Context: an optimization exercise on an open-source flow, tuned for small area and a short achievable clock period. The choices shown serve that exercise and are no tape-out recipe. At most, simulation tests tie the RTL to the original design; equivalence was not proved. Some runs may be left out. An edit can pass the tests and still lose a function that they never use. Function not checked in runs 2 to 15: the RTL went through the layout flow alone. The clock port is modelled as an ideal driver, which makes a skipped or thinned clock tree look cheaper than it is; a real chip needs a root buffer or a tree.

--- config.mk ---
export PLATFORM = sky130hd
export DESIGN_NAME = UART
export DESIGN_NICKNAME = UART
export VERILOG_FILES = /design/flow/design.v
export SDC_FILE = /design/flow/constraint.sdc
export NUM_CORES = 4
export LEC_CHECK = 0
export CAP_MARGIN = 20
export CORE_MARGIN = 2
export CORE_UTILIZATION = 40
export SLEW_MARGIN = 20
--- constraint.sdc ---
create_clock -name core_clock -period 10.0 [get_ports {CLK}]
set_input_delay 2.0000 -clock core_clock [delete_from_list [all_inputs] [get_ports {CLK}]]
set_output_delay 2.0000 -clock core_clock [all_outputs]
set_load 0.01 [all_outputs]
--- design.v ---
module UART_TX_CTRL
#(
    parameter [ 1:0] RDY       = 2'b01,
    parameter [ 1:0] LOAD      = 2'b10,
    parameter [ 1:0] SEND      = 2'b11,
    parameter [ 3:0] IDX_MAX   = 10,
    parameter [13:0] TMR_MAX   = 14'b10100010110000  
)
(
    input  wire       CLK,
    input  wire       rst,
    input  wire       send,
    input  wire [7:0] send_data,
    output wire       ready,
    output wire       UART_TX
);
reg         tx_bit;
reg  [ 1:0] tx_state;
reg  [ 9:0] tx_data;
reg  [ 3:0] index;
reg  [13:0] tx_tmr;
wire        bit_done;
always @(posedge CLK) begin : state_transition
    if (rst)
        tx_state <= RDY;
    else
    case (tx_state)
        RDY:
            if (send)
                tx_state <= LOAD;
        LOAD:
            tx_state <= SEND;
        SEND:
            if (bit_done) begin
                if (index == IDX_MAX)
                    tx_state <= RDY;
                else
                    tx_state <= LOAD;
            end
        default:  
            tx_state <= RDY;
    endcase
end
always @(posedge CLK) begin : timing
    if (rst || tx_state == RDY) begin
        tx_tmr <= 14'd0;
    end
    else begin
        if (bit_done)
            tx_tmr <= 14'd0;
        else
            tx_tmr <= tx_tmr + 1;
    end
end
always @(posedge CLK) begin : increment_index
    if (rst || tx_state == RDY)
        index <= 0;
    else if (tx_state == LOAD)
        index <= index + 1;
end
always @(posedge CLK) begin : data_latch
    if (send)
        tx_data <= {1'b1, send_data, 1'b0};
end
always @(posedge CLK) begin : bit0
    if (rst || tx_state == RDY)
        tx_bit <= 1'b1;
    else if (tx_state == LOAD)
        tx_bit <= tx_data[index];
end
assign bit_done = (tx_tmr == TMR_MAX)? 1 : 0;
assign UART_TX   = tx_bit;
assign ready     = (tx_state == RDY)? 1 : 0;
endmodule
module UART_RX_CTRL
#(
    parameter [ 2:0] WAIT_START  = 3'b001,
    parameter [ 2:0] STORE_START = 3'b010,
    parameter [ 2:0] STORE_DATA  = 3'b011,
    parameter [ 2:0] STORE_STOP  = 3'b100,
    parameter [ 2:0] STORE_LAST  = 3'b101,
    parameter [13:0] TMR_MAX     = 14'b10100010110000  
)(
    input  wire        CLK,
    input  wire        rst,
    input  wire        UART_RX,
    output reg  [ 7:0] recv_data,
    output wire        vald_data
);
reg  [ 2:0] rx_reg;
reg  [ 2:0] rx_state;
reg  [13:0] rx_tmr;
reg  [ 2:0] bit_count;
wire        sample_point;
wire        startbit_detected;
always @(posedge CLK) begin : rx_latch_n_shift
    if (rst)
        rx_reg <= 3'd0;
    else
        rx_reg <= {rx_reg[1:0], UART_RX};
end
function set_startbit_detected;
    input state, rx2, rx1;
    begin
        if (state==WAIT_START && rx2==1'b1 && rx1==1'b0)
            set_startbit_detected = 1'b1;
        else
            set_startbit_detected = 1'b0;
    end
endfunction
assign startbit_detected = set_startbit_detected(
                            rx_state,
                            rx_reg[2],
                            rx_reg[1]
                        );
always @(posedge CLK) begin : rx_timer
    if (rst) begin
        rx_tmr <= 14'd0;
    end
    else if (startbit_detected == 1'b1) begin
        rx_tmr <= 14'd0;
    end
    else begin
        if (rx_tmr == TMR_MAX)
            rx_tmr <= 14'd0;
        else
            rx_tmr <= rx_tmr + 14'd1;
    end
end
assign sample_point = (rx_tmr == 14'd0)? 1'b1 : 1'b0;
always @(posedge CLK) begin : state_transition_n_bit_count
    if (rst) begin
        rx_state  <= WAIT_START;
        bit_count <= 3'd0;
    end
    else
    case (rx_state)
        WAIT_START:
            if (startbit_detected == 1'b1) begin
                rx_state <= STORE_START;
                bit_count <= 3'd0;
            end
        STORE_START:
            if (sample_point == 1'b1) begin
                if (rx_reg[1] == 1'b0)
                    rx_state <= STORE_DATA;
                else  
                    rx_state <= WAIT_START;
            end
        STORE_DATA:
            if (sample_point == 1'b1) begin
                recv_data <= {rx_reg[1], recv_data[7:1]};
                if (bit_count == 3'd7)
                    rx_state <= STORE_STOP;
                else
                    bit_count <= bit_count + 3'd1;
            end
        STORE_STOP:
            if (sample_point == 1'b1) begin
                if (rx_reg[1] == 1'b1)
                    rx_state <= STORE_LAST;
                else  
                    rx_state <= WAIT_START;
            end
        STORE_LAST:
            rx_state <= WAIT_START;
        default:  
            rx_state <= WAIT_START;
    endcase
end
assign vald_data = (rx_state == STORE_LAST)? 1'b1 : 1'b0;
endmodule
module FIFO
#(
    parameter ADDR_WIDTH = 8,
    parameter DATA_WIDTH = 8
)
(
    input  wire                  CLK,
    input  wire                  rst,
    input  wire                  w_enable,
    input  wire                  r_enable,
    input  wire [DATA_WIDTH-1:0] w_data,
    output reg  [DATA_WIDTH-1:0] r_data,
    output reg  [ADDR_WIDTH:0]   count
);
reg [ADDR_WIDTH-1:0] w_addr;
reg [ADDR_WIDTH-1:0] r_addr;
reg [DATA_WIDTH-1:0] ram [2**ADDR_WIDTH-1:0];
always @(posedge CLK) begin : dpm
    if (w_enable)
        ram[w_addr] <= w_data;
    if (rst)
        r_data      <= 0;
    else if (r_enable)
        r_data      <= ram[r_addr];
end
always @(posedge CLK) begin : addr
    if (rst) begin
        w_addr <= 0;
        r_addr <= 0;
    end
    else begin
        if (w_enable)
            w_addr <= w_addr + 1'b1;
        if (r_enable)
            r_addr <= r_addr + 1'b1;
    end
end
always @(posedge CLK) begin : count_data
    if (rst)
        count <= 0;
    else
    case ({w_enable, r_enable})
        2'b00: count <= count;
        2'b01: count <= count - 1'b1;
        2'b10: count <= count + 1'b1;
        2'b11: count <= count;
    endcase
end
endmodule
module UART
#(
    parameter [ 2:0] WAIT_ACTI      = 3'b001,
    parameter [ 2:0] SEND_CHAR      = 3'b010,
    parameter [ 2:0] RDY            = 3'b011,
    parameter [ 2:0] WAIT_RDY       = 3'b100,
    parameter [ 3:0] BTN_STR_LEN    = 4'd8,
    parameter [ 1:0] PARROT_STR_LEN = 2'd3,
    parameter        BTN            = 1'b0,
    parameter        PARROT         = 1'b1,
    parameter [13:0] BAUD_TMR_MAX   = 14'd15  
)
(
    input  wire CLK,        
    input  wire rst,        
    input  wire btn_0,      
    output wire UART_TX,    
    input  wire UART_RX     
);
reg  [ 2:0] uart_state;
wire [ 7:0] btn_str        [ 7:0];
reg  [ 3:0] str_idx;
reg         send_mode;
reg         send_char;
wire        send;
reg  [ 7:0] send_data;
wire        ready;
assign send = send_char;
wire [ 7:0] recv_data;
wire        vald_data;
wire        w_enable;
wire        r_enable;
wire [ 7:0] r_data;
wire [ 8:0] count;
assign btn_str[0] = 8'h02;  
assign btn_str[1] = 8'h41;  
assign btn_str[2] = 8'h52;  
assign btn_str[3] = 8'h54;  
assign btn_str[4] = 8'h59;  
assign btn_str[5] = 8'h0D;  
assign btn_str[6] = 8'h0A;  
assign btn_str[7] = 8'h03;  
UART_TX_CTRL #(.TMR_MAX(BAUD_TMR_MAX)) uart_tx_ctrl (
    CLK,
    rst,
    send,
    send_data,
    ready,
    UART_TX
);
UART_RX_CTRL #(.TMR_MAX(BAUD_TMR_MAX)) uart_rx_ctrl (
    CLK,
    rst,
    UART_RX,
    recv_data,
    vald_data
);
assign w_enable = (vald_data == 1'b1 && count < 2**8);
assign r_enable = (count > 0 && uart_state == WAIT_ACTI)? 1 : 0;
FIFO fifo (
    CLK,
    rst,
    w_enable,
    r_enable,
    recv_data,  
    r_data,
    count
);
always @(posedge CLK) begin : state_transition
    if (rst) begin
        uart_state <= WAIT_ACTI;
        send_mode  <= BTN;
    end
    else
    case (uart_state)
        WAIT_ACTI:
            if (r_enable) begin
                uart_state <= SEND_CHAR;
                send_mode  <= PARROT;
            end
            else if (btn_0 == 1'b1) begin
                uart_state <= SEND_CHAR;
                send_mode  <= BTN;
            end
        SEND_CHAR:
            uart_state <= RDY;
        RDY:
            uart_state <= WAIT_RDY;
        WAIT_RDY:
            if (ready == 1'b1) begin
                case (send_mode)
                    PARROT: begin
                        uart_state <= WAIT_ACTI;
                    end
                    BTN: begin
                        if (str_idx == BTN_STR_LEN)
                            uart_state <= WAIT_ACTI;
                        else
                            uart_state <= SEND_CHAR;
                    end
                endcase
            end
        default:  
            uart_state <= WAIT_ACTI;
    endcase
end
always @(posedge CLK) begin : inc_idx
    if (rst || uart_state == WAIT_ACTI)
        str_idx <= 0;
    else if (uart_state == SEND_CHAR)
        str_idx <= str_idx + 1;
end
always @(posedge CLK) begin : char_load
    if (rst) begin
        send_char <= 1'b0;
        send_data <= 0;
    end
    else if (uart_state == SEND_CHAR) begin
        send_char <= 1'b1;
        if (send_mode == PARROT)
            send_data <= r_data;
        else if (send_mode == BTN)
            send_data <= btn_str[str_idx[2:0]];
    end
    else begin
        send_char <= 1'b0;
    end
end
endmodule
--- run.sh ---
#!/bin/bash
# synth_recipe.tcl (not shown) runs the flow's synth.tcl, then flattens the netlist and writes it again
# the make line also repeats each setting of config.mk as NAME=value (left out here)
make -C /OpenROAD-flow-scripts/flow DESIGN_CONFIG=/design/flow/config.mk WORK_HOME=/design/flow/orfs CLKGATE_MAP_FILE= SYNTH_SCRIPT=/design/flow/synth_recipe.tcl finish
Fig. 1: run 1, routing view
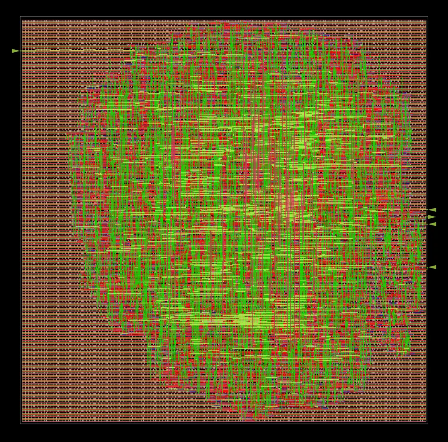
met2 WL: 108 mm
gr usage total: 21.1%
met3 WL post-DR: 20.5 mm

Fig. 2: run 1, supply voltage drop heat map
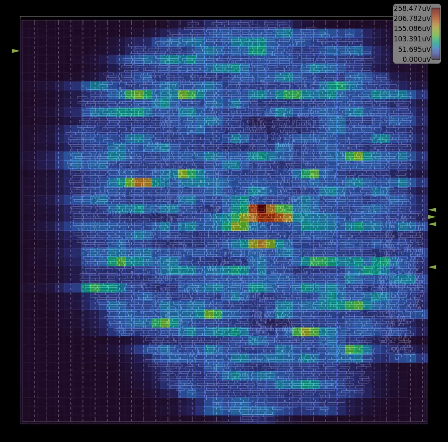

==> results.txt, run 1 <==
Area after DPL=0.0877 mm^2; Remaining DRCs=0; CP Buf/Inv Count=2; Multi-input gate area=0.0193 mm^2; max frequency=199 MHz; met3 global-route usage=4.48%; relative slew slack=15.3%; RSZ-0062 raised after global routing=no; tap cells=2805; # Max-Cap Violations=0; Syn Nets=4383; final worst path period share=50.1%; total gr overflow=0; Via-to-Cell Ratio=5.90; post-DR wirelength/cell=31.1 um; CP top delay family=compound AO/OA/AOI/OAI gates; top_reg_cell synth=edfxtp_1; Worst Hold Class=flip-flop to flip-flop; post-CTS setup buffers=0; H-tree Lvls=4; Hold Vio Cnt, Final=0; Synth Area in Adders=0.408%; multi-input gate share of total cell area=20.4%; clk cell area share=7.25%; FILL cells=17687; reg2reg setup slack=4.99 ns; Post-Layout Cell Count=7395; Leading cell kind=flip-flops and latches; 1st-iter DRT viols=6049; worst hold endpoint=uart_tx_ctrl.tx_data[1]; Worst Path Arrival=5.74 ns; Post-synth ARST share=0%; number of synthesized flops with an enable pin=2064; status=no timing/DRC/antenna violations; combinational family with the most area after synthesis=multiplexers; post-synthesis compound-gate area fraction=3.63%; post-route cell area=0.0946 mm^2; Non-CTS buffers=104; nonclk inv count=24; Reg-to-Reg Start=fifo.r_addr[0]
Fig. 3: run 1, where the registers sit
Scale bar: 100 um. Other sequential cells in the stronger gray, the rest of the logic in the fainter gray.
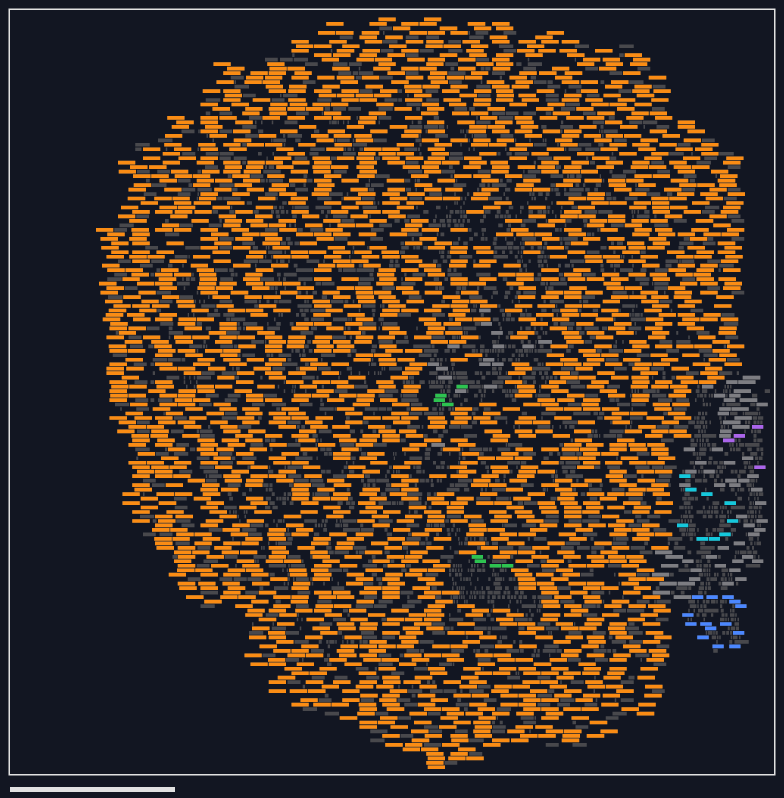
| name in the netlist | color | flops |
|---|---|---|
| `fifo.count` | cyan | 9 |
| `uart_tx_ctrl.index` | purple | 4 |
| `fifo.w_addr` | green | 8 |
| `fifo.ram` | orange | 2048 |
| `uart_rx_ctrl.rx_tmr` | blue | 14 |
sequential cell area share: 67.5%
Post-Route Utilization: 45.1%
FF+latch area: 0.0639 mm^2

Fig. 4: run 1, signal wires on met3
Scale bar: 100 um.
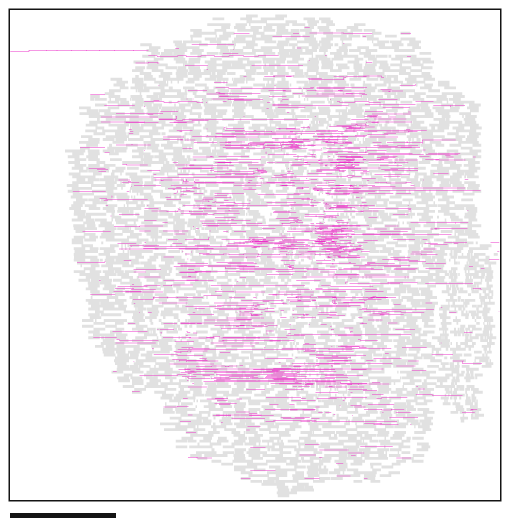

==> run 2: a larger rewrite; changed files in full <==
==> design.v <==
module UART_TX_CTRL (
    input  wire       CLK,
    input  wire       rst,
    input  wire       send,
    input  wire       load,
    input  wire [7:0] load_data,
    output wire       ready,
    output wire       UART_TX
);
localparam [1:0] RDY  = 2'b01,
                 LOAD = 2'b10,
                 SEND = 2'b11;
reg        tx_bit;
reg  [1:0] tx_state;
reg  [7:0] tx_data;
reg  [3:0] index;
reg  [3:0] tx_tmr;
wire       bit_done = (tx_tmr == 4'd15);
always @(posedge CLK) begin
    if (rst)
        tx_state <= RDY;
    else
    case (tx_state)
        RDY:
            if (send)
                tx_state <= LOAD;
        LOAD:
            tx_state <= SEND;
        SEND:
            if (bit_done)
                tx_state <= (index == 4'd10) ? RDY : LOAD;
        default:
            tx_state <= RDY;
    endcase
end
always @(posedge CLK) begin
    if (rst || tx_state == RDY)
        tx_tmr <= 4'd0;
    else
        tx_tmr <= tx_tmr + 4'd1;
end
always @(posedge CLK) begin
    if (rst || tx_state == RDY)
        index <= 4'd0;
    else if (tx_state == LOAD)
        index <= index + 4'd1;
end
always @(posedge CLK) begin
    if (load)
        tx_data <= load_data;
end
reg frame_bit;
always @(*) begin
    case (index)
        4'd0: frame_bit = 1'b0;
        4'd1: frame_bit = tx_data[0];
        4'd2: frame_bit = tx_data[1];
        4'd3: frame_bit = tx_data[2];
        4'd4: frame_bit = tx_data[3];
        4'd5: frame_bit = tx_data[4];
        4'd6: frame_bit = tx_data[5];
        4'd7: frame_bit = tx_data[6];
        4'd8: frame_bit = tx_data[7];
        default: frame_bit = 1'b1;
    endcase
end
always @(posedge CLK) begin
    if (rst || tx_state == RDY)
        tx_bit <= 1'b1;
    else if (tx_state == LOAD)
        tx_bit <= frame_bit;
end
assign UART_TX = tx_bit;
assign ready   = (tx_state == RDY);
endmodule
module UART_RX_CTRL (
    input  wire       CLK,
    input  wire       rst,
    input  wire       UART_RX,
    output reg  [7:0] recv_data,
    output wire       vald_data
);
localparam [2:0] WAIT_START  = 3'b001,
                 STORE_START = 3'b010,
                 STORE_DATA  = 3'b011,
                 STORE_STOP  = 3'b100,
                 STORE_LAST  = 3'b101;
reg  [2:0] rx_reg;
reg  [2:0] rx_state;
reg  [3:0] rx_tmr;
reg  [2:0] bit_count;
wire startbit_detected = rx_state[0] & rx_reg[2] & ~rx_reg[1];
wire sample_point      = (rx_tmr == 4'd0);
always @(posedge CLK) begin
    if (rst)
        rx_reg <= 3'd0;
    else
        rx_reg <= {rx_reg[1:0], UART_RX};
end
always @(posedge CLK) begin
    if (rst || startbit_detected)
        rx_tmr <= 4'd0;
    else
        rx_tmr <= rx_tmr + 4'd1;
end
always @(posedge CLK) begin
    if (rst) begin
        rx_state  <= WAIT_START;
        bit_count <= 3'd0;
    end
    else
    case (rx_state)
        WAIT_START:
            if (startbit_detected) begin
                rx_state  <= STORE_START;
                bit_count <= 3'd0;
            end
        STORE_START:
            if (sample_point)
                rx_state <= rx_reg[1] ? WAIT_START : STORE_DATA;
        STORE_DATA:
            if (sample_point) begin
                recv_data <= {rx_reg[1], recv_data[7:1]};
                if (bit_count == 3'd7)
                    rx_state <= STORE_STOP;
                else
                    bit_count <= bit_count + 3'd1;
            end
        STORE_STOP:
            if (sample_point)
                rx_state <= rx_reg[1] ? STORE_LAST : WAIT_START;
        default:
            rx_state <= WAIT_START;
    endcase
end
assign vald_data = (rx_state == STORE_LAST);
endmodule
module FIFO (
    input  wire       CLK,
    input  wire       rst,
    input  wire       w_enable,
    input  wire       r_enable,
    input  wire [7:0] w_data,
    output wire [7:0] head,      
    output reg        nempty,    
    output reg        full       
);
reg  [8:0] count;
reg        one;      
reg        two;      
reg  [4:0] ph;
reg  [7:0] w_buf;
reg        w_pend;
reg  [7:0] w_addr;
reg  [7:0] r_addr;
reg  [7:0] head_buf;
reg        fetch;
reg        hit;
reg  [7:0] wsel;
wire [7:0] tap [0:7];
always @(posedge CLK) begin
    if (rst)
        ph <= 5'd0;
    else
        ph <= ph + 5'd1;
end
genvar l, b;
generate
    for (l = 0; l < 8; l = l + 1) begin : lane
        for (b = 0; b < 8; b = b + 1) begin : bits
            reg [31:0] ring;
            always @(posedge CLK)
                ring <= {ring[30:0], wsel[l] ? w_buf[b] : ring[31]};
            assign tap[l][b] = ring[31];
        end
        always @(posedge CLK) begin
            if (rst)
                wsel[l] <= 1'b0;
            else
                wsel[l] <= w_pend && (ph == w_addr[7:3]) && (w_addr[2:0] == l);
        end
    end
endgenerate
wire flush = |wsel;
always @(posedge CLK) begin
    if (w_enable)
        w_buf <= w_data;
end
always @(posedge CLK) begin
    if (rst) begin
        w_pend <= 1'b0;
        w_addr <= 8'd0;
    end
    else if (w_enable)
        w_pend <= 1'b1;
    else if (flush) begin
        w_pend <= 1'b0;
        w_addr <= w_addr + 8'd1;
    end
end
always @(posedge CLK) begin
    if (rst)
        r_addr <= 8'd0;
    else if (r_enable)
        r_addr <= r_addr + 8'd1;
end
always @(posedge CLK) begin
    if (rst) begin
        fetch <= 1'b0;
        hit   <= 1'b0;
    end
    else begin
        hit <= fetch && (ph == r_addr[7:3]);
        if (r_enable && !one && !two)
            fetch <= 1'b1;
        else if (ph == r_addr[7:3])
            fetch <= 1'b0;
    end
end
always @(posedge CLK) begin
    if ((w_enable && !r_enable && one) || (r_enable && two))
        head_buf <= w_buf;
    else if (hit)
        head_buf <= tap[r_addr[2:0]];
end
assign head = one ? w_buf : head_buf;
always @(posedge CLK) begin
    if (rst) begin
        count  <= 9'd0;
        nempty <= 1'b0;
        one    <= 1'b0;
        two    <= 1'b0;
        full   <= 1'b0;
    end
    else if (w_enable && !r_enable) begin
        count  <= count + 9'd1;
        nempty <= 1'b1;
        one    <= !nempty;
        two    <= one;
        full   <= (count == 9'd255);
    end
    else if (r_enable && !w_enable) begin
        count  <= count - 9'd1;
        nempty <= !one;
        one    <= two;
        two    <= (count == 9'd3);
        full   <= 1'b0;
    end
end
endmodule
module UART (
    input  wire CLK,        
    input  wire rst,        
    input  wire btn_0,      
    output wire UART_TX,    
    input  wire UART_RX     
);
localparam [1:0] WAIT_ACTI = 2'd0,
                 SEND_CHAR = 2'd1,
                 RDY       = 2'd2,
                 WAIT_RDY  = 2'd3;
localparam       BTN       = 1'b0,
                 PARROT    = 1'b1;
reg  [1:0] uart_state;
reg  [3:0] str_idx;
reg        send_mode;
reg        send_char;
reg  [7:0] btn_char;
wire       ready;
wire [7:0] recv_data;
wire       vald_data;
wire [7:0] head;
wire       nempty;
wire       full;
wire w_enable = vald_data && !full;
wire r_enable = nempty && (uart_state == WAIT_ACTI);
always @(*) begin
    case (str_idx[2:0])
        3'd0: btn_char = 8'h02;  
        3'd1: btn_char = 8'h41;  
        3'd2: btn_char = 8'h52;  
        3'd3: btn_char = 8'h54;  
        3'd4: btn_char = 8'h59;  
        3'd5: btn_char = 8'h0D;  
        3'd6: btn_char = 8'h0A;  
        default: btn_char = 8'h03;  
    endcase
end
wire       tx_load      = r_enable || (uart_state == SEND_CHAR && send_mode == BTN);
wire [7:0] tx_load_data = r_enable ? head : btn_char;
UART_TX_CTRL uart_tx_ctrl (
    .CLK(CLK),
    .rst(rst),
    .send(send_char),
    .load(tx_load),
    .load_data(tx_load_data),
    .ready(ready),
    .UART_TX(UART_TX)
);
UART_RX_CTRL uart_rx_ctrl (
    .CLK(CLK),
    .rst(rst),
    .UART_RX(UART_RX),
    .recv_data(recv_data),
    .vald_data(vald_data)
);
FIFO fifo (
    .CLK(CLK),
    .rst(rst),
    .w_enable(w_enable),
    .r_enable(r_enable),
    .w_data(recv_data),
    .head(head),
    .nempty(nempty),
    .full(full)
);
always @(posedge CLK) begin
    if (rst) begin
        uart_state <= WAIT_ACTI;
        send_mode  <= BTN;
    end
    else
    case (uart_state)
        WAIT_ACTI:
            if (r_enable) begin
                uart_state <= SEND_CHAR;
                send_mode  <= PARROT;
            end
            else if (btn_0) begin
                uart_state <= SEND_CHAR;
                send_mode  <= BTN;
            end
        SEND_CHAR:
            uart_state <= RDY;
        RDY:
            uart_state <= WAIT_RDY;
        WAIT_RDY:
            if (ready) begin
                if (send_mode == PARROT || str_idx == 4'd8)
                    uart_state <= WAIT_ACTI;
                else
                    uart_state <= SEND_CHAR;
            end
    endcase
end
always @(posedge CLK) begin
    if (rst || uart_state == WAIT_ACTI)
        str_idx <= 4'd0;
    else if (uart_state == SEND_CHAR)
        str_idx <= str_idx + 4'd1;
end
always @(posedge CLK) begin
    if (rst)
        send_char <= 1'b0;
    else
        send_char <= (uart_state == SEND_CHAR);
end
endmodule
Fig. 5: run 2, signal wires on met3
Scale bar: 100 um.
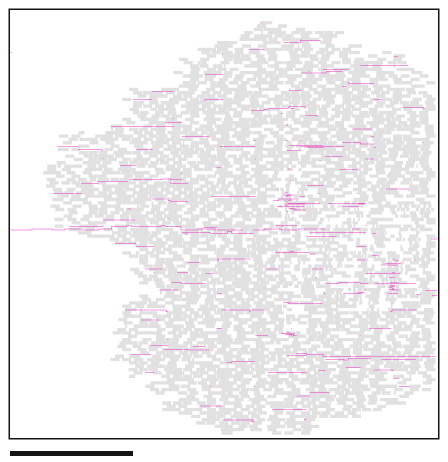
nets with wire on the layer: 81
longest straight run: 91.3 um
wire length on this layer: 2710 um
met3 global-route usage: 2.80%
routed via count: 18133

Fig. 6: run 2, wiring by layer
Scale bar: 100 um.
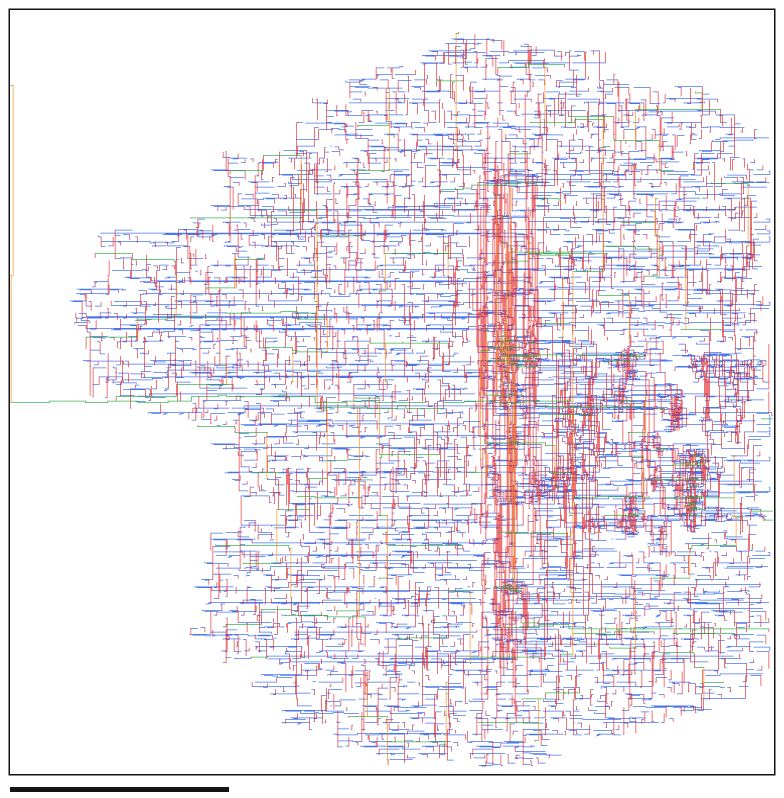
| layer | color | wire length |
|---|---|---|
| M2 | red | 22.8 mm |
| M4 | orange | 2070 um |
| M1 | blue | 30.1 mm |
| M3 | green | 2710 um |
drt total wl: 57.7 mm
gr usage total: 9.71%
post-DR wirelength/cell: 12.7 um

Fig. 7: run 2, clock network drawn from the DEF
Scale bar: 100 um.
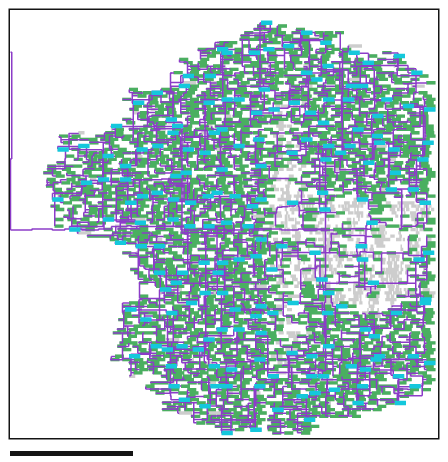
[flip-flops] green | count: 2157
[clock-net drivers] cyan | count: 185
[clock wires] purple | length: 19900 um
routed clock nets: 186
clock skew: 0.0373 ns

==> run 2 against run 1 <==
First-iteration DRC count decreased by 82%; sequential share of layout area increased by 11 points; clock skew decreased by 0.013 ns.
==> results.txt, run 2 <==
Synth Area in Adders=1.07% (+0.66 points); share of the synthesized area in the top cell type=89.4%; nonclk inv count=25 (+4.2%); total gr overflow=0 (unchanged); Remaining DRCs=0 (unchanged); post-synthesis sequential area ratio=91.4%; Required @ worst endpoint=10.62 ns; Register-to-Register Path Depth=11; CTS tree=yes; status=no timing/DRC/antenna violations; Cell Count Post-Placement=4228; tap cells=1536 (-45%); worst hold slack=0.302 ns; pin count of the biggest net entering global routing=62; Final nets=2923; Non-CTS buffers=6 (-94%); Multi-input gate area=0.00378 mm^2 (-80%); Area after DPL=0.0493 mm^2 (-44%); ratio of cells with drive above 1 in the final layout=12.2%; post-CTS setup buffers=0 (unchanged); clk latency of the worst-skew pair=0.77 ns; Syn Nets=2782 (-37%); synthesized area=0.0476 mm^2; max frequency=257 MHz (+29%); CP Class=flip-flop to flip-flop; Reg-to-Reg Start=uart_state[0]; worst hold endpoint=fifo.lane[6].bits[4].ring[9]; sequential cell area share=78.2% (+11 points); Worst Hold Class=flip-flop to flip-flop; Slew Limit Fails=0; clk cell area share=11.3% (+4.1 points); die height=349 um; multi-input gate share of total cell area=6.80% (-14 points); Hold Vio Cnt, Final=0 (unchanged); Post-synth top cells=dfxtp_1 (2125), mux2_2 (69), nor2_1 (50); Post-Synth Simple-Gate Area=2.40%; Tmin final=3.90 ns; Startpoint Class=flip-flop; Post-Layout Cell Count=4556 (-38%); worst setup path startpoint=uart_state[0]; GPL Wtd Cong=0.753; CP Buf/Inv Count=3 (+1); met3 WL post-DR=2.71 mm (-87%); combinational family with the most area after synthesis=simple AND/OR/NAND/NOR gates; most common cell in the netlist=dfxtp_1; RSZ-0062 raised after global routing=no; Post-Route Utilization=47.1% (+2.1 points); ANT cells=1; met2 WL=22.8 mm (-79%); Top reg by flops=fifo.lane.bits.ring; site row count=126; reg2reg setup slack=6.10 ns (+1.12 ns); Worst Path Arrival=4.52 ns (-1.22 ns); FF+latch area=0.0435 mm^2 (-32%); number of synthesized flops with an enable pin=32 (-98%); worst setup path end=fifo.count[6]; Root Driver=clkbuf_16; worst-path maximum fanout=14; FILL cells=9872 (-44%); 1st-iter DRT viols=1095 (-82%); relative slew slack=43.2% (+28 points); Leading cell kind=flip-flops and latches; # Max-Cap Violations=0 (unchanged); synth unique cells=63; Port-buffer cells=4; commonest non-fill, non-tap cell in the layout=dfxtp_1; Post-synth ARST share=0% (unchanged); top_reg_cell synth=dfxtp_1; CP top delay family=adder cells; HPWL after DPL=33.0 mm; worst setup margin=6.10 ns; Initial Utilization=40.3%; H-tree Lvls=4 (unchanged); final worst path period share=39.0% (-11 points); post-route cell area=0.0557 mm^2 (-41%); post-synthesis compound-gate area fraction=1.91% (-1.7 points); Via-to-Cell Ratio=3.98 (-33%); mux share of post-synthesis cell area=1.93%; CTS sink count=2157; Multi-In Gates=504; Avg Cell Area, Syn=17.4 um^2; clkbuf count=268; top sig layer=met4; initial antenna violation count=5; largest cells by area after synthesis=dfxtp_1 (89%), edfxtp_1 (2.0%), mux2_2 (1.6%), ha_1 (1.0%), a21oi_1 (0.42%)
Fig. 8: run 2, routing view
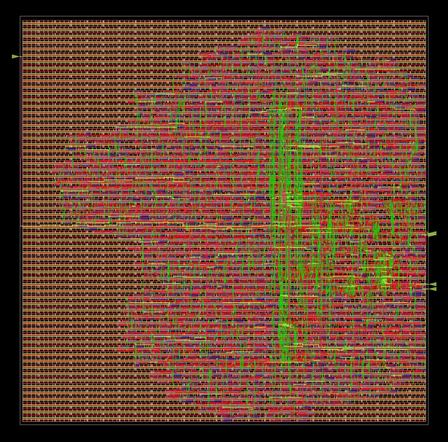

## Run 3: what changed since run 2
--- a/design.v
+++ b/design.v
@@ -38,5 +38,5 @@
         tx_tmr <= 4'd0;
     else
-        tx_tmr <= tx_tmr + 4'd1;
+        tx_tmr <= tx_tmr ^ {&tx_tmr[2:0], &tx_tmr[1:0], tx_tmr[0], 1'b1};
 end
 always @(posedge CLK) begin
@@ -44,5 +44,5 @@
         index <= 4'd0;
     else if (tx_state == LOAD)
-        index <= index + 4'd1;
+        index <= index ^ {&index[2:0], &index[1:0], index[0], 1'b1};
 end
 always @(posedge CLK) begin
@@ -102,5 +102,5 @@
         rx_tmr <= 4'd0;
     else
-        rx_tmr <= rx_tmr + 4'd1;
+        rx_tmr <= rx_tmr ^ {&rx_tmr[2:0], &rx_tmr[1:0], rx_tmr[0], 1'b1};
 end
 always @(posedge CLK) begin
@@ -125,5 +125,5 @@
                     rx_state <= STORE_STOP;
                 else
-                    bit_count <= bit_count + 3'd1;
+                    bit_count <= bit_count ^ {&bit_count[1:0], bit_count[0], 1'b1};
             end
         STORE_STOP:
@@ -157,11 +157,16 @@
 reg        fetch;
 reg        hit;
-reg  [7:0] wsel;
+reg        flush;
+wire [7:0] wsel;
 wire [7:0] tap [0:7];
+function [7:0] inc8;
+    input [7:0] x;
+    inc8 = x ^ {&x[6:0], &x[5:0], &x[4:0], &x[3:0], &x[2:0], &x[1:0], x[0], 1'b1};
+endfunction
 always @(posedge CLK) begin
     if (rst)
         ph <= 5'd0;
     else
-        ph <= ph + 5'd1;
+        ph <= ph ^ {&ph[3:0], &ph[2:0], &ph[1:0], ph[0], 1'b1};
 end
 genvar l, b;
@@ -174,13 +179,13 @@
             assign tap[l][b] = ring[31];
         end
-        always @(posedge CLK) begin
-            if (rst)
-                wsel[l] <= 1'b0;
-            else
-                wsel[l] <= w_pend && (ph == w_addr[7:3]) && (w_addr[2:0] == l);
-        end
+        assign wsel[l] = flush && (w_addr[2:0] == l);
     end
 endgenerate
-wire flush = |wsel;
+always @(posedge CLK) begin
+    if (rst)
+        flush <= 1'b0;
+    else
+        flush <= w_pend && !flush && (ph == w_addr[7:3]);
+end
 always @(posedge CLK) begin
     if (w_enable)
@@ -196,5 +201,5 @@
     else if (flush) begin
         w_pend <= 1'b0;
-        w_addr <= w_addr + 8'd1;
+        w_addr <= inc8(w_addr);
     end
 end
@@ -203,5 +208,5 @@
         r_addr <= 8'd0;
     else if (r_enable)
-        r_addr <= r_addr + 8'd1;
+        r_addr <= inc8(r_addr);
 end
 always @(posedge CLK) begin
@@ -234,5 +239,5 @@
     end
     else if (w_enable && !r_enable) begin
-        count  <= count + 9'd1;
+        count  <= count ^ {&count[7:0], &count[6:0], &count[5:0], &count[4:0], &count[3:0], &count[2:0], &count[1:0], count[0], 1'b1};
         nempty <= 1'b1;
         one    <= !nempty;
@@ -241,5 +246,5 @@
     end
     else if (r_enable && !w_enable) begin
-        count  <= count - 9'd1;
+        count  <= count ^ {~|count[7:0], ~|count[6:0], ~|count[5:0], ~|count[4:0], ~|count[3:0], ~|count[2:0], ~|count[1:0], ~count[0], 1'b1};
         nempty <= !one;
         one    <= two;
@@ -348,5 +353,5 @@
         str_idx <= 4'd0;
     else if (uart_state == SEND_CHAR)
-        str_idx <= str_idx + 4'd1;
+        str_idx <= str_idx ^ {&str_idx[2:0], &str_idx[1:0], str_idx[0], 1'b1};
 end
 always @(posedge CLK) begin
--- a/config.mk
+++ b/config.mk
@@ -6,4 +6,5 @@
 export NUM_CORES = 4
 export LEC_CHECK = 0
+export ABC_CLOCK_PERIOD_IN_PS = 2000
 export CAP_MARGIN = 20
 export CORE_MARGIN = 2
Fig. 9: run 3, routing view
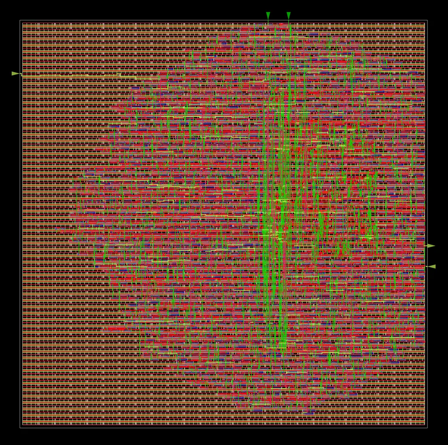
met3 WL post-DR: 2.51 mm
met2 WL: 22.0 mm
top sig layer: met4
drt total wl: 56.1 mm

Fig. 10: run 3, clock network drawn from the DEF
Scale bar: 100 um.
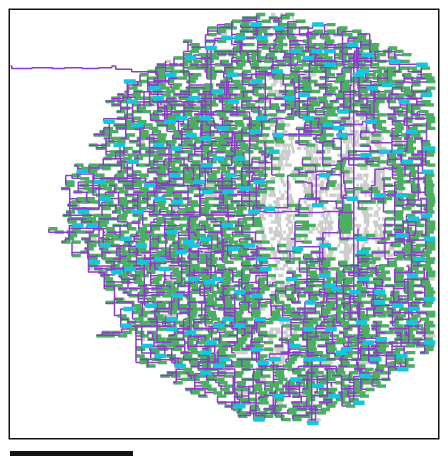
[clock-net drivers] cyan | count: 185
[clock wires] purple | length: 19500 um
[flip-flops] green | count: 2150
flops lie: spread over the die
routed clock nets: 186
clk latency of the worst-skew pair: 0.77 ns

Fig. 11: run 3, signal wires on met3
Scale bar: 100 um.
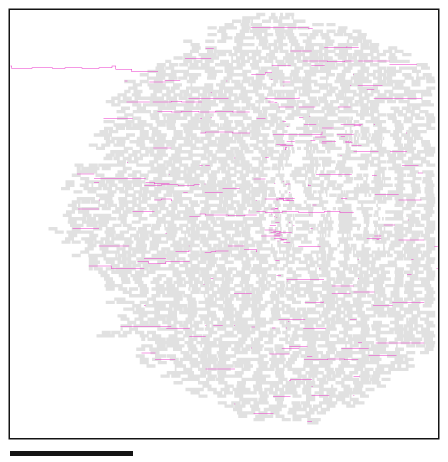
longest straight run: 46.7 um
wire length on this layer: 2510 um
main direction: horizontal
share of all routed wire: 4.5%

==> run 3 against run 2 <==
Synthesized cell count decreased by 2.1%; fmax up 6.5%; sequential share of layout area up 0.30 points; count of clock-buffer cells in the layout up 3; cell area shrank 0.70%; wire length shrank 2.7%; critical path depth down 10; global-route usage decreased by 0.31 points; area after synthesis is 0.71% lower; critical path type is now flip-flop to output port; critical endpoint is now UART_TX; highest routed layer unchanged.
==> results.txt, run 3 <==
routed via count=17735 (-2.2%); CP Class=flip-flop to output port; post-DR wirelength/cell=12.4 um (-2.0%); Leading cell kind=flip-flops and latches; worst-path maximum fanout=2 (-12); total gr overflow=0 (unchanged); clkbuf count=271 (+1.1%); Worst Path Arrival=1.66 ns (-2.86 ns); Worst Hold Class=flip-flop to flip-flop; clk cell area share=11.3% (-0.065 points); site row count=126 (unchanged); Area after DPL=0.0490 mm^2 (-0.66%); Final nets=2872 (-1.7%); relative slew slack=44.3% (+1.0 points); CP top delay family=buffers and inverters; worst setup path startpoint=uart_tx_ctrl.tx_bit; most common cell in the netlist=dfxtp_1; die height=348 um (-0.35%); post-synthesis sequential area ratio=91.7% (+0.35 points); worst setup margin=6.34 ns (+0.237 ns); pin count of the biggest net entering global routing=75 (+21%); status=no timing/DRC/antenna violations; synthesized area=0.0473 mm^2 (-0.71%); Syn Nets=2723 (-2.1%); combinational family with the most area after synthesis=multiplexers; # Max-Cap Violations=0 (unchanged); synth unique cells=70 (+11%); Required @ worst endpoint=8.00 ns (-2.62 ns); Post-Route Utilization=47.0% (-0.14 points); tap cells=1536 (unchanged); Slew Limit Fails=0 (unchanged); FILL cells=9889 (+0.17%); FF+latch area=0.0434 mm^2 (-0.32%); HPWL after DPL=32.1 mm (-2.9%); Multi-In Gates=460 (-8.7%); top_reg_cell synth=dfxtp_1; Cell Count Post-Placement=4179 (-1.2%); Tmin final=3.66 ns (-0.237 ns); 1st-iter DRT viols=943 (-14%); Register-to-Register Path Depth=7 (-4); CTS tree=yes; Port-buffer cells=4 (unchanged); worst setup path end=UART_TX; Post-synth top cells=dfxtp_1 (2118), nor2_1 (58), mux2_2 (42); nonclk inv count=27 (+8.0%); final worst path period share=36.6% (-2.4 points); gr usage total=9.40% (-0.31 points); number of synthesized flops with an enable pin=32 (unchanged); post-synthesis compound-gate area fraction=1.54% (-0.37 points); share of the synthesized area in the top cell type=89.7% (+0.34 points); GPL Wtd Cong=0.833 (+11%); CTS sink count=2150 (-0.32%); reg2reg setup slack=7.09 ns (+0.99 ns); post-route cell area=0.0553 mm^2 (-0.70%); multi-input gate share of total cell area=6.49% (-0.31 points); Synth Area in Adders=1.01% (-0.061 points); Reg-to-Reg Start=uart_rx_ctrl.rx_state[1]; Multi-input gate area=0.00359 mm^2 (-5.2%); Top reg by flops=fifo.lane.bits.ring; Post-synth ARST share=0% (unchanged); mux share of post-synthesis cell area=2.30% (+0.37 points)
## Run 4: what changed since run 3
--- a/config.mk
+++ b/config.mk
@@ -6,5 +6,4 @@
 export NUM_CORES = 4
 export LEC_CHECK = 0
-export ABC_CLOCK_PERIOD_IN_PS = 2000
 export CAP_MARGIN = 20
 export CORE_MARGIN = 2
Fig. 12: run 4, wiring by layer
Scale bar: 100 um.
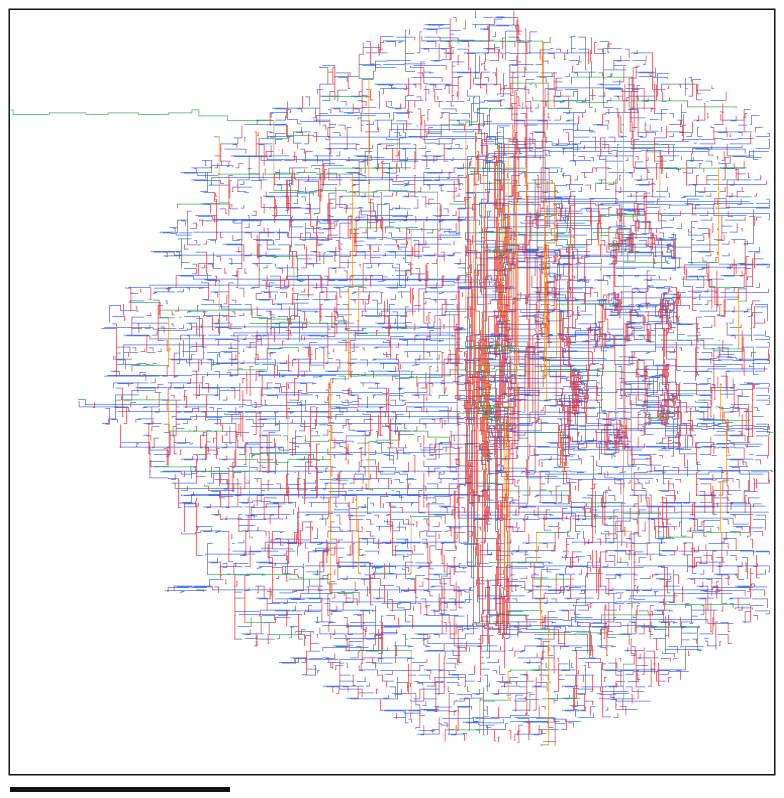
| layer | color | wire length |
|---|---|---|
| M1 | blue | 28.9 mm |
| M2 | red | 22.0 mm |
| M3 | green | 2510 um |
| M4 | orange | 2730 um |

Fig. 13: run 4, supply voltage drop heat map
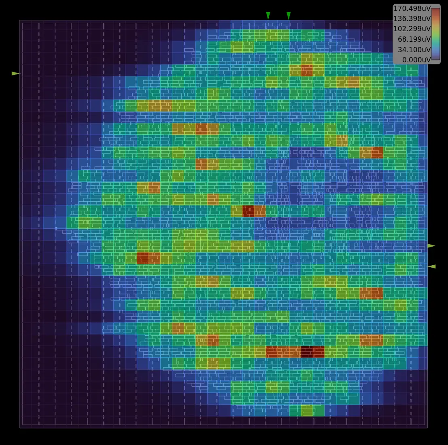

Fig. 14: run 4, where the registers sit
Scale bar: 100 um. Other sequential cells in the stronger gray, the rest of the logic in the fainter gray.
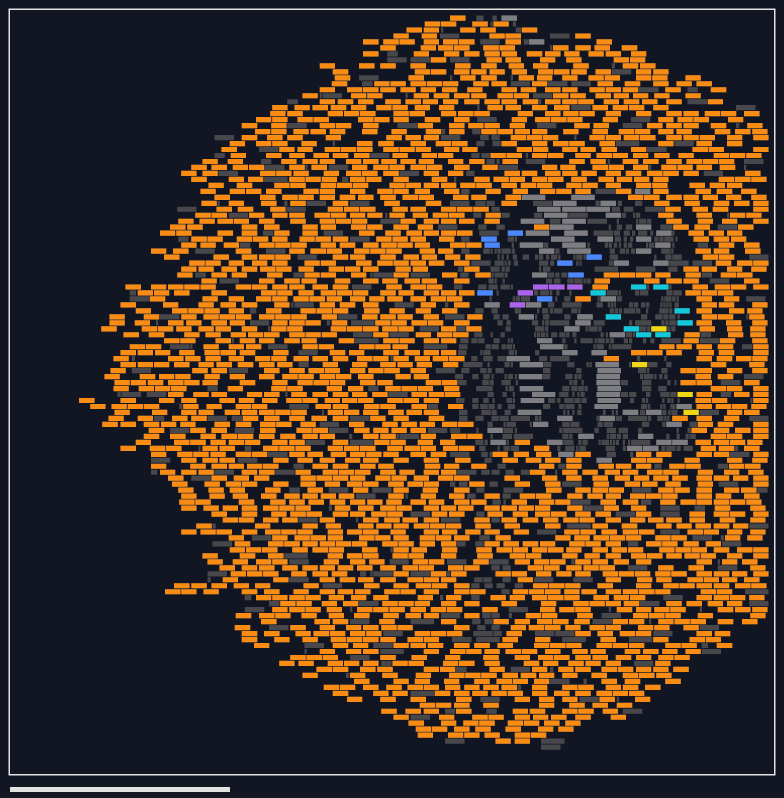
| name in the netlist | color | flops |
|---|---|---|
| `fifo.ph` | purple | 5 |
| `fifo.count` | cyan | 9 |
| `uart_tx_ctrl.index` | yellow | 4 |
| `fifo.lane.bits.ring` | orange | 2048 |
| `fifo.w_addr` | blue | 8 |

==> run 4 against run 3 <==
Cell area did not move; non-clock buffer count is the same; clock skew stayed put; global-route usage is the same; fmax did not move; die area stayed put; still clean.
==> results.txt, run 4 <==
status=no timing/DRC/antenna violations; Post-synth ARST share=0% (unchanged); Multi-In Gates=460 (unchanged); Worst Hold Class=flip-flop to flip-flop; FILL cells=9889 (unchanged); Post-synth top cells=dfxtp_1 (2118), nor2_1 (58), mux2_2 (42); combinational family with the most area after synthesis=multiplexers; drt total wl=56.1 mm (unchanged); post-DR wirelength/cell=12.4 um (unchanged); Post-Route Utilization=47.0% (unchanged); mux share of post-synthesis cell area=2.30% (unchanged); CTS tree=yes; # Max-Cap Violations=0 (unchanged); nonclk inv count=27 (unchanged); Leading cell kind=flip-flops and latches; reg2reg setup slack=7.09 ns (about the same); Slew Limit Fails=0 (unchanged); Tmin final=3.66 ns (unchanged); Synth Area in XOR/XNOR=0.593%; multi-input gate share of total cell area=6.49% (unchanged); post-synthesis compound-gate area fraction=1.54% (unchanged); HPWL after DPL=32.1 mm (unchanged); share of the synthesized area in the top cell type=89.7% (unchanged); gr usage total=9.40% (unchanged); Required @ worst endpoint=8.00 ns (about the same); clkbuf count=271 (unchanged); total gr overflow=0 (unchanged); worst setup path end=UART_TX; post-synthesis sequential area ratio=91.7% (unchanged); 1st-iter DRT viols=943 (unchanged); site row count=126 (unchanged); Multi-input gate area=0.00359 mm^2 (unchanged); worst setup margin=6.34 ns (unchanged); Seq Cell Count=2150; pin count of the biggest net entering global routing=75 (unchanged); GPL Wtd Cong=0.833 (unchanged); clk latency of the worst-skew pair=0.77 ns (about the same); Synth Area in Adders=1.01% (unchanged); routed via count=17735 (unchanged); synth unique cells=70 (unchanged); Top reg by flops=fifo.lane.bits.ring; worst-path maximum fanout=2 (unchanged); ANT nets after route=0; CTS sink count=2150 (unchanged); Syn Nets=2723 (unchanged); final worst path period share=36.6% (unchanged); post-route cell area=0.0553 mm^2 (unchanged); Clk pin slew, worst setup/hold paths=0.06 ns; clk cell area share=11.3% (unchanged); met3 WL post-DR=2.51 mm (unchanged); DR pass1 iterations=6; tap cells=1536 (unchanged); Port-buffer cells=4 (unchanged); CP top delay family=buffers and inverters; worst setup path startpoint=uart_tx_ctrl.tx_bit; number of synthesized flops with an enable pin=32 (unchanged); Final nets=2872 (unchanged); synthesized area=0.0473 mm^2 (unchanged); Cell Count Post-Placement=4179 (unchanged); die height=348 um (unchanged)
## Run 5: what changed since run 4
==> flow/run.sh (new file) <==
#!/bin/bash
# The standard layout flow (standard synthesis unchanged), with
#  - a buf_4 on each port instead of the default port buffer,
#  - larger clock-tree sink clusters and no dummy loads in the clock tree.
set -uo pipefail
bash standard.sh \
  BUFFER_PORTS_ARGS="-buffer_cell sky130_fd_sc_hd__buf_4" \
  CTS_ARGS="-sink_clustering_enable -repair_clock_nets -sink_clustering_size 30 -sink_clustering_max_diameter 100 -dont_use_dummy_load" \
  finish > standard.log 2>&1
==> standard.sh (new file) <==
#!/bin/bash
# synth_recipe.tcl (not shown) runs the flow's synth.tcl, then flattens the netlist and writes it again
# the make line also repeats each setting of config.mk as NAME=value (left out here)
make -C /OpenROAD-flow-scripts/flow DESIGN_CONFIG=/design/flow/config.mk WORK_HOME=/design/flow/orfs CLKGATE_MAP_FILE= SYNTH_SCRIPT=/design/flow/synth_recipe.tcl "${@:-finish}"
removed: run.sh
Fig. 15: run 5, where the registers sit
Scale bar: 100 um. Other sequential cells in the stronger gray, the rest of the logic in the fainter gray.
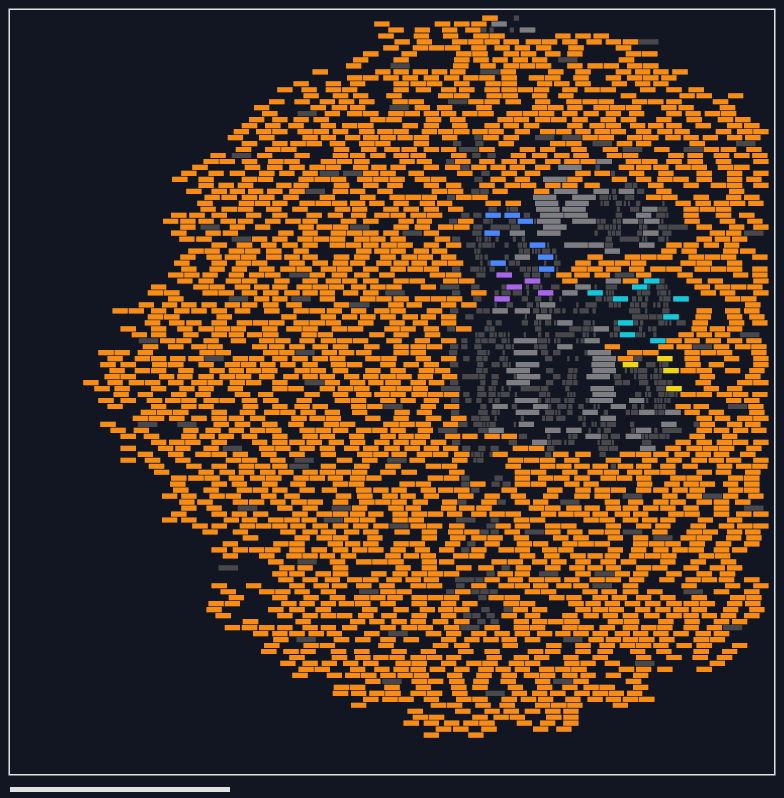
| name in the netlist | color | flops |
|---|---|---|
| `fifo.ph` | purple | 5 |
| `fifo.count` | cyan | 9 |
| `uart_tx_ctrl.index` | yellow | 4 |
| `fifo.w_addr` | blue | 8 |
| `fifo.lane.bits.ring` | orange | 2048 |

Fig. 16: run 5, signal wires on met3
Scale bar: 100 um.
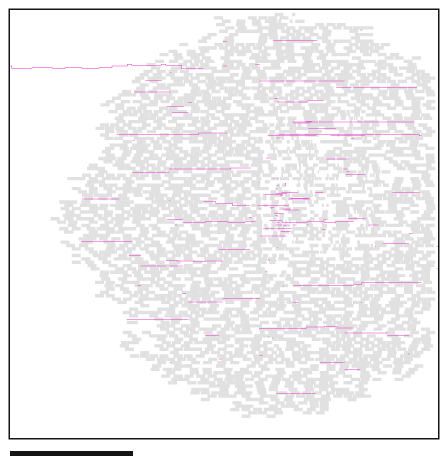
main direction: horizontal
share of all routed wire: 4.0%
wire length on this layer: 2110 um
drt total wl: 53.0 mm
met3 global-route usage: 2.05%
routed via count: 16745

==> run 5 against run 4 <==
Critical endpoint unchanged; via count is 5.6% lower; flip-flop and latch count unchanged; count of clock-buffer cells in the layout decreased by 190.
==> results.txt, run 5 <==
nonclk inv count=27 (unchanged); number of synthesized flops with an enable pin=32 (unchanged); synthesized area=0.0473 mm^2 (unchanged); Cell Count Post-Placement=4178 (-0.024%); Required @ worst endpoint=8.00 ns (about the same); Multi-input gate area=0.00359 mm^2 (unchanged); most frequent cells in the layout=dfxtp_1 (2118), clkbuf_16 (81), nor2_1 (58); multi-input gate share of total cell area=7.03% (+0.54 points); Synth Area in Adders=1.01% (unchanged); combinational family with the most area after synthesis=multiplexers; Final nets=2767 (-3.7%); worst setup path end=UART_TX; CTS sink count=2150 (unchanged); die extent in x=348 um; Seq Cell Count=2150 (unchanged); status=no timing/DRC/antenna violations; Slew Limit Fails=0 (unchanged); GPL Wtd Cong=0.838 (+0.55%); final worst path period share=31.3% (-5.3 points); DR pass1 iterations=5 (-1); worst-path maximum fanout=2 (unchanged); clkbuf count=81 (-70%); site row count=126 (unchanged); share of the synthesized area in the top cell type=89.7% (unchanged); Multi-In Gates=460 (unchanged); vias in the first global route=15844; Worst Hold Class=flip-flop to flip-flop; Port-buffer cells=4 (unchanged); reg2reg setup slack=6.91 ns (-0.18 ns); die height=348 um (unchanged); total gr overflow=0 (unchanged); pin count of the biggest net entering global routing=75 (unchanged); CP top delay family=flip-flops; post-synthesis compound-gate area fraction=1.54% (unchanged); Clk pin slew, worst setup/hold paths=0.10 ns (+0.04 ns); Top reg by flops=fifo.lane.bits.ring; mux share of post-synthesis cell area=2.30% (unchanged); Post-Route Utilization=43.4% (-3.6 points); commonest non-fill, non-tap cell in the layout=dfxtp_1; Synth Area in XOR/XNOR=0.593% (unchanged); # Max-Cap Violations=0 (unchanged); Post-synth ARST share=0% (unchanged); hold wc startpoint=fifo.lane[1].bits[5].ring[26]; tap cells=1536 (unchanged); gr usage total=8.82% (-0.58 points); clk cell area share=3.97% (-7.3 points); Leading cell kind=flip-flops and latches; 1st-iter DRT viols=934 (-0.95%); post-DR wirelength/cell=12.4 um (about the same); CTS tree=yes; Post-synth top cells=dfxtp_1 (2118), nor2_1 (58), mux2_2 (42); worst setup path startpoint=uart_tx_ctrl.tx_bit; clk latency of the worst-skew pair=0.65 ns (-0.12 ns); post-route cell area=0.0511 mm^2 (-7.6%); met3 WL post-DR=2.11 mm (-16%); FILL cells=10348 (+4.6%); Largest register FFs=2048; HPWL after DPL=32.3 mm (+0.64%); Setup crit end kind=output port; largest cells by area after synthesis=dfxtp_1 (90%), edfxtp_1 (2.0%), ha_1 (1.0%), mux2_2 (1.0%), mux2_1 (0.88%); post-synthesis sequential area ratio=91.7% (unchanged); synth unique cells=70 (unchanged); worst setup margin=6.87 ns (+0.527 ns); ANT nets after route=0 (unchanged); Syn Nets=2723 (unchanged)
Fig. 17: run 5, supply voltage drop heat map
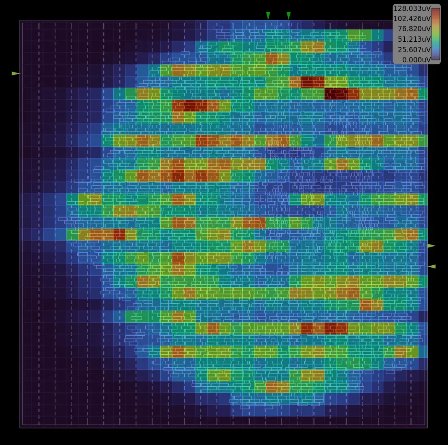

Fig. 18: run 5, clock network drawn from the DEF
Scale bar: 100 um.
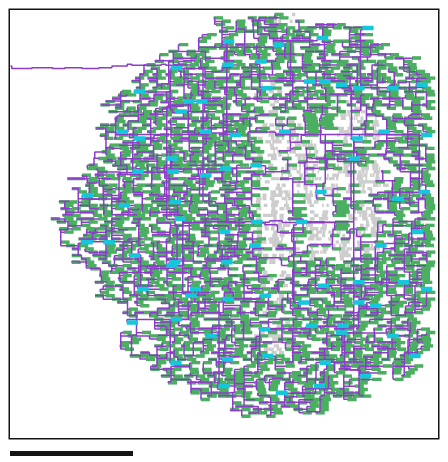

## Run 6: what changed since run 5
--- a/design.v
+++ b/design.v
@@ -3,7 +3,7 @@
     input  wire       rst,
     input  wire       send,
-    input  wire       load,
-    input  wire [7:0] load_data,
+    input  wire [7:0] data,      
     output wire       ready,
+    output wire       tail,      
     output wire       UART_TX
 );
@@ -13,5 +13,4 @@
 reg        tx_bit;
 reg  [1:0] tx_state;
-reg  [7:0] tx_data;
 reg  [3:0] index;
 reg  [3:0] tx_tmr;
@@ -46,20 +45,16 @@
         index <= index ^ {&index[2:0], &index[1:0], index[0], 1'b1};
 end
-always @(posedge CLK) begin
-    if (load)
-        tx_data <= load_data;
-end
 reg frame_bit;
 always @(*) begin
     case (index)
         4'd0: frame_bit = 1'b0;
-        4'd1: frame_bit = tx_data[0];
-        4'd2: frame_bit = tx_data[1];
-        4'd3: frame_bit = tx_data[2];
-        4'd4: frame_bit = tx_data[3];
-        4'd5: frame_bit = tx_data[4];
-        4'd6: frame_bit = tx_data[5];
-        4'd7: frame_bit = tx_data[6];
-        4'd8: frame_bit = tx_data[7];
+        4'd1: frame_bit = data[0];
+        4'd2: frame_bit = data[1];
+        4'd3: frame_bit = data[2];
+        4'd4: frame_bit = data[3];
+        4'd5: frame_bit = data[4];
+        4'd6: frame_bit = data[5];
+        4'd7: frame_bit = data[6];
+        4'd8: frame_bit = data[7];
         default: frame_bit = 1'b1;
     endcase
@@ -73,4 +68,5 @@
 assign UART_TX = tx_bit;
 assign ready   = (tx_state == RDY);
+assign tail    = index[3] & (index[1] | index[0]);
 endmodule
 module UART_RX_CTRL (
@@ -141,6 +137,7 @@
     input  wire       w_enable,
     input  wire       r_enable,
+    input  wire       allow,
     input  wire [7:0] w_data,
-    output wire [7:0] head,      
+    output reg  [7:0] cur,
     output reg        nempty,    
     output reg        full       
@@ -148,5 +145,4 @@
 reg  [8:0] count;
 reg        one;      
-reg        two;      
 reg  [4:0] ph;
 reg  [7:0] w_buf;
@@ -154,6 +150,5 @@
 reg  [7:0] w_addr;
 reg  [7:0] r_addr;
-reg  [7:0] head_buf;
-reg        fetch;
+reg        cur_ok;   
 reg        hit;
 reg        flush;
@@ -210,24 +205,24 @@
         r_addr <= inc8(r_addr);
 end
+wire want = allow && !cur_ok && nempty;
 always @(posedge CLK) begin
     if (rst) begin
-        fetch <= 1'b0;
-        hit   <= 1'b0;
+        cur_ok <= 1'b0;
+        hit    <= 1'b0;
     end
     else begin
-        hit <= fetch && (ph == r_addr[7:3]);
-        if (r_enable && !one && !two)
-            fetch <= 1'b1;
-        else if (ph == r_addr[7:3])
-            fetch <= 1'b0;
+        hit <= want && !one && (ph == r_addr[7:3]);
+        if (r_enable)
+            cur_ok <= 1'b0;
+        else if ((want && one) || hit)
+            cur_ok <= 1'b1;
     end
 end
 always @(posedge CLK) begin
-    if ((w_enable && !r_enable && one) || (r_enable && two))
-        head_buf <= w_buf;
+    if ((r_enable || want) && one)
+        cur <= w_buf;
     else if (hit)
-        head_buf <= tap[r_addr[2:0]];
+        cur <= tap[r_addr[2:0]];
 end
-assign head = one ? w_buf : head_buf;
 always @(posedge CLK) begin
     if (rst) begin
@@ -235,5 +230,4 @@
         nempty <= 1'b0;
         one    <= 1'b0;
-        two    <= 1'b0;
         full   <= 1'b0;
     end
@@ -242,5 +236,4 @@
         nempty <= 1'b1;
         one    <= !nempty;
-        two    <= one;
         full   <= (count == 9'd255);
     end
@@ -248,6 +241,5 @@
         count  <= count ^ {~|count[7:0], ~|count[6:0], ~|count[5:0], ~|count[4:0], ~|count[3:0], ~|count[2:0], ~|count[1:0], ~count[0], 1'b1};
         nempty <= !one;
-        one    <= two;
-        two    <= (count == 9'd3);
+        one    <= (count == 9'd2);
         full   <= 1'b0;
     end
@@ -273,7 +265,8 @@
 reg  [7:0] btn_char;
 wire       ready;
+wire       tail;
 wire [7:0] recv_data;
 wire       vald_data;
-wire [7:0] head;
+wire [7:0] cur;
 wire       nempty;
 wire       full;
@@ -282,23 +275,21 @@
 always @(*) begin
     case (str_idx[2:0])
-        3'd0: btn_char = 8'h02;  
-        3'd1: btn_char = 8'h41;  
-        3'd2: btn_char = 8'h52;  
-        3'd3: btn_char = 8'h54;  
-        3'd4: btn_char = 8'h59;  
-        3'd5: btn_char = 8'h0D;  
-        3'd6: btn_char = 8'h0A;  
+        3'd1: btn_char = 8'h02;  
+        3'd2: btn_char = 8'h41;  
+        3'd3: btn_char = 8'h52;  
+        3'd4: btn_char = 8'h54;  
+        3'd5: btn_char = 8'h59;  
+        3'd6: btn_char = 8'h0D;  
+        3'd7: btn_char = 8'h0A;  
         default: btn_char = 8'h03;  
     endcase
 end
-wire       tx_load      = r_enable || (uart_state == SEND_CHAR && send_mode == BTN);
-wire [7:0] tx_load_data = r_enable ? head : btn_char;
 UART_TX_CTRL uart_tx_ctrl (
     .CLK(CLK),
     .rst(rst),
     .send(send_char),
-    .load(tx_load),
-    .load_data(tx_load_data),
+    .data(send_mode == PARROT ? cur : btn_char),
     .ready(ready),
+    .tail(tail),
     .UART_TX(UART_TX)
 );
@@ -315,6 +306,7 @@
     .w_enable(w_enable),
     .r_enable(r_enable),
+    .allow(uart_state == WAIT_ACTI || send_mode == BTN || tail),
     .w_data(recv_data),
-    .head(head),
+    .cur(cur),
     .nempty(nempty),
     .full(full)
Fig. 19: run 6, clock network drawn from the DEF
Scale bar: 100 um.
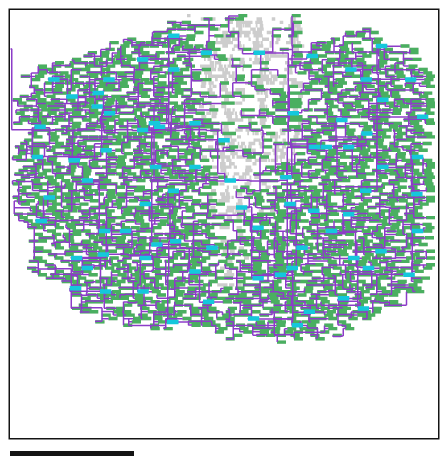
[clock-net drivers] cyan | count: 81
[clock wires] purple | length: 17200 um
[flip-flops] green | count: 2141
routed clock nets: 82

Fig. 20: run 6, routing view
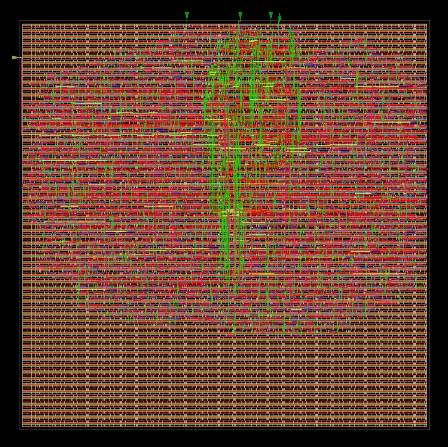
gr usage total: 8.66%
drt total wl: 51.9 mm
post-DR wirelength/cell: 12.3 um

Fig. 21: run 6, supply voltage drop heat map
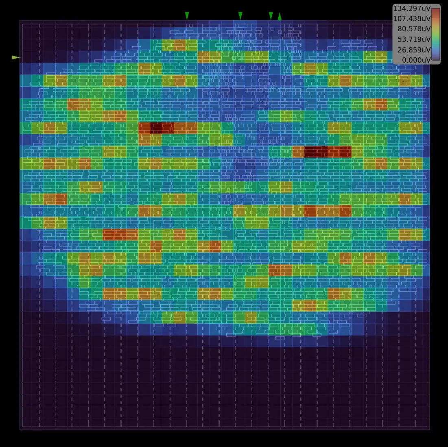

==> run 6 against run 5 <==
Count of clock-buffer cells in the layout is the same; final cell count decreased by 1.0%; area after synthesis shrank 1.0%; wire length shrank 1.9%; highest routed layer unchanged.
==> results.txt, run 6 <==
Yosys top cell by area=dfxtp_1; worst setup path startpoint=uart_state[0]; ANT nets after route=0 (unchanged); Crit path depth=10; combinational family with the most area after synthesis=multiplexers; pin count of the biggest net entering global routing=69 (-8.0%); largest cells by area after synthesis=dfxtp_1 (91%), mux2_2 (1.8%), edfxtp_1 (1.5%), ha_1 (1.1%), nor2_1 (0.48%); hold wc startpoint=fifo.lane[2].bits[5].ring[6]; Cell Count Post-Placement=4136 (-1.0%); 1st-iter DRT viols=939 (+0.54%); tap cells=1524 (-0.78%); Clk pin slew, worst setup/hold paths=0.11 ns (about the same); Leading cell kind=flip-flops and latches; setup_tns=0 ns; Core Region=0.116 mm^2; Synth Area in XOR/XNOR=0.655% (+0.062 points); Top reg by flops=fifo.lane.bits.ring; sequential cell area share=85.2%; vias in the first global route=15377 (-2.9%); die extent in x=346 um (-0.52%); HPWL after DPL=31.6 mm (-2.0%); final worst path period share=31.2% (-0.14 points); GPL Wtd Cong=0.795 (-5.1%); Root Driver=clkbuf_16; number of gates resized after CTS=0; Slew Limit Fails=0 (unchanged); Post-synth top cells=dfxtp_1 (2117), mux2_2 (76), nor2_1 (60); Reg-to-Reg Start=uart_state[0]; Syn Nets=2686 (-1.4%); met2 Use GR=11.4%; routed via count=16528 (-1.3%); Port-buffer cells=4 (unchanged); Startpoint Class=flip-flop; # Max-Cap Violations=0 (unchanged); synth unique cells=58 (-17%); Non-CTS buffers=4; Multi-input gate area=0.00343 mm^2 (-4.3%); mux share of post-synthesis cell area=1.99% (-0.30 points); FILL cells=10136 (-2.0%); Final nets=2741 (-0.94%); clock skew=0.0486 ns; CP Class=flip-flop to flip-flop; Post-synth ARST share=0% (unchanged); reg2reg setup slack=6.88 ns (-0.03 ns); site row count=125 (-0.79%); Largest stage delay, worst path=0.56 ns; Post-Layout Cell Count=4221; total gr overflow=0 (unchanged); post-synthesis compound-gate area fraction=1.67% (+0.13 points); Clock Tree Buf Depth=3; Setup crit end kind=flip-flop; met3 WL post-DR=1.83 mm (-13%); commonest non-fill, non-tap cell in the layout=dfxtp_1; ratio of cells with drive above 1 in the final layout=6.31%; clk latency of the worst-skew pair=0.65 ns (about the same); Largest register FFs=2048 (unchanged); die height=346 um (-0.52%); nonclk inv count=22 (-19%); clkbuf count=81 (unchanged); Worst Hold Class=flip-flop to flip-flop; post-CTS setup buffers=0; number of synthesized flops with an enable pin=24 (-25%); post-route cell area=0.0506 mm^2 (-0.90%); synthesized area=0.0468 mm^2 (-1.0%); worst setup margin=6.88 ns (+0.0136 ns); CP top delay family=simple AND/OR/NAND/NOR gates; Post-Route Utilization=43.6% (+0.19 points); DR pass1 iterations=7 (+2); Via-to-Cell Ratio=3.92; status=no timing/DRC/antenna violations; worst-path maximum fanout=17 (+15); clk cell area share=4.01% (+0.036 points); multi-input gate share of total cell area=6.79% (-0.24 points); P&R area growth vs syn=8.17%; worst setup path end=fifo.count[8]; CTS sink count=2141 (-0.42%); share of the synthesized area in the top cell type=90.6% (+0.90 points); Seq Cell Count=2141 (-0.42%); Required @ worst endpoint=10.50 ns (+2.50 ns); most frequent cells in the layout=dfxtp_1 (2117), clkbuf_16 (81), mux2_2 (76); post-synthesis sequential area ratio=92.2% (+0.41 points); initial antenna violation count=8; Multi-In Gates=445 (-3.3%); Synth Area in Adders=1.12% (+0.12 points); CTS tree=yes; met3 global-route usage=1.82% (-0.24 points)
Fig. 22: run 6, signal wires on met3
Scale bar: 100 um.
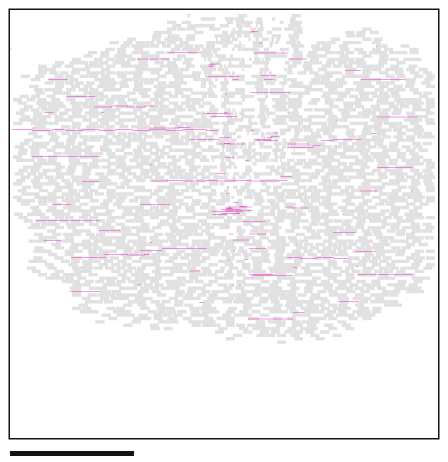

## Run 7: what changed since run 6
--- a/design.v
+++ b/design.v
@@ -75,5 +75,6 @@
     input  wire       UART_RX,
     output reg  [7:0] recv_data,
-    output wire       vald_data
+    output wire       vald_data,
+    output wire       vald_next    
 );
 localparam [2:0] WAIT_START  = 3'b001,
@@ -131,4 +132,5 @@
 end
 assign vald_data = (rx_state == STORE_LAST);
+assign vald_next = !rst && (rx_state == STORE_STOP) && sample_point && rx_reg[1];
 endmodule
 module FIFO (
@@ -141,5 +143,7 @@
     output reg  [7:0] cur,
     output reg        nempty,    
-    output reg        full       
+    output reg        full,      
+    output reg        nempty_d,  
+    output reg        full_d
 );
 reg  [8:0] count;
@@ -225,22 +229,34 @@
         cur <= tap[r_addr[2:0]];
 end
+always @(*) begin
+    nempty_d = nempty;
+    full_d   = full;
+    if (rst) begin
+        nempty_d = 1'b0;
+        full_d   = 1'b0;
+    end
+    else if (w_enable && !r_enable) begin
+        nempty_d = 1'b1;
+        full_d   = (count == 9'd255);
+    end
+    else if (r_enable && !w_enable) begin
+        nempty_d = !one;
+        full_d   = 1'b0;
+    end
+end
 always @(posedge CLK) begin
+    nempty <= nempty_d;
+    full   <= full_d;
     if (rst) begin
         count  <= 9'd0;
-        nempty <= 1'b0;
         one    <= 1'b0;
-        full   <= 1'b0;
     end
     else if (w_enable && !r_enable) begin
         count  <= count ^ {&count[7:0], &count[6:0], &count[5:0], &count[4:0], &count[3:0], &count[2:0], &count[1:0], count[0], 1'b1};
-        nempty <= 1'b1;
         one    <= !nempty;
-        full   <= (count == 9'd255);
     end
     else if (r_enable && !w_enable) begin
         count  <= count ^ {~|count[7:0], ~|count[6:0], ~|count[5:0], ~|count[4:0], ~|count[3:0], ~|count[2:0], ~|count[1:0], ~count[0], 1'b1};
-        nempty <= !one;
         one    <= (count == 9'd2);
-        full   <= 1'b0;
     end
 end
@@ -271,6 +287,15 @@
 wire       nempty;
 wire       full;
-wire w_enable = vald_data && !full;
-wire r_enable = nempty && (uart_state == WAIT_ACTI);
+wire       vald_next;
+wire       nempty_d;
+wire       full_d;
+reg        w_enable;
+reg        r_enable;
+wire       acti_d = (uart_state == WAIT_ACTI && !r_enable && !btn_0) ||
+                    (uart_state == WAIT_RDY && ready && (send_mode == PARROT || str_idx == 4'd8));
+always @(posedge CLK) begin
+    w_enable <= vald_next && !full_d;
+    r_enable <= !rst && acti_d && nempty_d;
+end
 always @(*) begin
     case (str_idx[2:0])
@@ -299,5 +324,6 @@
     .UART_RX(UART_RX),
     .recv_data(recv_data),
-    .vald_data(vald_data)
+    .vald_data(vald_data),
+    .vald_next(vald_next)
 );
 FIFO fifo (
@@ -310,5 +336,7 @@
     .cur(cur),
     .nempty(nempty),
-    .full(full)
+    .full(full),
+    .nempty_d(nempty_d),
+    .full_d(full_d)
 );
 always @(posedge CLK) begin
Fig. 23: run 7, signal wires on met3
Scale bar: 100 um.
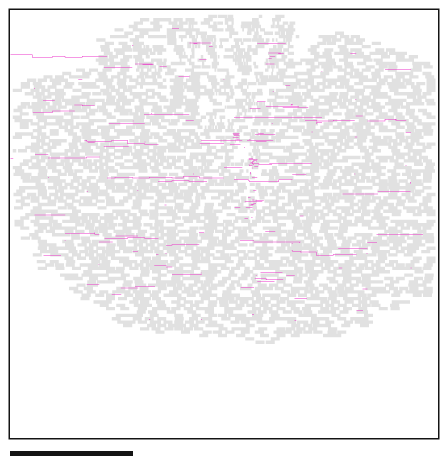
main direction: horizontal
longest straight run: 71.1 um
share of all routed wire: 3.5%
nets with wire on the layer: 66

Fig. 24: run 7, clock network drawn from the DEF
Scale bar: 100 um.
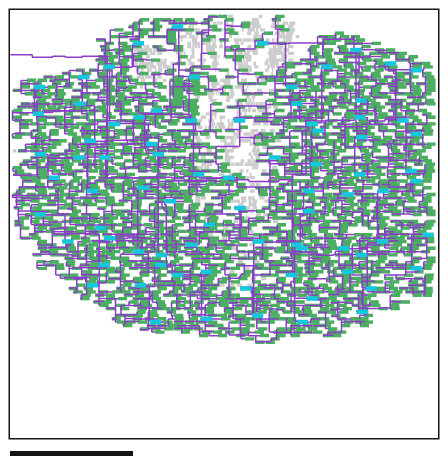
[clock wires] purple | length: 17100 um
[clock-net drivers] cyan | count: 81
[flip-flops] green | count: 2143
routed clock nets: 82

Fig. 25: run 7, routing view
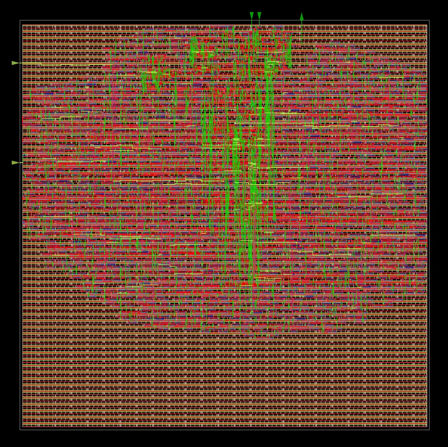
met2 WL: 19.9 mm
gr usage total: 8.66%

==> run 7 against run 6 <==
Wire length grew 1.9%; sequential share of layout area is 0.24 points lower; largest cell class unchanged; first-iteration DRC count is 1.8% higher; non-clock buffer count grew 1; worst hold slack got worse by 0.00063 ns.
==> results.txt, run 7 <==
status=no timing/DRC/antenna violations; Multi-In Gates=457 (+2.7%); ratio of cells with drive above 1 in the final layout=6.52% (+0.20 points); commonest non-fill, non-tap cell in the layout=dfxtp_1; Post-Layout Cell Count=4246 (+0.59%); routed via count=16765 (+1.4%); clock skew=0.0629 ns (+0.0142 ns); Avg Cell Area, Syn=17.6 um^2; clk cell area share=3.99% (-0.015 points); nonclk inv count=30 (+36%); P&R area growth vs syn=8.18% (about the same); reg2reg setup slack=7.07 ns (+0.19 ns); post-synthesis sequential area ratio=91.9% (-0.25 points); HPWL after DPL=32.5 mm (+2.7%); ANT nets after route=0 (unchanged); CTS sink count=2143 (+0.093%); Core Region=0.116 mm^2 (+0.27%); drt total wl=52.9 mm (+1.9%); Leading cell kind=flip-flops and latches; synth unique cells=62 (+6.9%); GPL Wtd Cong=0.739 (-7.1%); Via-to-Cell Ratio=3.95 (+0.84%); Clk pin slew, worst setup/hold paths=0.11 ns (about the same); post-CTS setup buffers=0 (unchanged); Root Driver=clkbuf_16; most frequent cells in the layout=dfxtp_1 (2119), mux2_2 (83), clkbuf_16 (81); Yosys warnings=4; share of the synthesized area in the top cell type=90.4% (-0.25 points); multi-input gate share of total cell area=6.98% (+0.19 points); post-route cell area=0.0508 mm^2 (+0.38%); post-DR wirelength/cell=12.5 um (+1.3%); site row count=125 (unchanged); die height=347 um (+0.18%); CTS Buf Count=81; clk latency of the worst-skew pair=0.66 ns (about the same); Top reg by flops=fifo.lane.bits.ring; met3 WL post-DR=1.84 mm (+0.66%); CP Buf/Inv Count=1; Slew Limit Fails=0 (unchanged); number of gates resized after CTS=0 (unchanged); CP top delay family=flip-flops; worst setup path end=UART_TX; sequential cell area share=85.0% (-0.24 points); Post-synth top cells=dfxtp_1 (2119), mux2_2 (83), nor2_1 (50); Post-Route Utilization=43.6% (+0.048 points); Crit path depth=1 (-9); total gr overflow=0 (unchanged); top flop regs=fifo.lane.bits.ring (2048), fifo.count (9); worst setup margin=6.88 ns (-0.00245 ns); Synth Area in Adders=1.12% (-0.0041 points); worst-path maximum fanout=2 (-15); hold wc startpoint=fifo.lane[7].bits[5].ring[0]; Required @ worst endpoint=8.00 ns (-2.50 ns); Synth Area in XOR/XNOR=0.522% (-0.13 points); mux share of post-synthesis cell area=2.10% (+0.11 points); global-route wire length before repair=81.2 mm; # Max-Cap Violations=0 (unchanged); met3 global-route usage=1.82% (+0.0054 points); met2 Use GR=11.7% (+0.33 points); number of synthesized flops with an enable pin=24 (unchanged); worst setup path startpoint=uart_tx_ctrl.tx_bit; Syn Nets=2711 (+0.93%); Post-synth ARST share=0% (unchanged); Final nets=2764 (+0.84%); CP Class=flip-flop to output port; setup_tns=0 ns (unchanged); combinational family with the most area after synthesis=simple AND/OR/NAND/NOR gates; vias in the first global route=15038 (-2.2%); Largest register FFs=2048 (unchanged); Non-CTS buffers=5 (+1); Seq Cell Count=2143 (+0.093%); Worst Hold Class=flip-flop to flip-flop; tap cells=1524 (unchanged); Cell Count Post-Placement=4159 (+0.56%); 1st-iter DRT viols=956 (+1.8%); Yosys top cell by area=dfxtp_1; CP cell instances=buf_4; Reg-to-Reg Start=fifo.r_addr[2]; largest cells by area after synthesis=dfxtp_1 (90%), mux2_2 (2.0%), edfxtp_1 (1.5%), ha_1 (1.1%), nor2_1 (0.40%); Startpoint Class=flip-flop; Setup crit end kind=output port; clkbuf count=81 (unchanged); Clock Tree Buf Depth=3 (unchanged); Multi-input gate area=0.00354 mm^2 (+3.2%); final worst path period share=31.2% (about the same); synthesized area=0.0469 mm^2 (+0.37%); FILL cells=10205 (+0.68%)
Fig. 26: run 7, wiring by layer
Scale bar: 100 um.
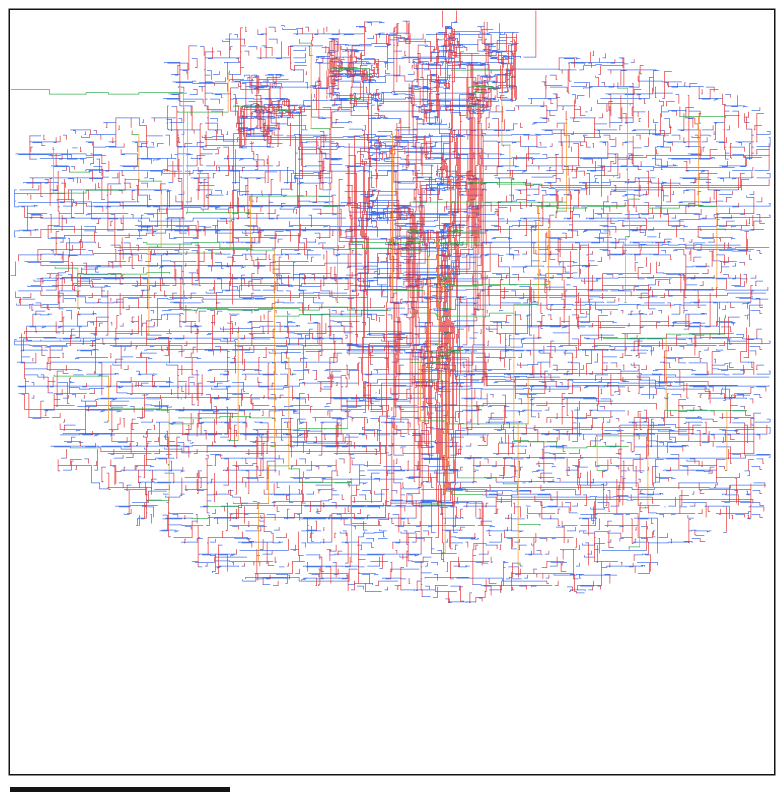

## Run 8: what changed since run 7
--- a/config.mk
+++ b/config.mk
@@ -8,4 +8,4 @@
 export CAP_MARGIN = 20
 export CORE_MARGIN = 2
-export CORE_UTILIZATION = 40
+export CORE_UTILIZATION = 65
 export SLEW_MARGIN = 20
Fig. 27: run 8, wiring by layer
Scale bar: 100 um.
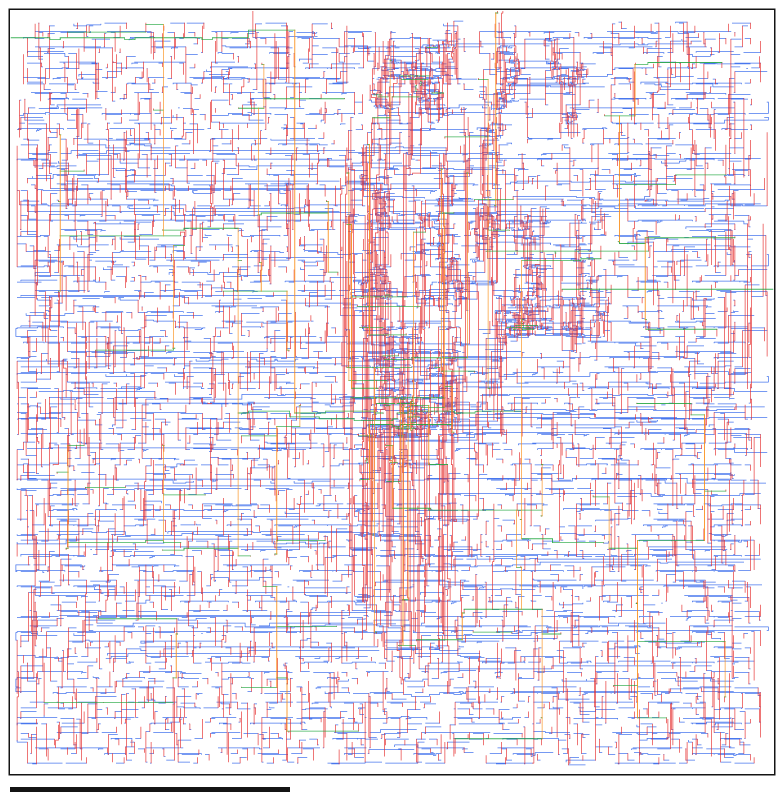
| layer | color | wire length |
|---|---|---|
| M3 | green | 1850 um |
| M1 | blue | 28.5 mm |
| M4 | orange | 2270 um |
| M2 | red | 24.3 mm |
post-DR wirelength/cell: 15.5 um
drt total wl: 56.9 mm
routed via count: 16973
gr usage total: 15.6%

Fig. 28: run 8, clock network drawn from the DEF
Scale bar: 100 um.
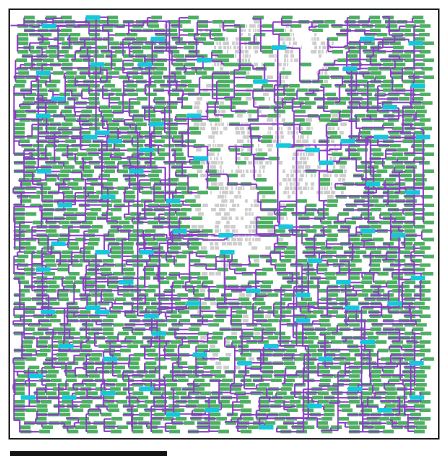
[clock wires] purple | length: 16800 um
[flip-flops] green | count: 2143
[clock-net drivers] cyan | count: 81
routed clock nets: 82

==> run 8 against run 7 <==
Still clean; non-clock buffer count stayed put; clock skew is 0.0068 ns lower; critical path depth stayed put; critical endpoint unchanged; highest routed layer unchanged.
==> results.txt, run 8 <==
status=no timing/DRC/antenna violations; FILL cells=4533 (-56%); Seq Cell Count=2143 (unchanged); Yosys top cell by area=dfxtp_1; mux share of post-synthesis cell area=2.10% (unchanged); tap cells=950 (-38%); Synth Area in Adders=1.12% (unchanged); hold wc startpoint=fifo.lane[3].bits[0].ring[22]; worst setup margin=6.93 ns (+0.0527 ns); Cell Count Post-Placement=3585 (-14%); CP cell instances=buf_4; worst setup path end=UART_TX; 1st-iter DRT viols=824 (-14%); total gr overflow=0 (unchanged); Root Driver=clkbuf_16; multi-input gate share of total cell area=7.08% (+0.099 points); reg2reg setup slack=7.12 ns (+0.05 ns); met3 global-route usage=2.82% (+1.0 points); ratio of cells with drive above 1 in the final layout=6.52% (unchanged); Worst Hold Class=flip-flop to flip-flop; site row count=98 (-22%); Area after DPL=0.0480 mm^2; Via-to-Cell Ratio=4.62 (+17%); nonclk inv count=30 (unchanged); Multi-input gate area=0.00354 mm^2 (unchanged); post-synthesis sequential area ratio=91.9% (unchanged); Leading cell kind=flip-flops and latches; Crit path depth=1 (unchanged); clk latency of the worst-skew pair=0.66 ns (about the same); P&R area growth vs syn=6.67%; Slew Limit Fails=0 (unchanged); Startpoint Class=flip-flop; worst slack, placed=6.73 ns; gr busiest metal=met2; Post-Layout Cell Count=3676 (-13%); met2 Use GR=23.5% (+12 points); GPL Wtd Cong=0.820 (+11%); met2 WL=24.3 mm (+22%); number of gates resized after CTS=0 (unchanged); CTS sink count=2143 (unchanged); Yosys warnings=4 (unchanged); worst-path maximum fanout=2 (unchanged); Multi-In Gates=457 (unchanged); post-CTS setup buffers=0 (unchanged); largest cells by area after synthesis=dfxtp_1 (90%), mux2_2 (2.0%), edfxtp_1 (1.5%), ha_1 (1.1%), nor2_1 (0.40%); CP Class=flip-flop to output port; final worst path period share=30.7% (-0.53 points); synthesized area=0.0469 mm^2 (unchanged); Clk pin slew, worst setup/hold paths=0.10 ns (about the same); Core Region=0.0715 mm^2 (-39%); Non-clock buffer share=0.0750%; CP Buf/Inv Count=1 (unchanged); HPWL after DPL=34.4 mm (+5.8%); Required @ worst endpoint=8.00 ns (about the same); # Max-Cap Violations=0 (unchanged); Syn Nets=2711 (unchanged); Clock Tree Buf Depth=3 (unchanged); Top reg by flops=fifo.lane.bits.ring; combinational family with the most area after synthesis=simple AND/OR/NAND/NOR gates; ANT nets after route=0 (unchanged); clock skew=0.0561 ns (-0.00677 ns); worst setup path startpoint=uart_tx_ctrl.tx_bit; number of synthesized flops with an enable pin=24 (unchanged); commonest non-fill, non-tap cell in the layout=dfxtp_1; die height=273 um (-21%); vias in the first global route=16598 (+10%); post-route cell area=0.0501 mm^2 (-1.4%); top flop regs=fifo.lane.bits.ring (2048), fifo.count (9); Post-synth ARST share=0% (unchanged); Synth Area in XOR/XNOR=0.522% (unchanged); CTS Buf Count=81 (unchanged); CP top delay family=flip-flops
Fig. 29: run 8, where the registers sit
Scale bar: 100 um. Other sequential cells in the stronger gray, the rest of the logic in the fainter gray.
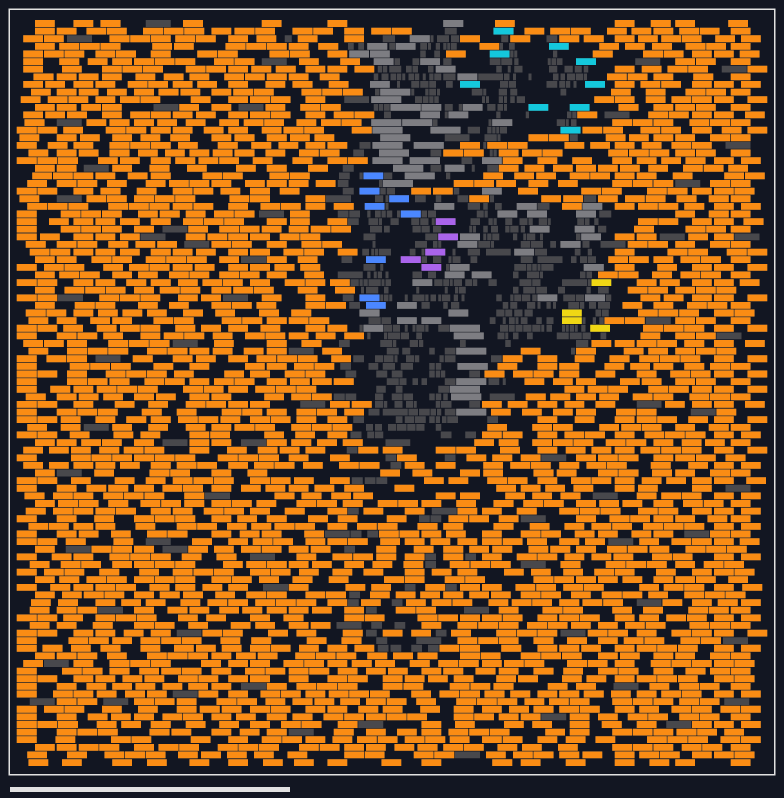
| name in the netlist | color | flops |
|---|---|---|
| `fifo.w_addr` | blue | 8 |
| `fifo.count` | cyan | 9 |
| `fifo.lane.bits.ring` | orange | 2048 |
| `fifo.ph` | purple | 5 |
| `uart_tx_ctrl.index` | yellow | 4 |
not colored: 69
sequential cell area share: 86.2%
FF+latch area: 0.0431 mm^2
Post-Route Utilization: 70.0%

## Run 9: what changed since run 8
--- a/config.mk
+++ b/config.mk
@@ -8,4 +8,4 @@
 export CAP_MARGIN = 20
 export CORE_MARGIN = 2
-export CORE_UTILIZATION = 65
+export CORE_UTILIZATION = 80
 export SLEW_MARGIN = 20
==> run 9 against run 8 <==
Synthesized cell count unchanged; area after synthesis unchanged; the flow now stops in 3_5_place_dp.
==> results.txt, run 9 <==
Post-synth top cells=dfxtp_1 (2119), mux2_2 (83), nor2_1 (50); Yosys warnings=4 (unchanged); Synth Area in Adders=1.12% (unchanged); post-synthesis sequential area ratio=91.9% (unchanged); Top-Level Pins=5; Yosys top cell by area=dfxtp_1; site row count=88 (-10%); Post-Synth Simple-Gate Area=2.14%; GPL Wtd Cong=0.869 (+6.0%); Synth Area in XOR/XNOR=0.522% (unchanged); Initial Utilization=81.2%; Post-Syn Instances=2665; synthesized area=0.0469 mm^2 (unchanged); post-synthesis compound-gate area fraction=1.67%; synth unique cells=62; die extent in x=246 um; share of the synthesized area in the top cell type=90.4%; most common cell in the netlist=dfxtp_1; number of synthesized flops with an enable pin=24 (unchanged); mux share of post-synthesis cell area=2.10% (unchanged); HPWL after DPL=48.4 mm (+41%); Avg Cell Area, Syn=17.6 um^2; largest cells by area after synthesis=dfxtp_1 (90%), mux2_2 (2.0%), edfxtp_1 (1.5%), ha_1 (1.1%), nor2_1 (0.40%); Post-synth ARST share=0% (unchanged); top_reg_cell synth=dfxtp_1; Port-buffer cells=4; Syn Nets=2711 (unchanged); combinational family with the most area after synthesis=simple AND/OR/NAND/NOR gates; Yosys reg bits=2143; status=stopped before the end; failing step=3_5_place_dp; Stop Error=[ERROR DPL-0033] detailed placement checks failed during check placement.; die height=246 um (-9.7%)
## Run 10: what changed since run 9
--- a/config.mk
+++ b/config.mk
@@ -8,4 +8,5 @@
 export CAP_MARGIN = 20
 export CORE_MARGIN = 2
-export CORE_UTILIZATION = 80
+export CORE_UTILIZATION = 85
+export PLACE_DENSITY = 0.92
 export SLEW_MARGIN = 20
==> run 10 against run 9 <==
The run again fails in 3_5_place_dp; area after synthesis unchanged; synthesized cell count unchanged.
==> results.txt, run 10 <==
status=stopped before the end; failing step=3_5_place_dp; Stop Error=[ERROR DPL-0033] detailed placement checks failed during check placement.; Syn Nets=2711 (unchanged); mux share of post-synthesis cell area=2.10% (unchanged); Synth Area in XOR/XNOR=0.522% (unchanged); Synth Area in Adders=1.12% (unchanged); Yosys top cell by area=dfxtp_1; synth unique cells=62 (unchanged); share of the synthesized area in the top cell type=90.4% (unchanged); post-synthesis sequential area ratio=91.9% (unchanged); HPWL after DPL=71.6 mm (+48%); Top-Level Pins=5 (unchanged); die extent in x=239 um (-2.9%); combinational family with the most area after synthesis=simple AND/OR/NAND/NOR gates; Yosys reg bits=2143 (unchanged); GPL Wtd Cong=0.876 (+0.83%); most common cell in the netlist=dfxtp_1; Port-buffer cells=4 (unchanged); synthesized area=0.0469 mm^2 (unchanged); post-synthesis compound-gate area fraction=1.67% (unchanged); Post-synth top cells=dfxtp_1 (2119), mux2_2 (83), nor2_1 (50); number of synthesized flops with an enable pin=24 (unchanged); Avg Cell Area, Syn=17.6 um^2 (unchanged); Post-Syn Instances=2665 (unchanged); top_reg_cell synth=dfxtp_1; site row count=86 (-2.3%); Post-synth ARST share=0% (unchanged); Yosys warnings=4 (unchanged); largest cells by area after synthesis=dfxtp_1 (90%), mux2_2 (2.0%), edfxtp_1 (1.5%), ha_1 (1.1%), nor2_1 (0.40%); Initial Utilization=85.5% (+4.3 points); Post-Synth Simple-Gate Area=2.14% (unchanged); die height=239 um (-2.9%)
## Run 11: what changed since run 10
--- a/config.mk
+++ b/config.mk
@@ -8,5 +8,4 @@
 export CAP_MARGIN = 20
 export CORE_MARGIN = 2
-export CORE_UTILIZATION = 85
-export PLACE_DENSITY = 0.92
+export CORE_UTILIZATION = 72
 export SLEW_MARGIN = 20
Fig. 30: run 11, signal wires on met3
Scale bar: 100 um.
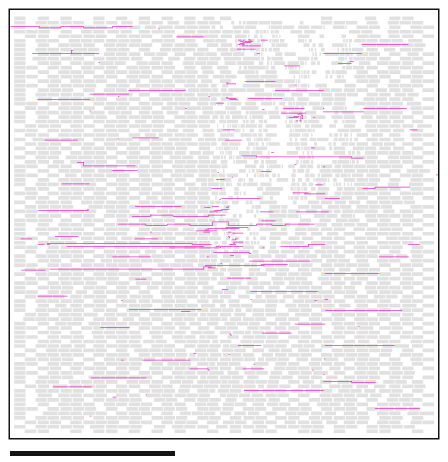
share of all routed wire: 3.3%
main direction: horizontal
wire length on this layer: 2350 um
nets with wire on the layer: 78
longest straight run: 93.2 um

Fig. 31: run 11, wiring by layer
Scale bar: 100 um.
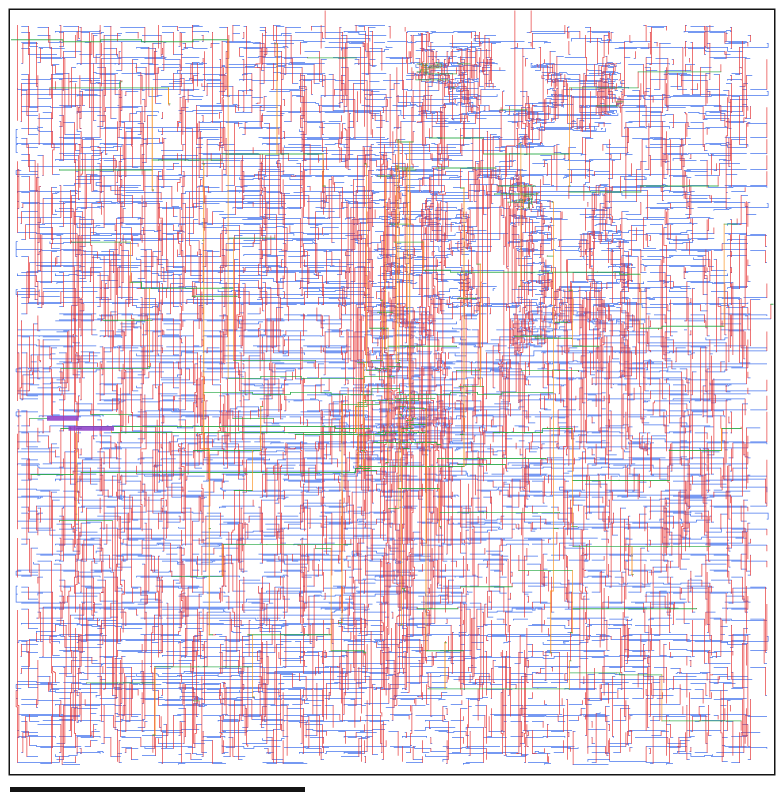
| layer | color | wire length |
|---|---|---|
| M1 | blue | 32.3 mm |
| M5 | purple | 23.0 um |
| M4 | orange | 1990 um |
| M3 | green | 2350 um |
| M2 | red | 34.6 mm |
drt total wl: 71.2 mm
gr usage total: 21.8%

Fig. 32: run 11, where the registers sit
Scale bar: 100 um. Other sequential cells in the stronger gray, the rest of the logic in the fainter gray.
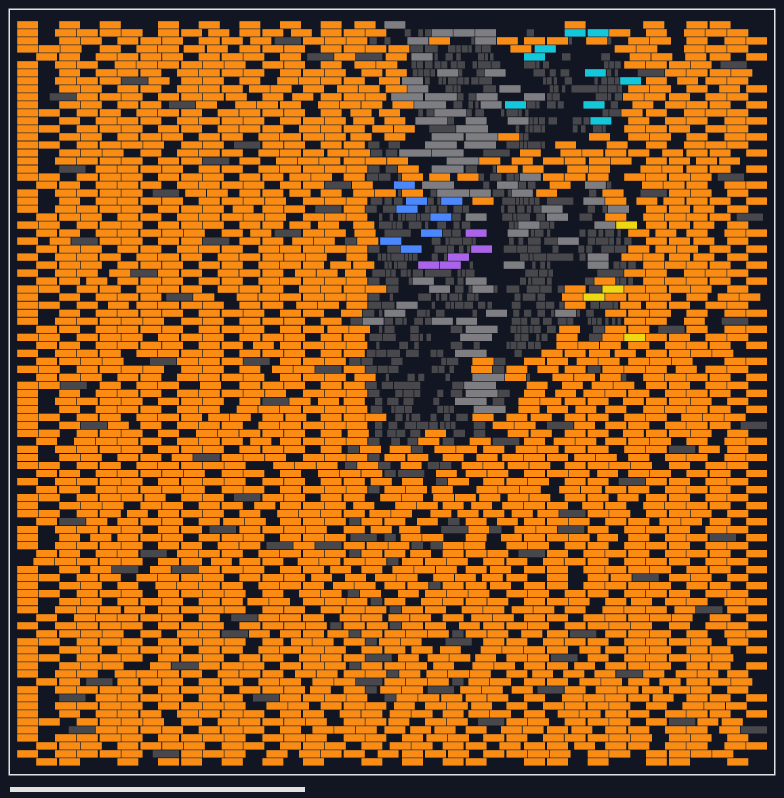
| name in the netlist | color | flops |
|---|---|---|
| `uart_tx_ctrl.index` | yellow | 4 |
| `fifo.w_addr` | blue | 8 |
| `fifo.count` | cyan | 9 |
| `fifo.lane.bits.ring` | orange | 2048 |
| `fifo.ph` | purple | 5 |

==> run 11 against run 10 <==
Synthesized cell count is the same; area after synthesis unchanged; the run now finishes clean.
==> results.txt, run 11 <==
worst hold endpoint=fifo.lane[5].bits[0].ring[28]; M1 WL=32.3 mm; site row count=93 (+8.1%); Top reg by flops=fifo.lane.bits.ring; die extent in x=259 um (+8.5%); Yosys warnings=4 (unchanged); Post-Route Utilization=77.5%; Required @ worst endpoint=8.00 ns; Seq Cell Count=2143; Yosys top cell by area=dfxtp_1; largest cells by area after synthesis=dfxtp_1 (90%), mux2_2 (2.0%), edfxtp_1 (1.5%), ha_1 (1.1%), nor2_1 (0.40%); post-synthesis sequential area ratio=91.9% (unchanged); Cell Count Post-Placement=3490; Clock Tree Buf Depth=3; Core Region=0.0645 mm^2; worst setup path startpoint=uart_tx_ctrl.tx_bit; Startpoint Class=flip-flop; Post-Layout Cell Count=3573; Syn Nets=2711 (unchanged); 1st-iter DRT viols=895; Yosys reg bits=2143 (unchanged); worst slack, placed=6.73 ns; CP Buf/Inv Count=1; P&R area growth vs syn=6.38%; Synth Area in Adders=1.12% (unchanged); Post-synth ARST share=0% (unchanged); Hold Buf Count CTS=0; Top-Level Pins=5 (unchanged); combinational family with the most area after synthesis=simple AND/OR/NAND/NOR gates; number of synthesized flops with an enable pin=24 (unchanged); mux share of post-synthesis cell area=2.10% (unchanged); met2 WL=34.6 mm; gr busiest metal=met2; Non-clock buffer share=0.0752%; Leading cell kind=flip-flops and latches; WHS Path Cells=0; post-CTS setup buffers=0; Post-Synth Simple-Gate Area=2.14% (unchanged); Post-synth top cells=dfxtp_1 (2119), mux2_2 (83), nor2_1 (50); synthesized area=0.0469 mm^2 (unchanged); Largest stage delay, worst path=0.35 ns; Worst Path Arrival=1.09 ns; met1 Track Usage GR=29.4%; Largest register FFs=2048; DR pass1 iterations=5; HPWL after DPL=37.8 mm (-47%); CP top delay family=flip-flops; synth unique cells=62 (unchanged); global-route wire length before repair=110 mm; FF-to-FF End=fifo.cur[2]; tap cells=855; GPL Wtd Cong=0.858 (-2.1%); Avg Cell Area, Syn=17.6 um^2 (unchanged); setup_tns=0 ns; Synth Area in XOR/XNOR=0.522% (unchanged); hold wc startpoint=fifo.lane[5].bits[0].ring[27]; Slew Limit Fails=0; Port-buffer cells=4 (unchanged); Post-Syn Instances=2665 (unchanged); share of the synthesized area in the top cell type=90.4% (unchanged); top_reg_cell synth=dfxtp_1; post-synthesis compound-gate area fraction=1.67% (unchanged); FF+latch area=0.0431 mm^2; Crit path depth=1; status=no timing/DRC/antenna violations; met3 global-route usage=3.30%; Setup crit end kind=output port; die height=259 um (+8.5%); Initial Utilization=72.8% (-13 points); CTS Buf Count=81; relative slew slack=45.7%; clk cell area share=4.06%; most common cell in the netlist=dfxtp_1; Reg-to-Reg Start=fifo.r_addr[2]; nonclk inv count=30
## Run 12: what changed since run 11
--- a/config.mk
+++ b/config.mk
@@ -7,5 +7,7 @@
 export LEC_CHECK = 0
 export CAP_MARGIN = 20
+export CELL_PAD_IN_SITES_DETAIL_PLACEMENT = 0
+export CELL_PAD_IN_SITES_GLOBAL_PLACEMENT = 0
 export CORE_MARGIN = 2
-export CORE_UTILIZATION = 72
+export CORE_UTILIZATION = 80
 export SLEW_MARGIN = 20
==> run 12 against run 11 <==
The flow now stops in 3_5_place_dp; synthesized cell count did not move; area after synthesis did not move.
==> results.txt, run 12 <==
Post-Synth Simple-Gate Area=2.14% (unchanged); top_reg_cell synth=dfxtp_1; die extent in x=246 um (-5.1%); site row count=88 (-5.4%); synthesized area=0.0469 mm^2 (unchanged); Post-Syn Instances=2665 (unchanged); Synth Area in XOR/XNOR=0.522% (unchanged); most common cell in the netlist=dfxtp_1; failing step=3_5_place_dp; Avg Cell Area, Syn=17.6 um^2 (unchanged); Port-buffer cells=4 (unchanged); synth unique cells=62 (unchanged); Yosys warnings=4 (unchanged); Post-synth top cells=dfxtp_1 (2119), mux2_2 (83), nor2_1 (50); Yosys top cell by area=dfxtp_1; post-synthesis sequential area ratio=91.9% (unchanged); share of the synthesized area in the top cell type=90.4% (unchanged); GPL Wtd Cong=0.869 (+1.3%); Synth Area in Adders=1.12% (unchanged); largest cells by area after synthesis=dfxtp_1 (90%), mux2_2 (2.0%), edfxtp_1 (1.5%), ha_1 (1.1%), nor2_1 (0.40%); combinational family with the most area after synthesis=simple AND/OR/NAND/NOR gates; number of synthesized flops with an enable pin=24 (unchanged); status=stopped before the end; Top-Level Pins=5 (unchanged); HPWL after DPL=48.4 mm (+28%); post-synthesis compound-gate area fraction=1.67% (unchanged); mux share of post-synthesis cell area=2.10% (unchanged); Stop Error=[ERROR DPL-0033] detailed placement checks failed during check placement.; Initial Utilization=81.2% (+8.4 points); Post-synth ARST share=0% (unchanged); Syn Nets=2711 (unchanged); Yosys reg bits=2143 (unchanged); die height=246 um (-5.1%)
## Run 13: what changed since run 12
==> flow/run.sh (replaced) <==
#!/bin/bash
# The standard layout flow (standard synthesis unchanged), with
#  - a buf_4 on each port instead of the default port buffer,
#  - larger clock-tree sink clusters and no dummy loads in the clock tree,
#  - the top of the clock tree rebuilt after CTS: the clock port drives
#    four root buffers, each driving a quarter of the leaf buffers
#    (retree.tcl), in place of the root and eight mid-level buffers.
set -uo pipefail
ARGS=(BUFFER_PORTS_ARGS="-buffer_cell sky130_fd_sc_hd__buf_4"
      CTS_ARGS="-sink_clustering_enable -repair_clock_nets -sink_clustering_size 30 -sink_clustering_max_diameter 100 -dont_use_dummy_load")
bash standard.sh "${ARGS[@]}" cts > standard_cts.log 2>&1 || exit 1
RES=$(pwd)/orfs/results/sky130hd/UART/base
RES=$RES NROOT=4 NX=2 openroad -no_init -exit flow/retree_run.tcl > retree.log 2>&1 || exit 1
bash standard.sh "${ARGS[@]}" finish > standard_finish.log 2>&1
==> flow/retree.tcl (new file) <==
# Rebuild the top of the clock tree: the clock port drives NROOT root
# buffers directly, each driving a share of the leaf buffers.
set nroot $::env(NROOT)
set block [ord::get_db_block]
set db [ord::get_db]
set clknet [$block findNet CLK]
# the buffer the port drives
set oldroots {}
foreach it [$clknet getITerms] { lappend oldroots [$it getInst] }
set mids {}
foreach r $oldroots {
  set n [[$r findITerm X] getNet]
  foreach it [$n getITerms] { if {[$it isInputSignal]} { lappend mids [$it getInst] } }
}
set leaves {}
foreach m $mids {
  set n [[$m findITerm X] getNet]
  foreach it [$n getITerms] { if {[$it isInputSignal]} { lappend leaves $it } }
}
puts "roots [llength $oldroots] mids [llength $mids] leaves [llength $leaves]"
# leaf positions
set pts {}
foreach it $leaves {
  set b [[$it getInst] getBBox]
  lappend pts [list $it [expr {([$b xMin]+[$b xMax])/2}] [expr {([$b yMin]+[$b yMax])/2}]]
}
# split into groups: by x into nx columns, then by y into ny rows
set nx $::env(NX); set ny [expr {$nroot / $nx}]
set pts [lsort -integer -index 1 $pts]
set per [expr {int(ceil(double([llength $pts]) / $nx))}]
set groups {}
for {set i 0} {$i < $nx} {incr i} {
  set col [lrange $pts [expr {$i*$per}] [expr {($i+1)*$per-1}]]
  set col [lsort -integer -index 2 $col]
  set per2 [expr {int(ceil(double([llength $col]) / $ny))}]
  for {set j 0} {$j < $ny} {incr j} { lappend groups [lrange $col [expr {$j*$per2}] [expr {($j+1)*$per2-1}]] }
}
set master [$db findMaster sky130_fd_sc_hd__clkbuf_16]
# remove old mids and roots
foreach m [concat $mids $oldroots] {
  set n [[$m findITerm X] getNet]
  odb::dbInst_destroy $m
  odb::dbNet_destroy $n
}
set k 0
foreach g $groups {
  set sx 0; set sy 0
  foreach p $g { set sx [expr {$sx + [lindex $p 1]}]; set sy [expr {$sy + [lindex $p 2]}] }
  set cx [expr {$sx / [llength $g]}]; set cy [expr {$sy / [llength $g]}]
  set inst [odb::dbInst_create $block $master "clkroot_$k"]
  $inst setLocation $cx $cy
  $inst setPlacementStatus PLACED
  set net [odb::dbNet_create $block "clkroot_net_$k"]
  $net setSigType CLOCK
  [$inst findITerm A] connect $clknet
  [$inst findITerm X] connect $net
  foreach p $g { set it [lindex $p 0]; $it disconnect; $it connect $net }
  puts "root $k: [llength $g] leaves at $cx $cy"
  incr k
}
global_connect
==> flow/retree_run.tcl (new file) <==
# Load the design after clock-tree synthesis, rebuild the top of the clock
# tree (retree.tcl), legalise, and write the result back for routing.
set R $::env(RES)
read_db $R/4_cts.odb
read_liberty $::env(FLOW_HOME)/platforms/sky130hd/lib/sky130_fd_sc_hd__tt_025C_1v80.lib
read_sdc $R/4_cts.sdc
source $::env(FLOW_HOME)/platforms/sky130hd/setRC.tcl
source [file dirname [info script]]/retree.tcl
detailed_placement
check_placement
estimate_parasitics -placement
set_propagated_clock [all_clocks]
report_clock_skew
report_checks -path_delay max -group_path_count 5 -format end
report_checks -path_delay min -group_path_count 5 -format end
write_db $R/4_cts.odb
--- a/config.mk
+++ b/config.mk
@@ -7,7 +7,5 @@
 export LEC_CHECK = 0
 export CAP_MARGIN = 20
-export CELL_PAD_IN_SITES_DETAIL_PLACEMENT = 0
-export CELL_PAD_IN_SITES_GLOBAL_PLACEMENT = 0
 export CORE_MARGIN = 2
-export CORE_UTILIZATION = 80
+export CORE_UTILIZATION = 65
 export SLEW_MARGIN = 20
Fig. 33: run 13, where the registers sit
Scale bar: 100 um. Other sequential cells in the stronger gray, the rest of the logic in the fainter gray.
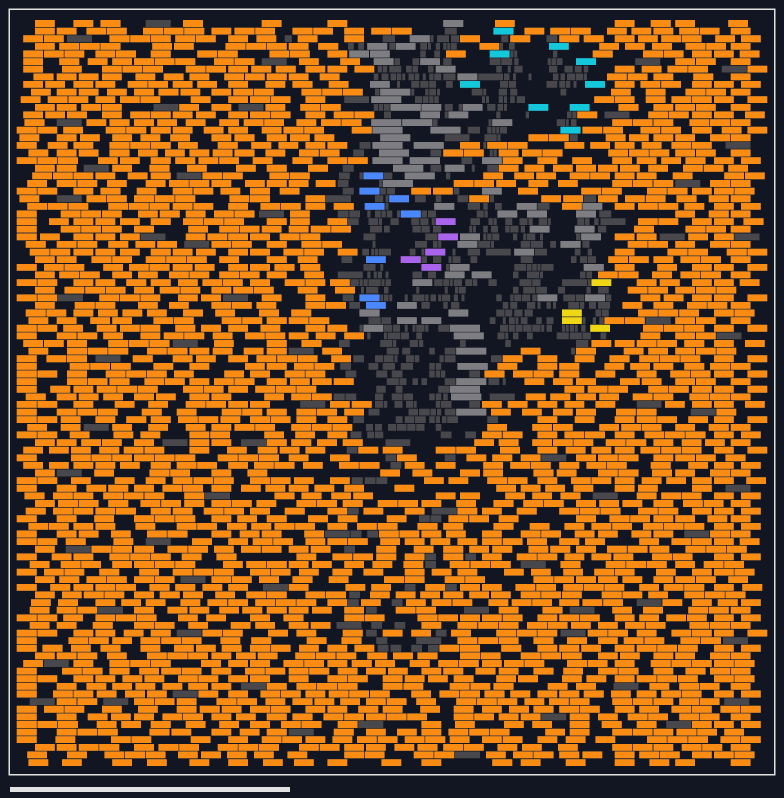
| name in the netlist | color | flops |
|---|---|---|
| `fifo.w_addr` | blue | 8 |
| `fifo.lane.bits.ring` | orange | 2048 |
| `fifo.count` | cyan | 9 |
| `uart_tx_ctrl.index` | yellow | 4 |
| `fifo.ph` | purple | 5 |
Post-Route Utilization: 69.9%
sequential cell area share: 86.4%

Fig. 34: run 13, clock network drawn from the DEF
Scale bar: 100 um.
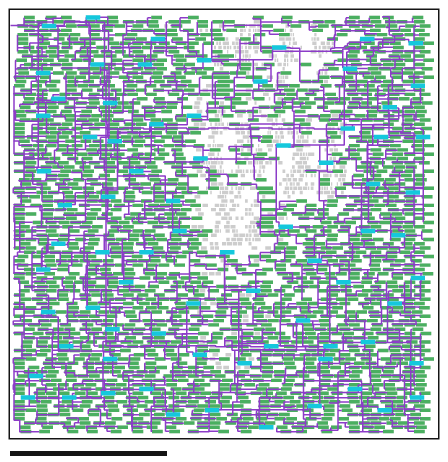
[flip-flops] green | count: 2143
[clock wires] purple | length: 16700 um
[clock-net drivers] cyan | count: 76
flops lie: spread over the die
routed clock nets: 77
clock skew: 0.0295 ns

Fig. 35: run 13, signal wires on met3
Scale bar: 100 um.
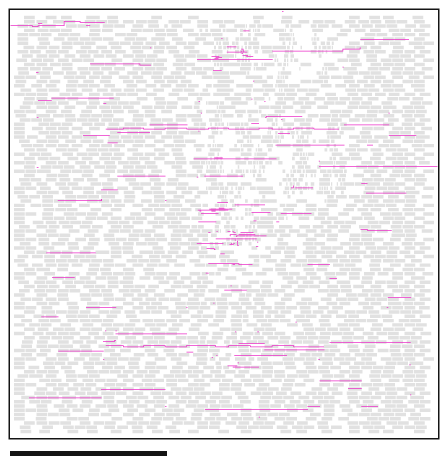
longest straight run: 75.2 um
main direction: horizontal
nets with wire on the layer: 53

==> run 13 against run 12 <==
The run now finishes clean; synthesized cell count unchanged; area after synthesis did not move.
==> results.txt, run 13 <==
Post-Synth Simple-Gate Area=2.14% (unchanged); Leading cell kind=flip-flops and latches; post-CTS setup buffers=0; Final nets=2759; Remaining DRCs=0; met3 global-route usage=2.97%; pin count of the biggest net entering global routing=76; Yosys top cell by area=dfxtp_1; Initial Utilization=65.7% (-16 points); worst setup margin=7.02 ns; max frequency=335 MHz; top_reg_cell synth=dfxtp_1; Tmin final=2.98 ns; met2 WL=24.1 mm; CP Buf/Inv Count=1; mux share of post-synthesis cell area=2.10% (unchanged); Top-Level Pins=5 (unchanged); share of the synthesized area in the top cell type=90.4% (unchanged); Core Region=0.0715 mm^2; Yosys reg bits=2143 (unchanged); Multi-input gate area=0.00354 mm^2; worst-path maximum fanout=2; setup_tns=0 ns; final worst path period share=29.8%; Post-synth top cells=dfxtp_1 (2119), mux2_2 (83), nor2_1 (50); Top reg by flops=fifo.lane.bits.ring; most common cell in the netlist=dfxtp_1; Reg-to-Reg Start=fifo.r_addr[2]; Via-to-Cell Ratio=4.63; Yosys warnings=4 (unchanged); Port-buffer cells=4 (unchanged); largest cells by area after synthesis=dfxtp_1 (90%), mux2_2 (2.0%), edfxtp_1 (1.5%), ha_1 (1.1%), nor2_1 (0.40%); met2 Use GR=23.1%; number of synthesized flops with an enable pin=24 (unchanged); FF+latch area=0.0431 mm^2; # Max-Cap Violations=0; worst-margin pin slew=0.785 ns; Multi-In Gates=457; status=no timing/DRC/antenna violations; Worst Hold Class=flip-flop to flip-flop; post-synthesis sequential area ratio=91.9% (unchanged); post-synthesis compound-gate area fraction=1.67% (unchanged); Largest stage delay, worst path=0.34 ns; Register-to-Register Path Depth=6; Avg Cell Area, Syn=17.6 um^2 (unchanged); synthesized area=0.0469 mm^2 (unchanged); ANT cells=7; die height=273 um (+11%); HPWL after DPL=34.4 mm (-29%); most frequent cells in the layout=dfxtp_1 (2119), mux2_2 (83), clkbuf_16 (76); Worst Path Arrival=0.98 ns; Slew Limit Fails=0; drt total wl=56.8 mm; met3 WL post-DR=1.98 mm; multi-input gate share of total cell area=7.09%; site row count=98 (+11%); Syn Nets=2711 (unchanged); nonclk inv count=30; Synth Area in XOR/XNOR=0.522% (unchanged); Startpoint Class=flip-flop; number of gates resized after CTS=0; DIE AREA=0.0744 mm^2; reg2reg setup slack=7.10 ns; total gr overflow=0; CP cell instances=buf_4; Synth Area in Adders=1.12% (unchanged); Post-synth ARST share=0% (unchanged); relative slew slack=47.7%; Post-Syn Instances=2665 (unchanged); synth unique cells=62 (unchanged); DR pass1 iterations=7; die extent in x=273 um (+11%); combinational family with the most area after synthesis=simple AND/OR/NAND/NOR gates; GPL Wtd Cong=0.820 (-5.7%); initial antenna violation count=5; Non-clock buffer share=0.276%; Crit path depth=1
## Run 14: what changed since run 13
==> flow/run.sh (replaced) <==
#!/bin/bash
# The standard layout flow (standard synthesis unchanged), with
#  - a buf_4 on each port instead of the default port buffer,
#  - clock-tree sink clusters of up to 30 flip-flops, no dummy loads,
#  - the clock tree above the leaf buffers rebuilt as two levels of
#    inverters (post_cts.tcl, retree.tcl): the clock port drives four
#    inv_16, each driving three inv_16 that drive the leaf buffers,
#  - timing repair aiming at a setup slack of SETUP_MARGIN ns.
set -uo pipefail
F=$(pwd)/flow
SETUP_MARGIN=${SETUP_MARGIN:-7.2}
export FANOUTS="4 3"
export CELLS="sky130_fd_sc_hd__inv_16 sky130_fd_sc_hd__inv_16"
export LEAFCELL=sky130_fd_sc_hd__clkbuf_16
bash standard.sh \
  BUFFER_PORTS_ARGS="-buffer_cell sky130_fd_sc_hd__buf_4" \
  CTS_ARGS="-sink_clustering_enable -repair_clock_nets -sink_clustering_size 30 -sink_clustering_max_diameter 100 -dont_use_dummy_load" \
  SKIP_CTS_REPAIR_TIMING=1 POST_CTS_TCL=$F/post_cts.tcl \
  SETUP_SLACK_MARGIN=$SETUP_MARGIN \
  finish > standard.log 2>&1
==> flow/post_cts.tcl (new file) <==
# Runs inside ORFS's CTS step (POST_CTS_TCL), after clock_tree_synthesis
# and with the CTS step's own timing repair skipped: rebuild the clock tree
# above the leaf buffers as two levels of inverters (retree.tcl), then
# repair timing and legalise as the CTS step would have.
source [file dirname [info script]]/retree.tcl
estimate_parasitics -placement
report_clock_skew
repair_timing_helper
detailed_placement
check_placement -verbose
estimate_parasitics -placement
report_clock_skew
report_checks -path_delay max -group_path_count 5 -format end
report_checks -path_delay min -group_path_count 5 -format end
==> flow/retree.tcl (replaced) <==
set block [ord::get_db_block]
set db [ord::get_db]
set clknet [$block findNet CLK]
proc outterm {inst} { foreach it [$inst getITerms] { if {[$it isOutputSignal]} { return $it } } }
proc interm {inst} { foreach it [$inst getITerms] { if {[$it isInputSignal]} { return $it } } }
proc center {inst} { set b [$inst getBBox]; return [list [expr {([$b xMin]+[$b xMax])/2}] [expr {([$b yMin]+[$b yMax])/2}]] }
# collect the CTS tree: every cell on the clock net's fan-out down to the
# cells that drive flip-flops (leaves)
set tree {}
set leaves {}
set front [list $clknet]
while {[llength $front]} {
  set next {}
  foreach n $front {
    foreach it [$n getITerms] {
      if {![$it isInputSignal]} continue
      set inst [$it getInst]
      set m [[$inst getMaster] getName]
      if {![string match "*clkbuf*" $m] && ![string match "*clkinv*" $m]} continue
      set on [[outterm $inst] getNet]
      set isleaf 1
      foreach it2 [$on getITerms] {
        if {[$it2 isInputSignal] && [string match "*clkbuf*" [[[$it2 getInst] getMaster] getName]]} { set isleaf 0 }
      }
      if {$isleaf} { lappend leaves $inst } else { lappend tree $inst; lappend next $on }
    }
  }
  set front $next
}
puts "tree cells [llength $tree], leaves [llength $leaves]"
foreach t $tree {
  set n [[outterm $t] getNet]
  odb::dbInst_destroy $t
  if {$n ne "NULL" && $n ne ""} { odb::dbNet_destroy $n }
}
# replace leaf cells
set lmaster [$db findMaster $::env(LEAFCELL)]
set items {}
set k 0
foreach l $leaves {
  set on [[outterm $l] getNet]
  set loc [$l getLocation]
  odb::dbInst_destroy $l
  set ni [odb::dbInst_create $block $lmaster "clkleaf_$k"]
  $ni setLocation [lindex $loc 0] [lindex $loc 1]
  $ni setPlacementStatus PLACED
  [outterm $ni] connect $on
  lappend items [concat [list $ni] [center $ni]]
  incr k
}
# split a list of {inst x y} into k groups along the longer axis
proc split_pts {pts k} {
  if {$k <= 1} { return [list $pts] }
  set xs {}; set ys {}
  foreach p $pts { lappend xs [lindex $p 1]; lappend ys [lindex $p 2] }
  set xs [lsort -integer $xs]; set ys [lsort -integer $ys]
  set dx [expr {[lindex $xs end] - [lindex $xs 0]}]; set dy [expr {[lindex $ys end] - [lindex $ys 0]}]
  set idx [expr {$dx >= $dy ? 1 : 2}]
  set pts [lsort -integer -index $idx $pts]
  # split into two halves proportional to k, recursively
  set k1 [expr {$k / 2}]; set k2 [expr {$k - $k1}]
  set n1 [expr {int(round(double([llength $pts]) * $k1 / $k))}]
  return [concat [split_pts [lrange $pts 0 [expr {$n1-1}]] $k1] [split_pts [lrange $pts $n1 end] $k2]]
}
set fanouts $::env(FANOUTS)
set cells $::env(CELLS)
set cnt 0
# build bottom-up: groups of items at the lowest level first needs the
# whole partition, so build top-down recursively
proc build {pts level parentnet} {
  global fanouts cells db block cnt
  if {$level >= [llength $fanouts]} {
    foreach p $pts { [interm [lindex $p 0]] connect $parentnet }
    return
  }
  set groups [split_pts $pts [lindex $fanouts $level]]
  set m [$db findMaster [lindex $cells $level]]
  foreach g $groups {
    if {[llength $g] == 0} continue
    set sx 0; set sy 0
    foreach p $g { set sx [expr {$sx + [lindex $p 1]}]; set sy [expr {$sy + [lindex $p 2]}] }
    set cx [expr {$sx / [llength $g]}]; set cy [expr {$sy / [llength $g]}]
    set inst [odb::dbInst_create $block $m "clktree_${level}_$cnt"]
    set net [odb::dbNet_create $block "clktree_net_${level}_$cnt"]
    incr cnt
    $inst setLocation $cx $cy
    $inst setPlacementStatus PLACED
    $net setSigType CLOCK
    [interm $inst] connect $parentnet
    [outterm $inst] connect $net
    build $g [expr {$level+1}] $net
  }
}
build $items 0 $clknet
puts "built [expr {$cnt}] tree cells"
global_connect
removed: flow/retree_run.tcl
==> run 14 against run 13 <==
The flow now stops in 4_1_cts; area after synthesis did not move; synthesized cell count did not move.
==> results.txt, run 14 <==
Synth Area in XOR/XNOR=0.522% (unchanged); die height=273 um (unchanged); die extent in x=273 um (unchanged); Cell Count Post-Placement=3584; synth unique cells=62 (unchanged); most common cell in the netlist=dfxtp_1; Area after DPL=0.0480 mm^2; top_reg_cell synth=dfxtp_1; share of the synthesized area in the top cell type=90.4% (unchanged); GPL Wtd Cong=0.829 (+1.2%); combinational family with the most area after synthesis=simple AND/OR/NAND/NOR gates; Top-Level Pins=5 (unchanged); Yosys top cell by area=dfxtp_1; largest cells by area after synthesis=dfxtp_1 (90%), mux2_2 (2.0%), edfxtp_1 (1.5%), ha_1 (1.1%), nor2_1 (0.40%); Post-synth top cells=dfxtp_1 (2119), mux2_2 (83), nor2_1 (50); status=stopped before the end; Avg Cell Area, Syn=17.6 um^2 (unchanged); mux share of post-synthesis cell area=2.10% (unchanged); Synth Area in Adders=1.12% (unchanged); synthesized area=0.0469 mm^2 (unchanged); post-synthesis sequential area ratio=91.9% (unchanged); failing step=4_1_cts; Post-synth ARST share=0% (unchanged); Post-Syn Instances=2665 (unchanged); Syn Nets=2711 (unchanged); Yosys reg bits=2143 (unchanged); Post-Synth Simple-Gate Area=2.14% (unchanged); Port-buffer cells=4 (unchanged); CTS sink count=2143; post-synthesis compound-gate area fraction=1.67% (unchanged); Yosys warnings=4 (unchanged); HPWL after DPL=34.5 mm (+0.28%); number of synthesized flops with an enable pin=24 (unchanged); worst slack, placed=6.61 ns; Stop Error=Error: cts.tcl, 90 can't read "fanouts": no such variable; Initial Utilization=65.7% (unchanged); site row count=98 (unchanged)
## Run 15: what changed since run 14
--- a/flow/run.sh
+++ b/flow/run.sh
@@ -9,5 +9,5 @@
 set -uo pipefail
 F=$(pwd)/flow
-SETUP_MARGIN=${SETUP_MARGIN:-7.2}
+SETUP_MARGIN=${SETUP_MARGIN:-0}
 export FANOUTS="4 3"
 export CELLS="sky130_fd_sc_hd__inv_16 sky130_fd_sc_hd__inv_16"
==> run 15 against run 14 <==
The flow again stops in 4_1_cts; synthesized cell count unchanged; area after synthesis unchanged.
==> results.txt, run 15 <==
worst slack, placed=6.73 ns (+0.126 ns); Yosys warnings=4 (unchanged); Post-synth ARST share=0% (unchanged); Area after DPL=0.0480 mm^2 (about the same); HPWL after DPL=34.4 mm (-0.28%); synthesized area=0.0469 mm^2 (unchanged); Stop Error=Error: cts.tcl, 90 can't read "fanouts": no such variable; failing step=4_1_cts; die height=273 um (unchanged); number of synthesized flops with an enable pin=24 (unchanged); Yosys reg bits=2143 (unchanged); status=stopped before the end; Synth Area in XOR/XNOR=0.522% (unchanged); Post-Synth Simple-Gate Area=2.14% (unchanged); site row count=98 (unchanged); GPL Wtd Cong=0.820 (-1.2%); combinational family with the most area after synthesis=simple AND/OR/NAND/NOR gates; Post-Syn Instances=2665 (unchanged); Initial Utilization=65.7% (unchanged); Top-Level Pins=5 (unchanged); Synth Area in Adders=1.12% (unchanged); top_reg_cell synth=dfxtp_1; Port-buffer cells=4 (unchanged); Cell Count Post-Placement=3585 (+0.028%); Yosys top cell by area=dfxtp_1; post-synthesis sequential area ratio=91.9% (unchanged); Syn Nets=2711 (unchanged); synth unique cells=62 (unchanged); Post-synth top cells=dfxtp_1 (2119), mux2_2 (83), nor2_1 (50); post-synthesis compound-gate area fraction=1.67% (unchanged); CTS sink count=2143 (unchanged); Avg Cell Area, Syn=17.6 um^2 (unchanged); die extent in x=273 um (unchanged); share of the synthesized area in the top cell type=90.4% (unchanged); largest cells by area after synthesis=dfxtp_1 (90%), mux2_2 (2.0%), edfxtp_1 (1.5%), ha_1 (1.1%), nor2_1 (0.40%); most common cell in the netlist=dfxtp_1; mux share of post-synthesis cell area=2.10% (unchanged)

port drivers added, routing unchanged:
The results above use ideal ports. As a check the final layouts listed here were re-extracted and re-timed, cells and wires unchanged. Step 1 assumes that a clkbuf_16 drives the clock port and a buf_2 every other input. Step 2 times the ports against the registers' clock, not the clock port: input delays grow and output delays shrink by t, the midpoint of the rising clock arrivals with the driver on. a / b / c = ideal ports / drivers / drivers and shift; a / b = the first two.
| run | t (ns) | slack for setup (ns) | worst setup path after step 2 | slew at the worst register clock pin (ns) | pins driven straight from the clock port |
|---|---|---|---|---|---|
| run 1 | 0.943 | 4.985 / 4.985 / 4.985 | register to register | 0.07 / 0.07 | 1 |
| run 2 | 0.812 | 6.102 / 6.102 / 6.102 | register to register | 0.06 / 0.06 | 1 |
| run 3 | 0.817 | 6.339 / 6.271 / 6.316 | input to register | 0.07 / 0.07 | 1 |
| run 4 | 0.817 | 6.339 / 6.271 / 6.316 | input to register | 0.07 / 0.07 | 1 |
| run 5 | 0.710 | 6.866 / 6.798 / 6.435 | input to register | 0.10 / 0.10 | 1 |
| run 6 | 0.692 | 6.879 / 6.843 / 6.407 | input to register | 0.11 / 0.11 | 1 |
| run 7 | 0.694 | 6.877 / 6.814 / 6.679 | input to register | 0.12 / 0.12 | 1 |
| run 8 | 0.688 | 6.930 / 6.866 / 6.683 | input to register | 0.11 / 0.11 | 1 |
| run 11 | 0.691 | 6.906 / 6.844 / 6.680 | input to register | 0.12 / 0.12 | 1 |
| run 13 | 0.624 | 7.018 / 6.882 / 6.751 | input to register | 0.11 / 0.11 | 4 |
After both steps every run listed still meets setup and hold. The setup slack of run 6, which loses most, moves by -0.036 ns with the drivers and by -0.472 ns with both steps.
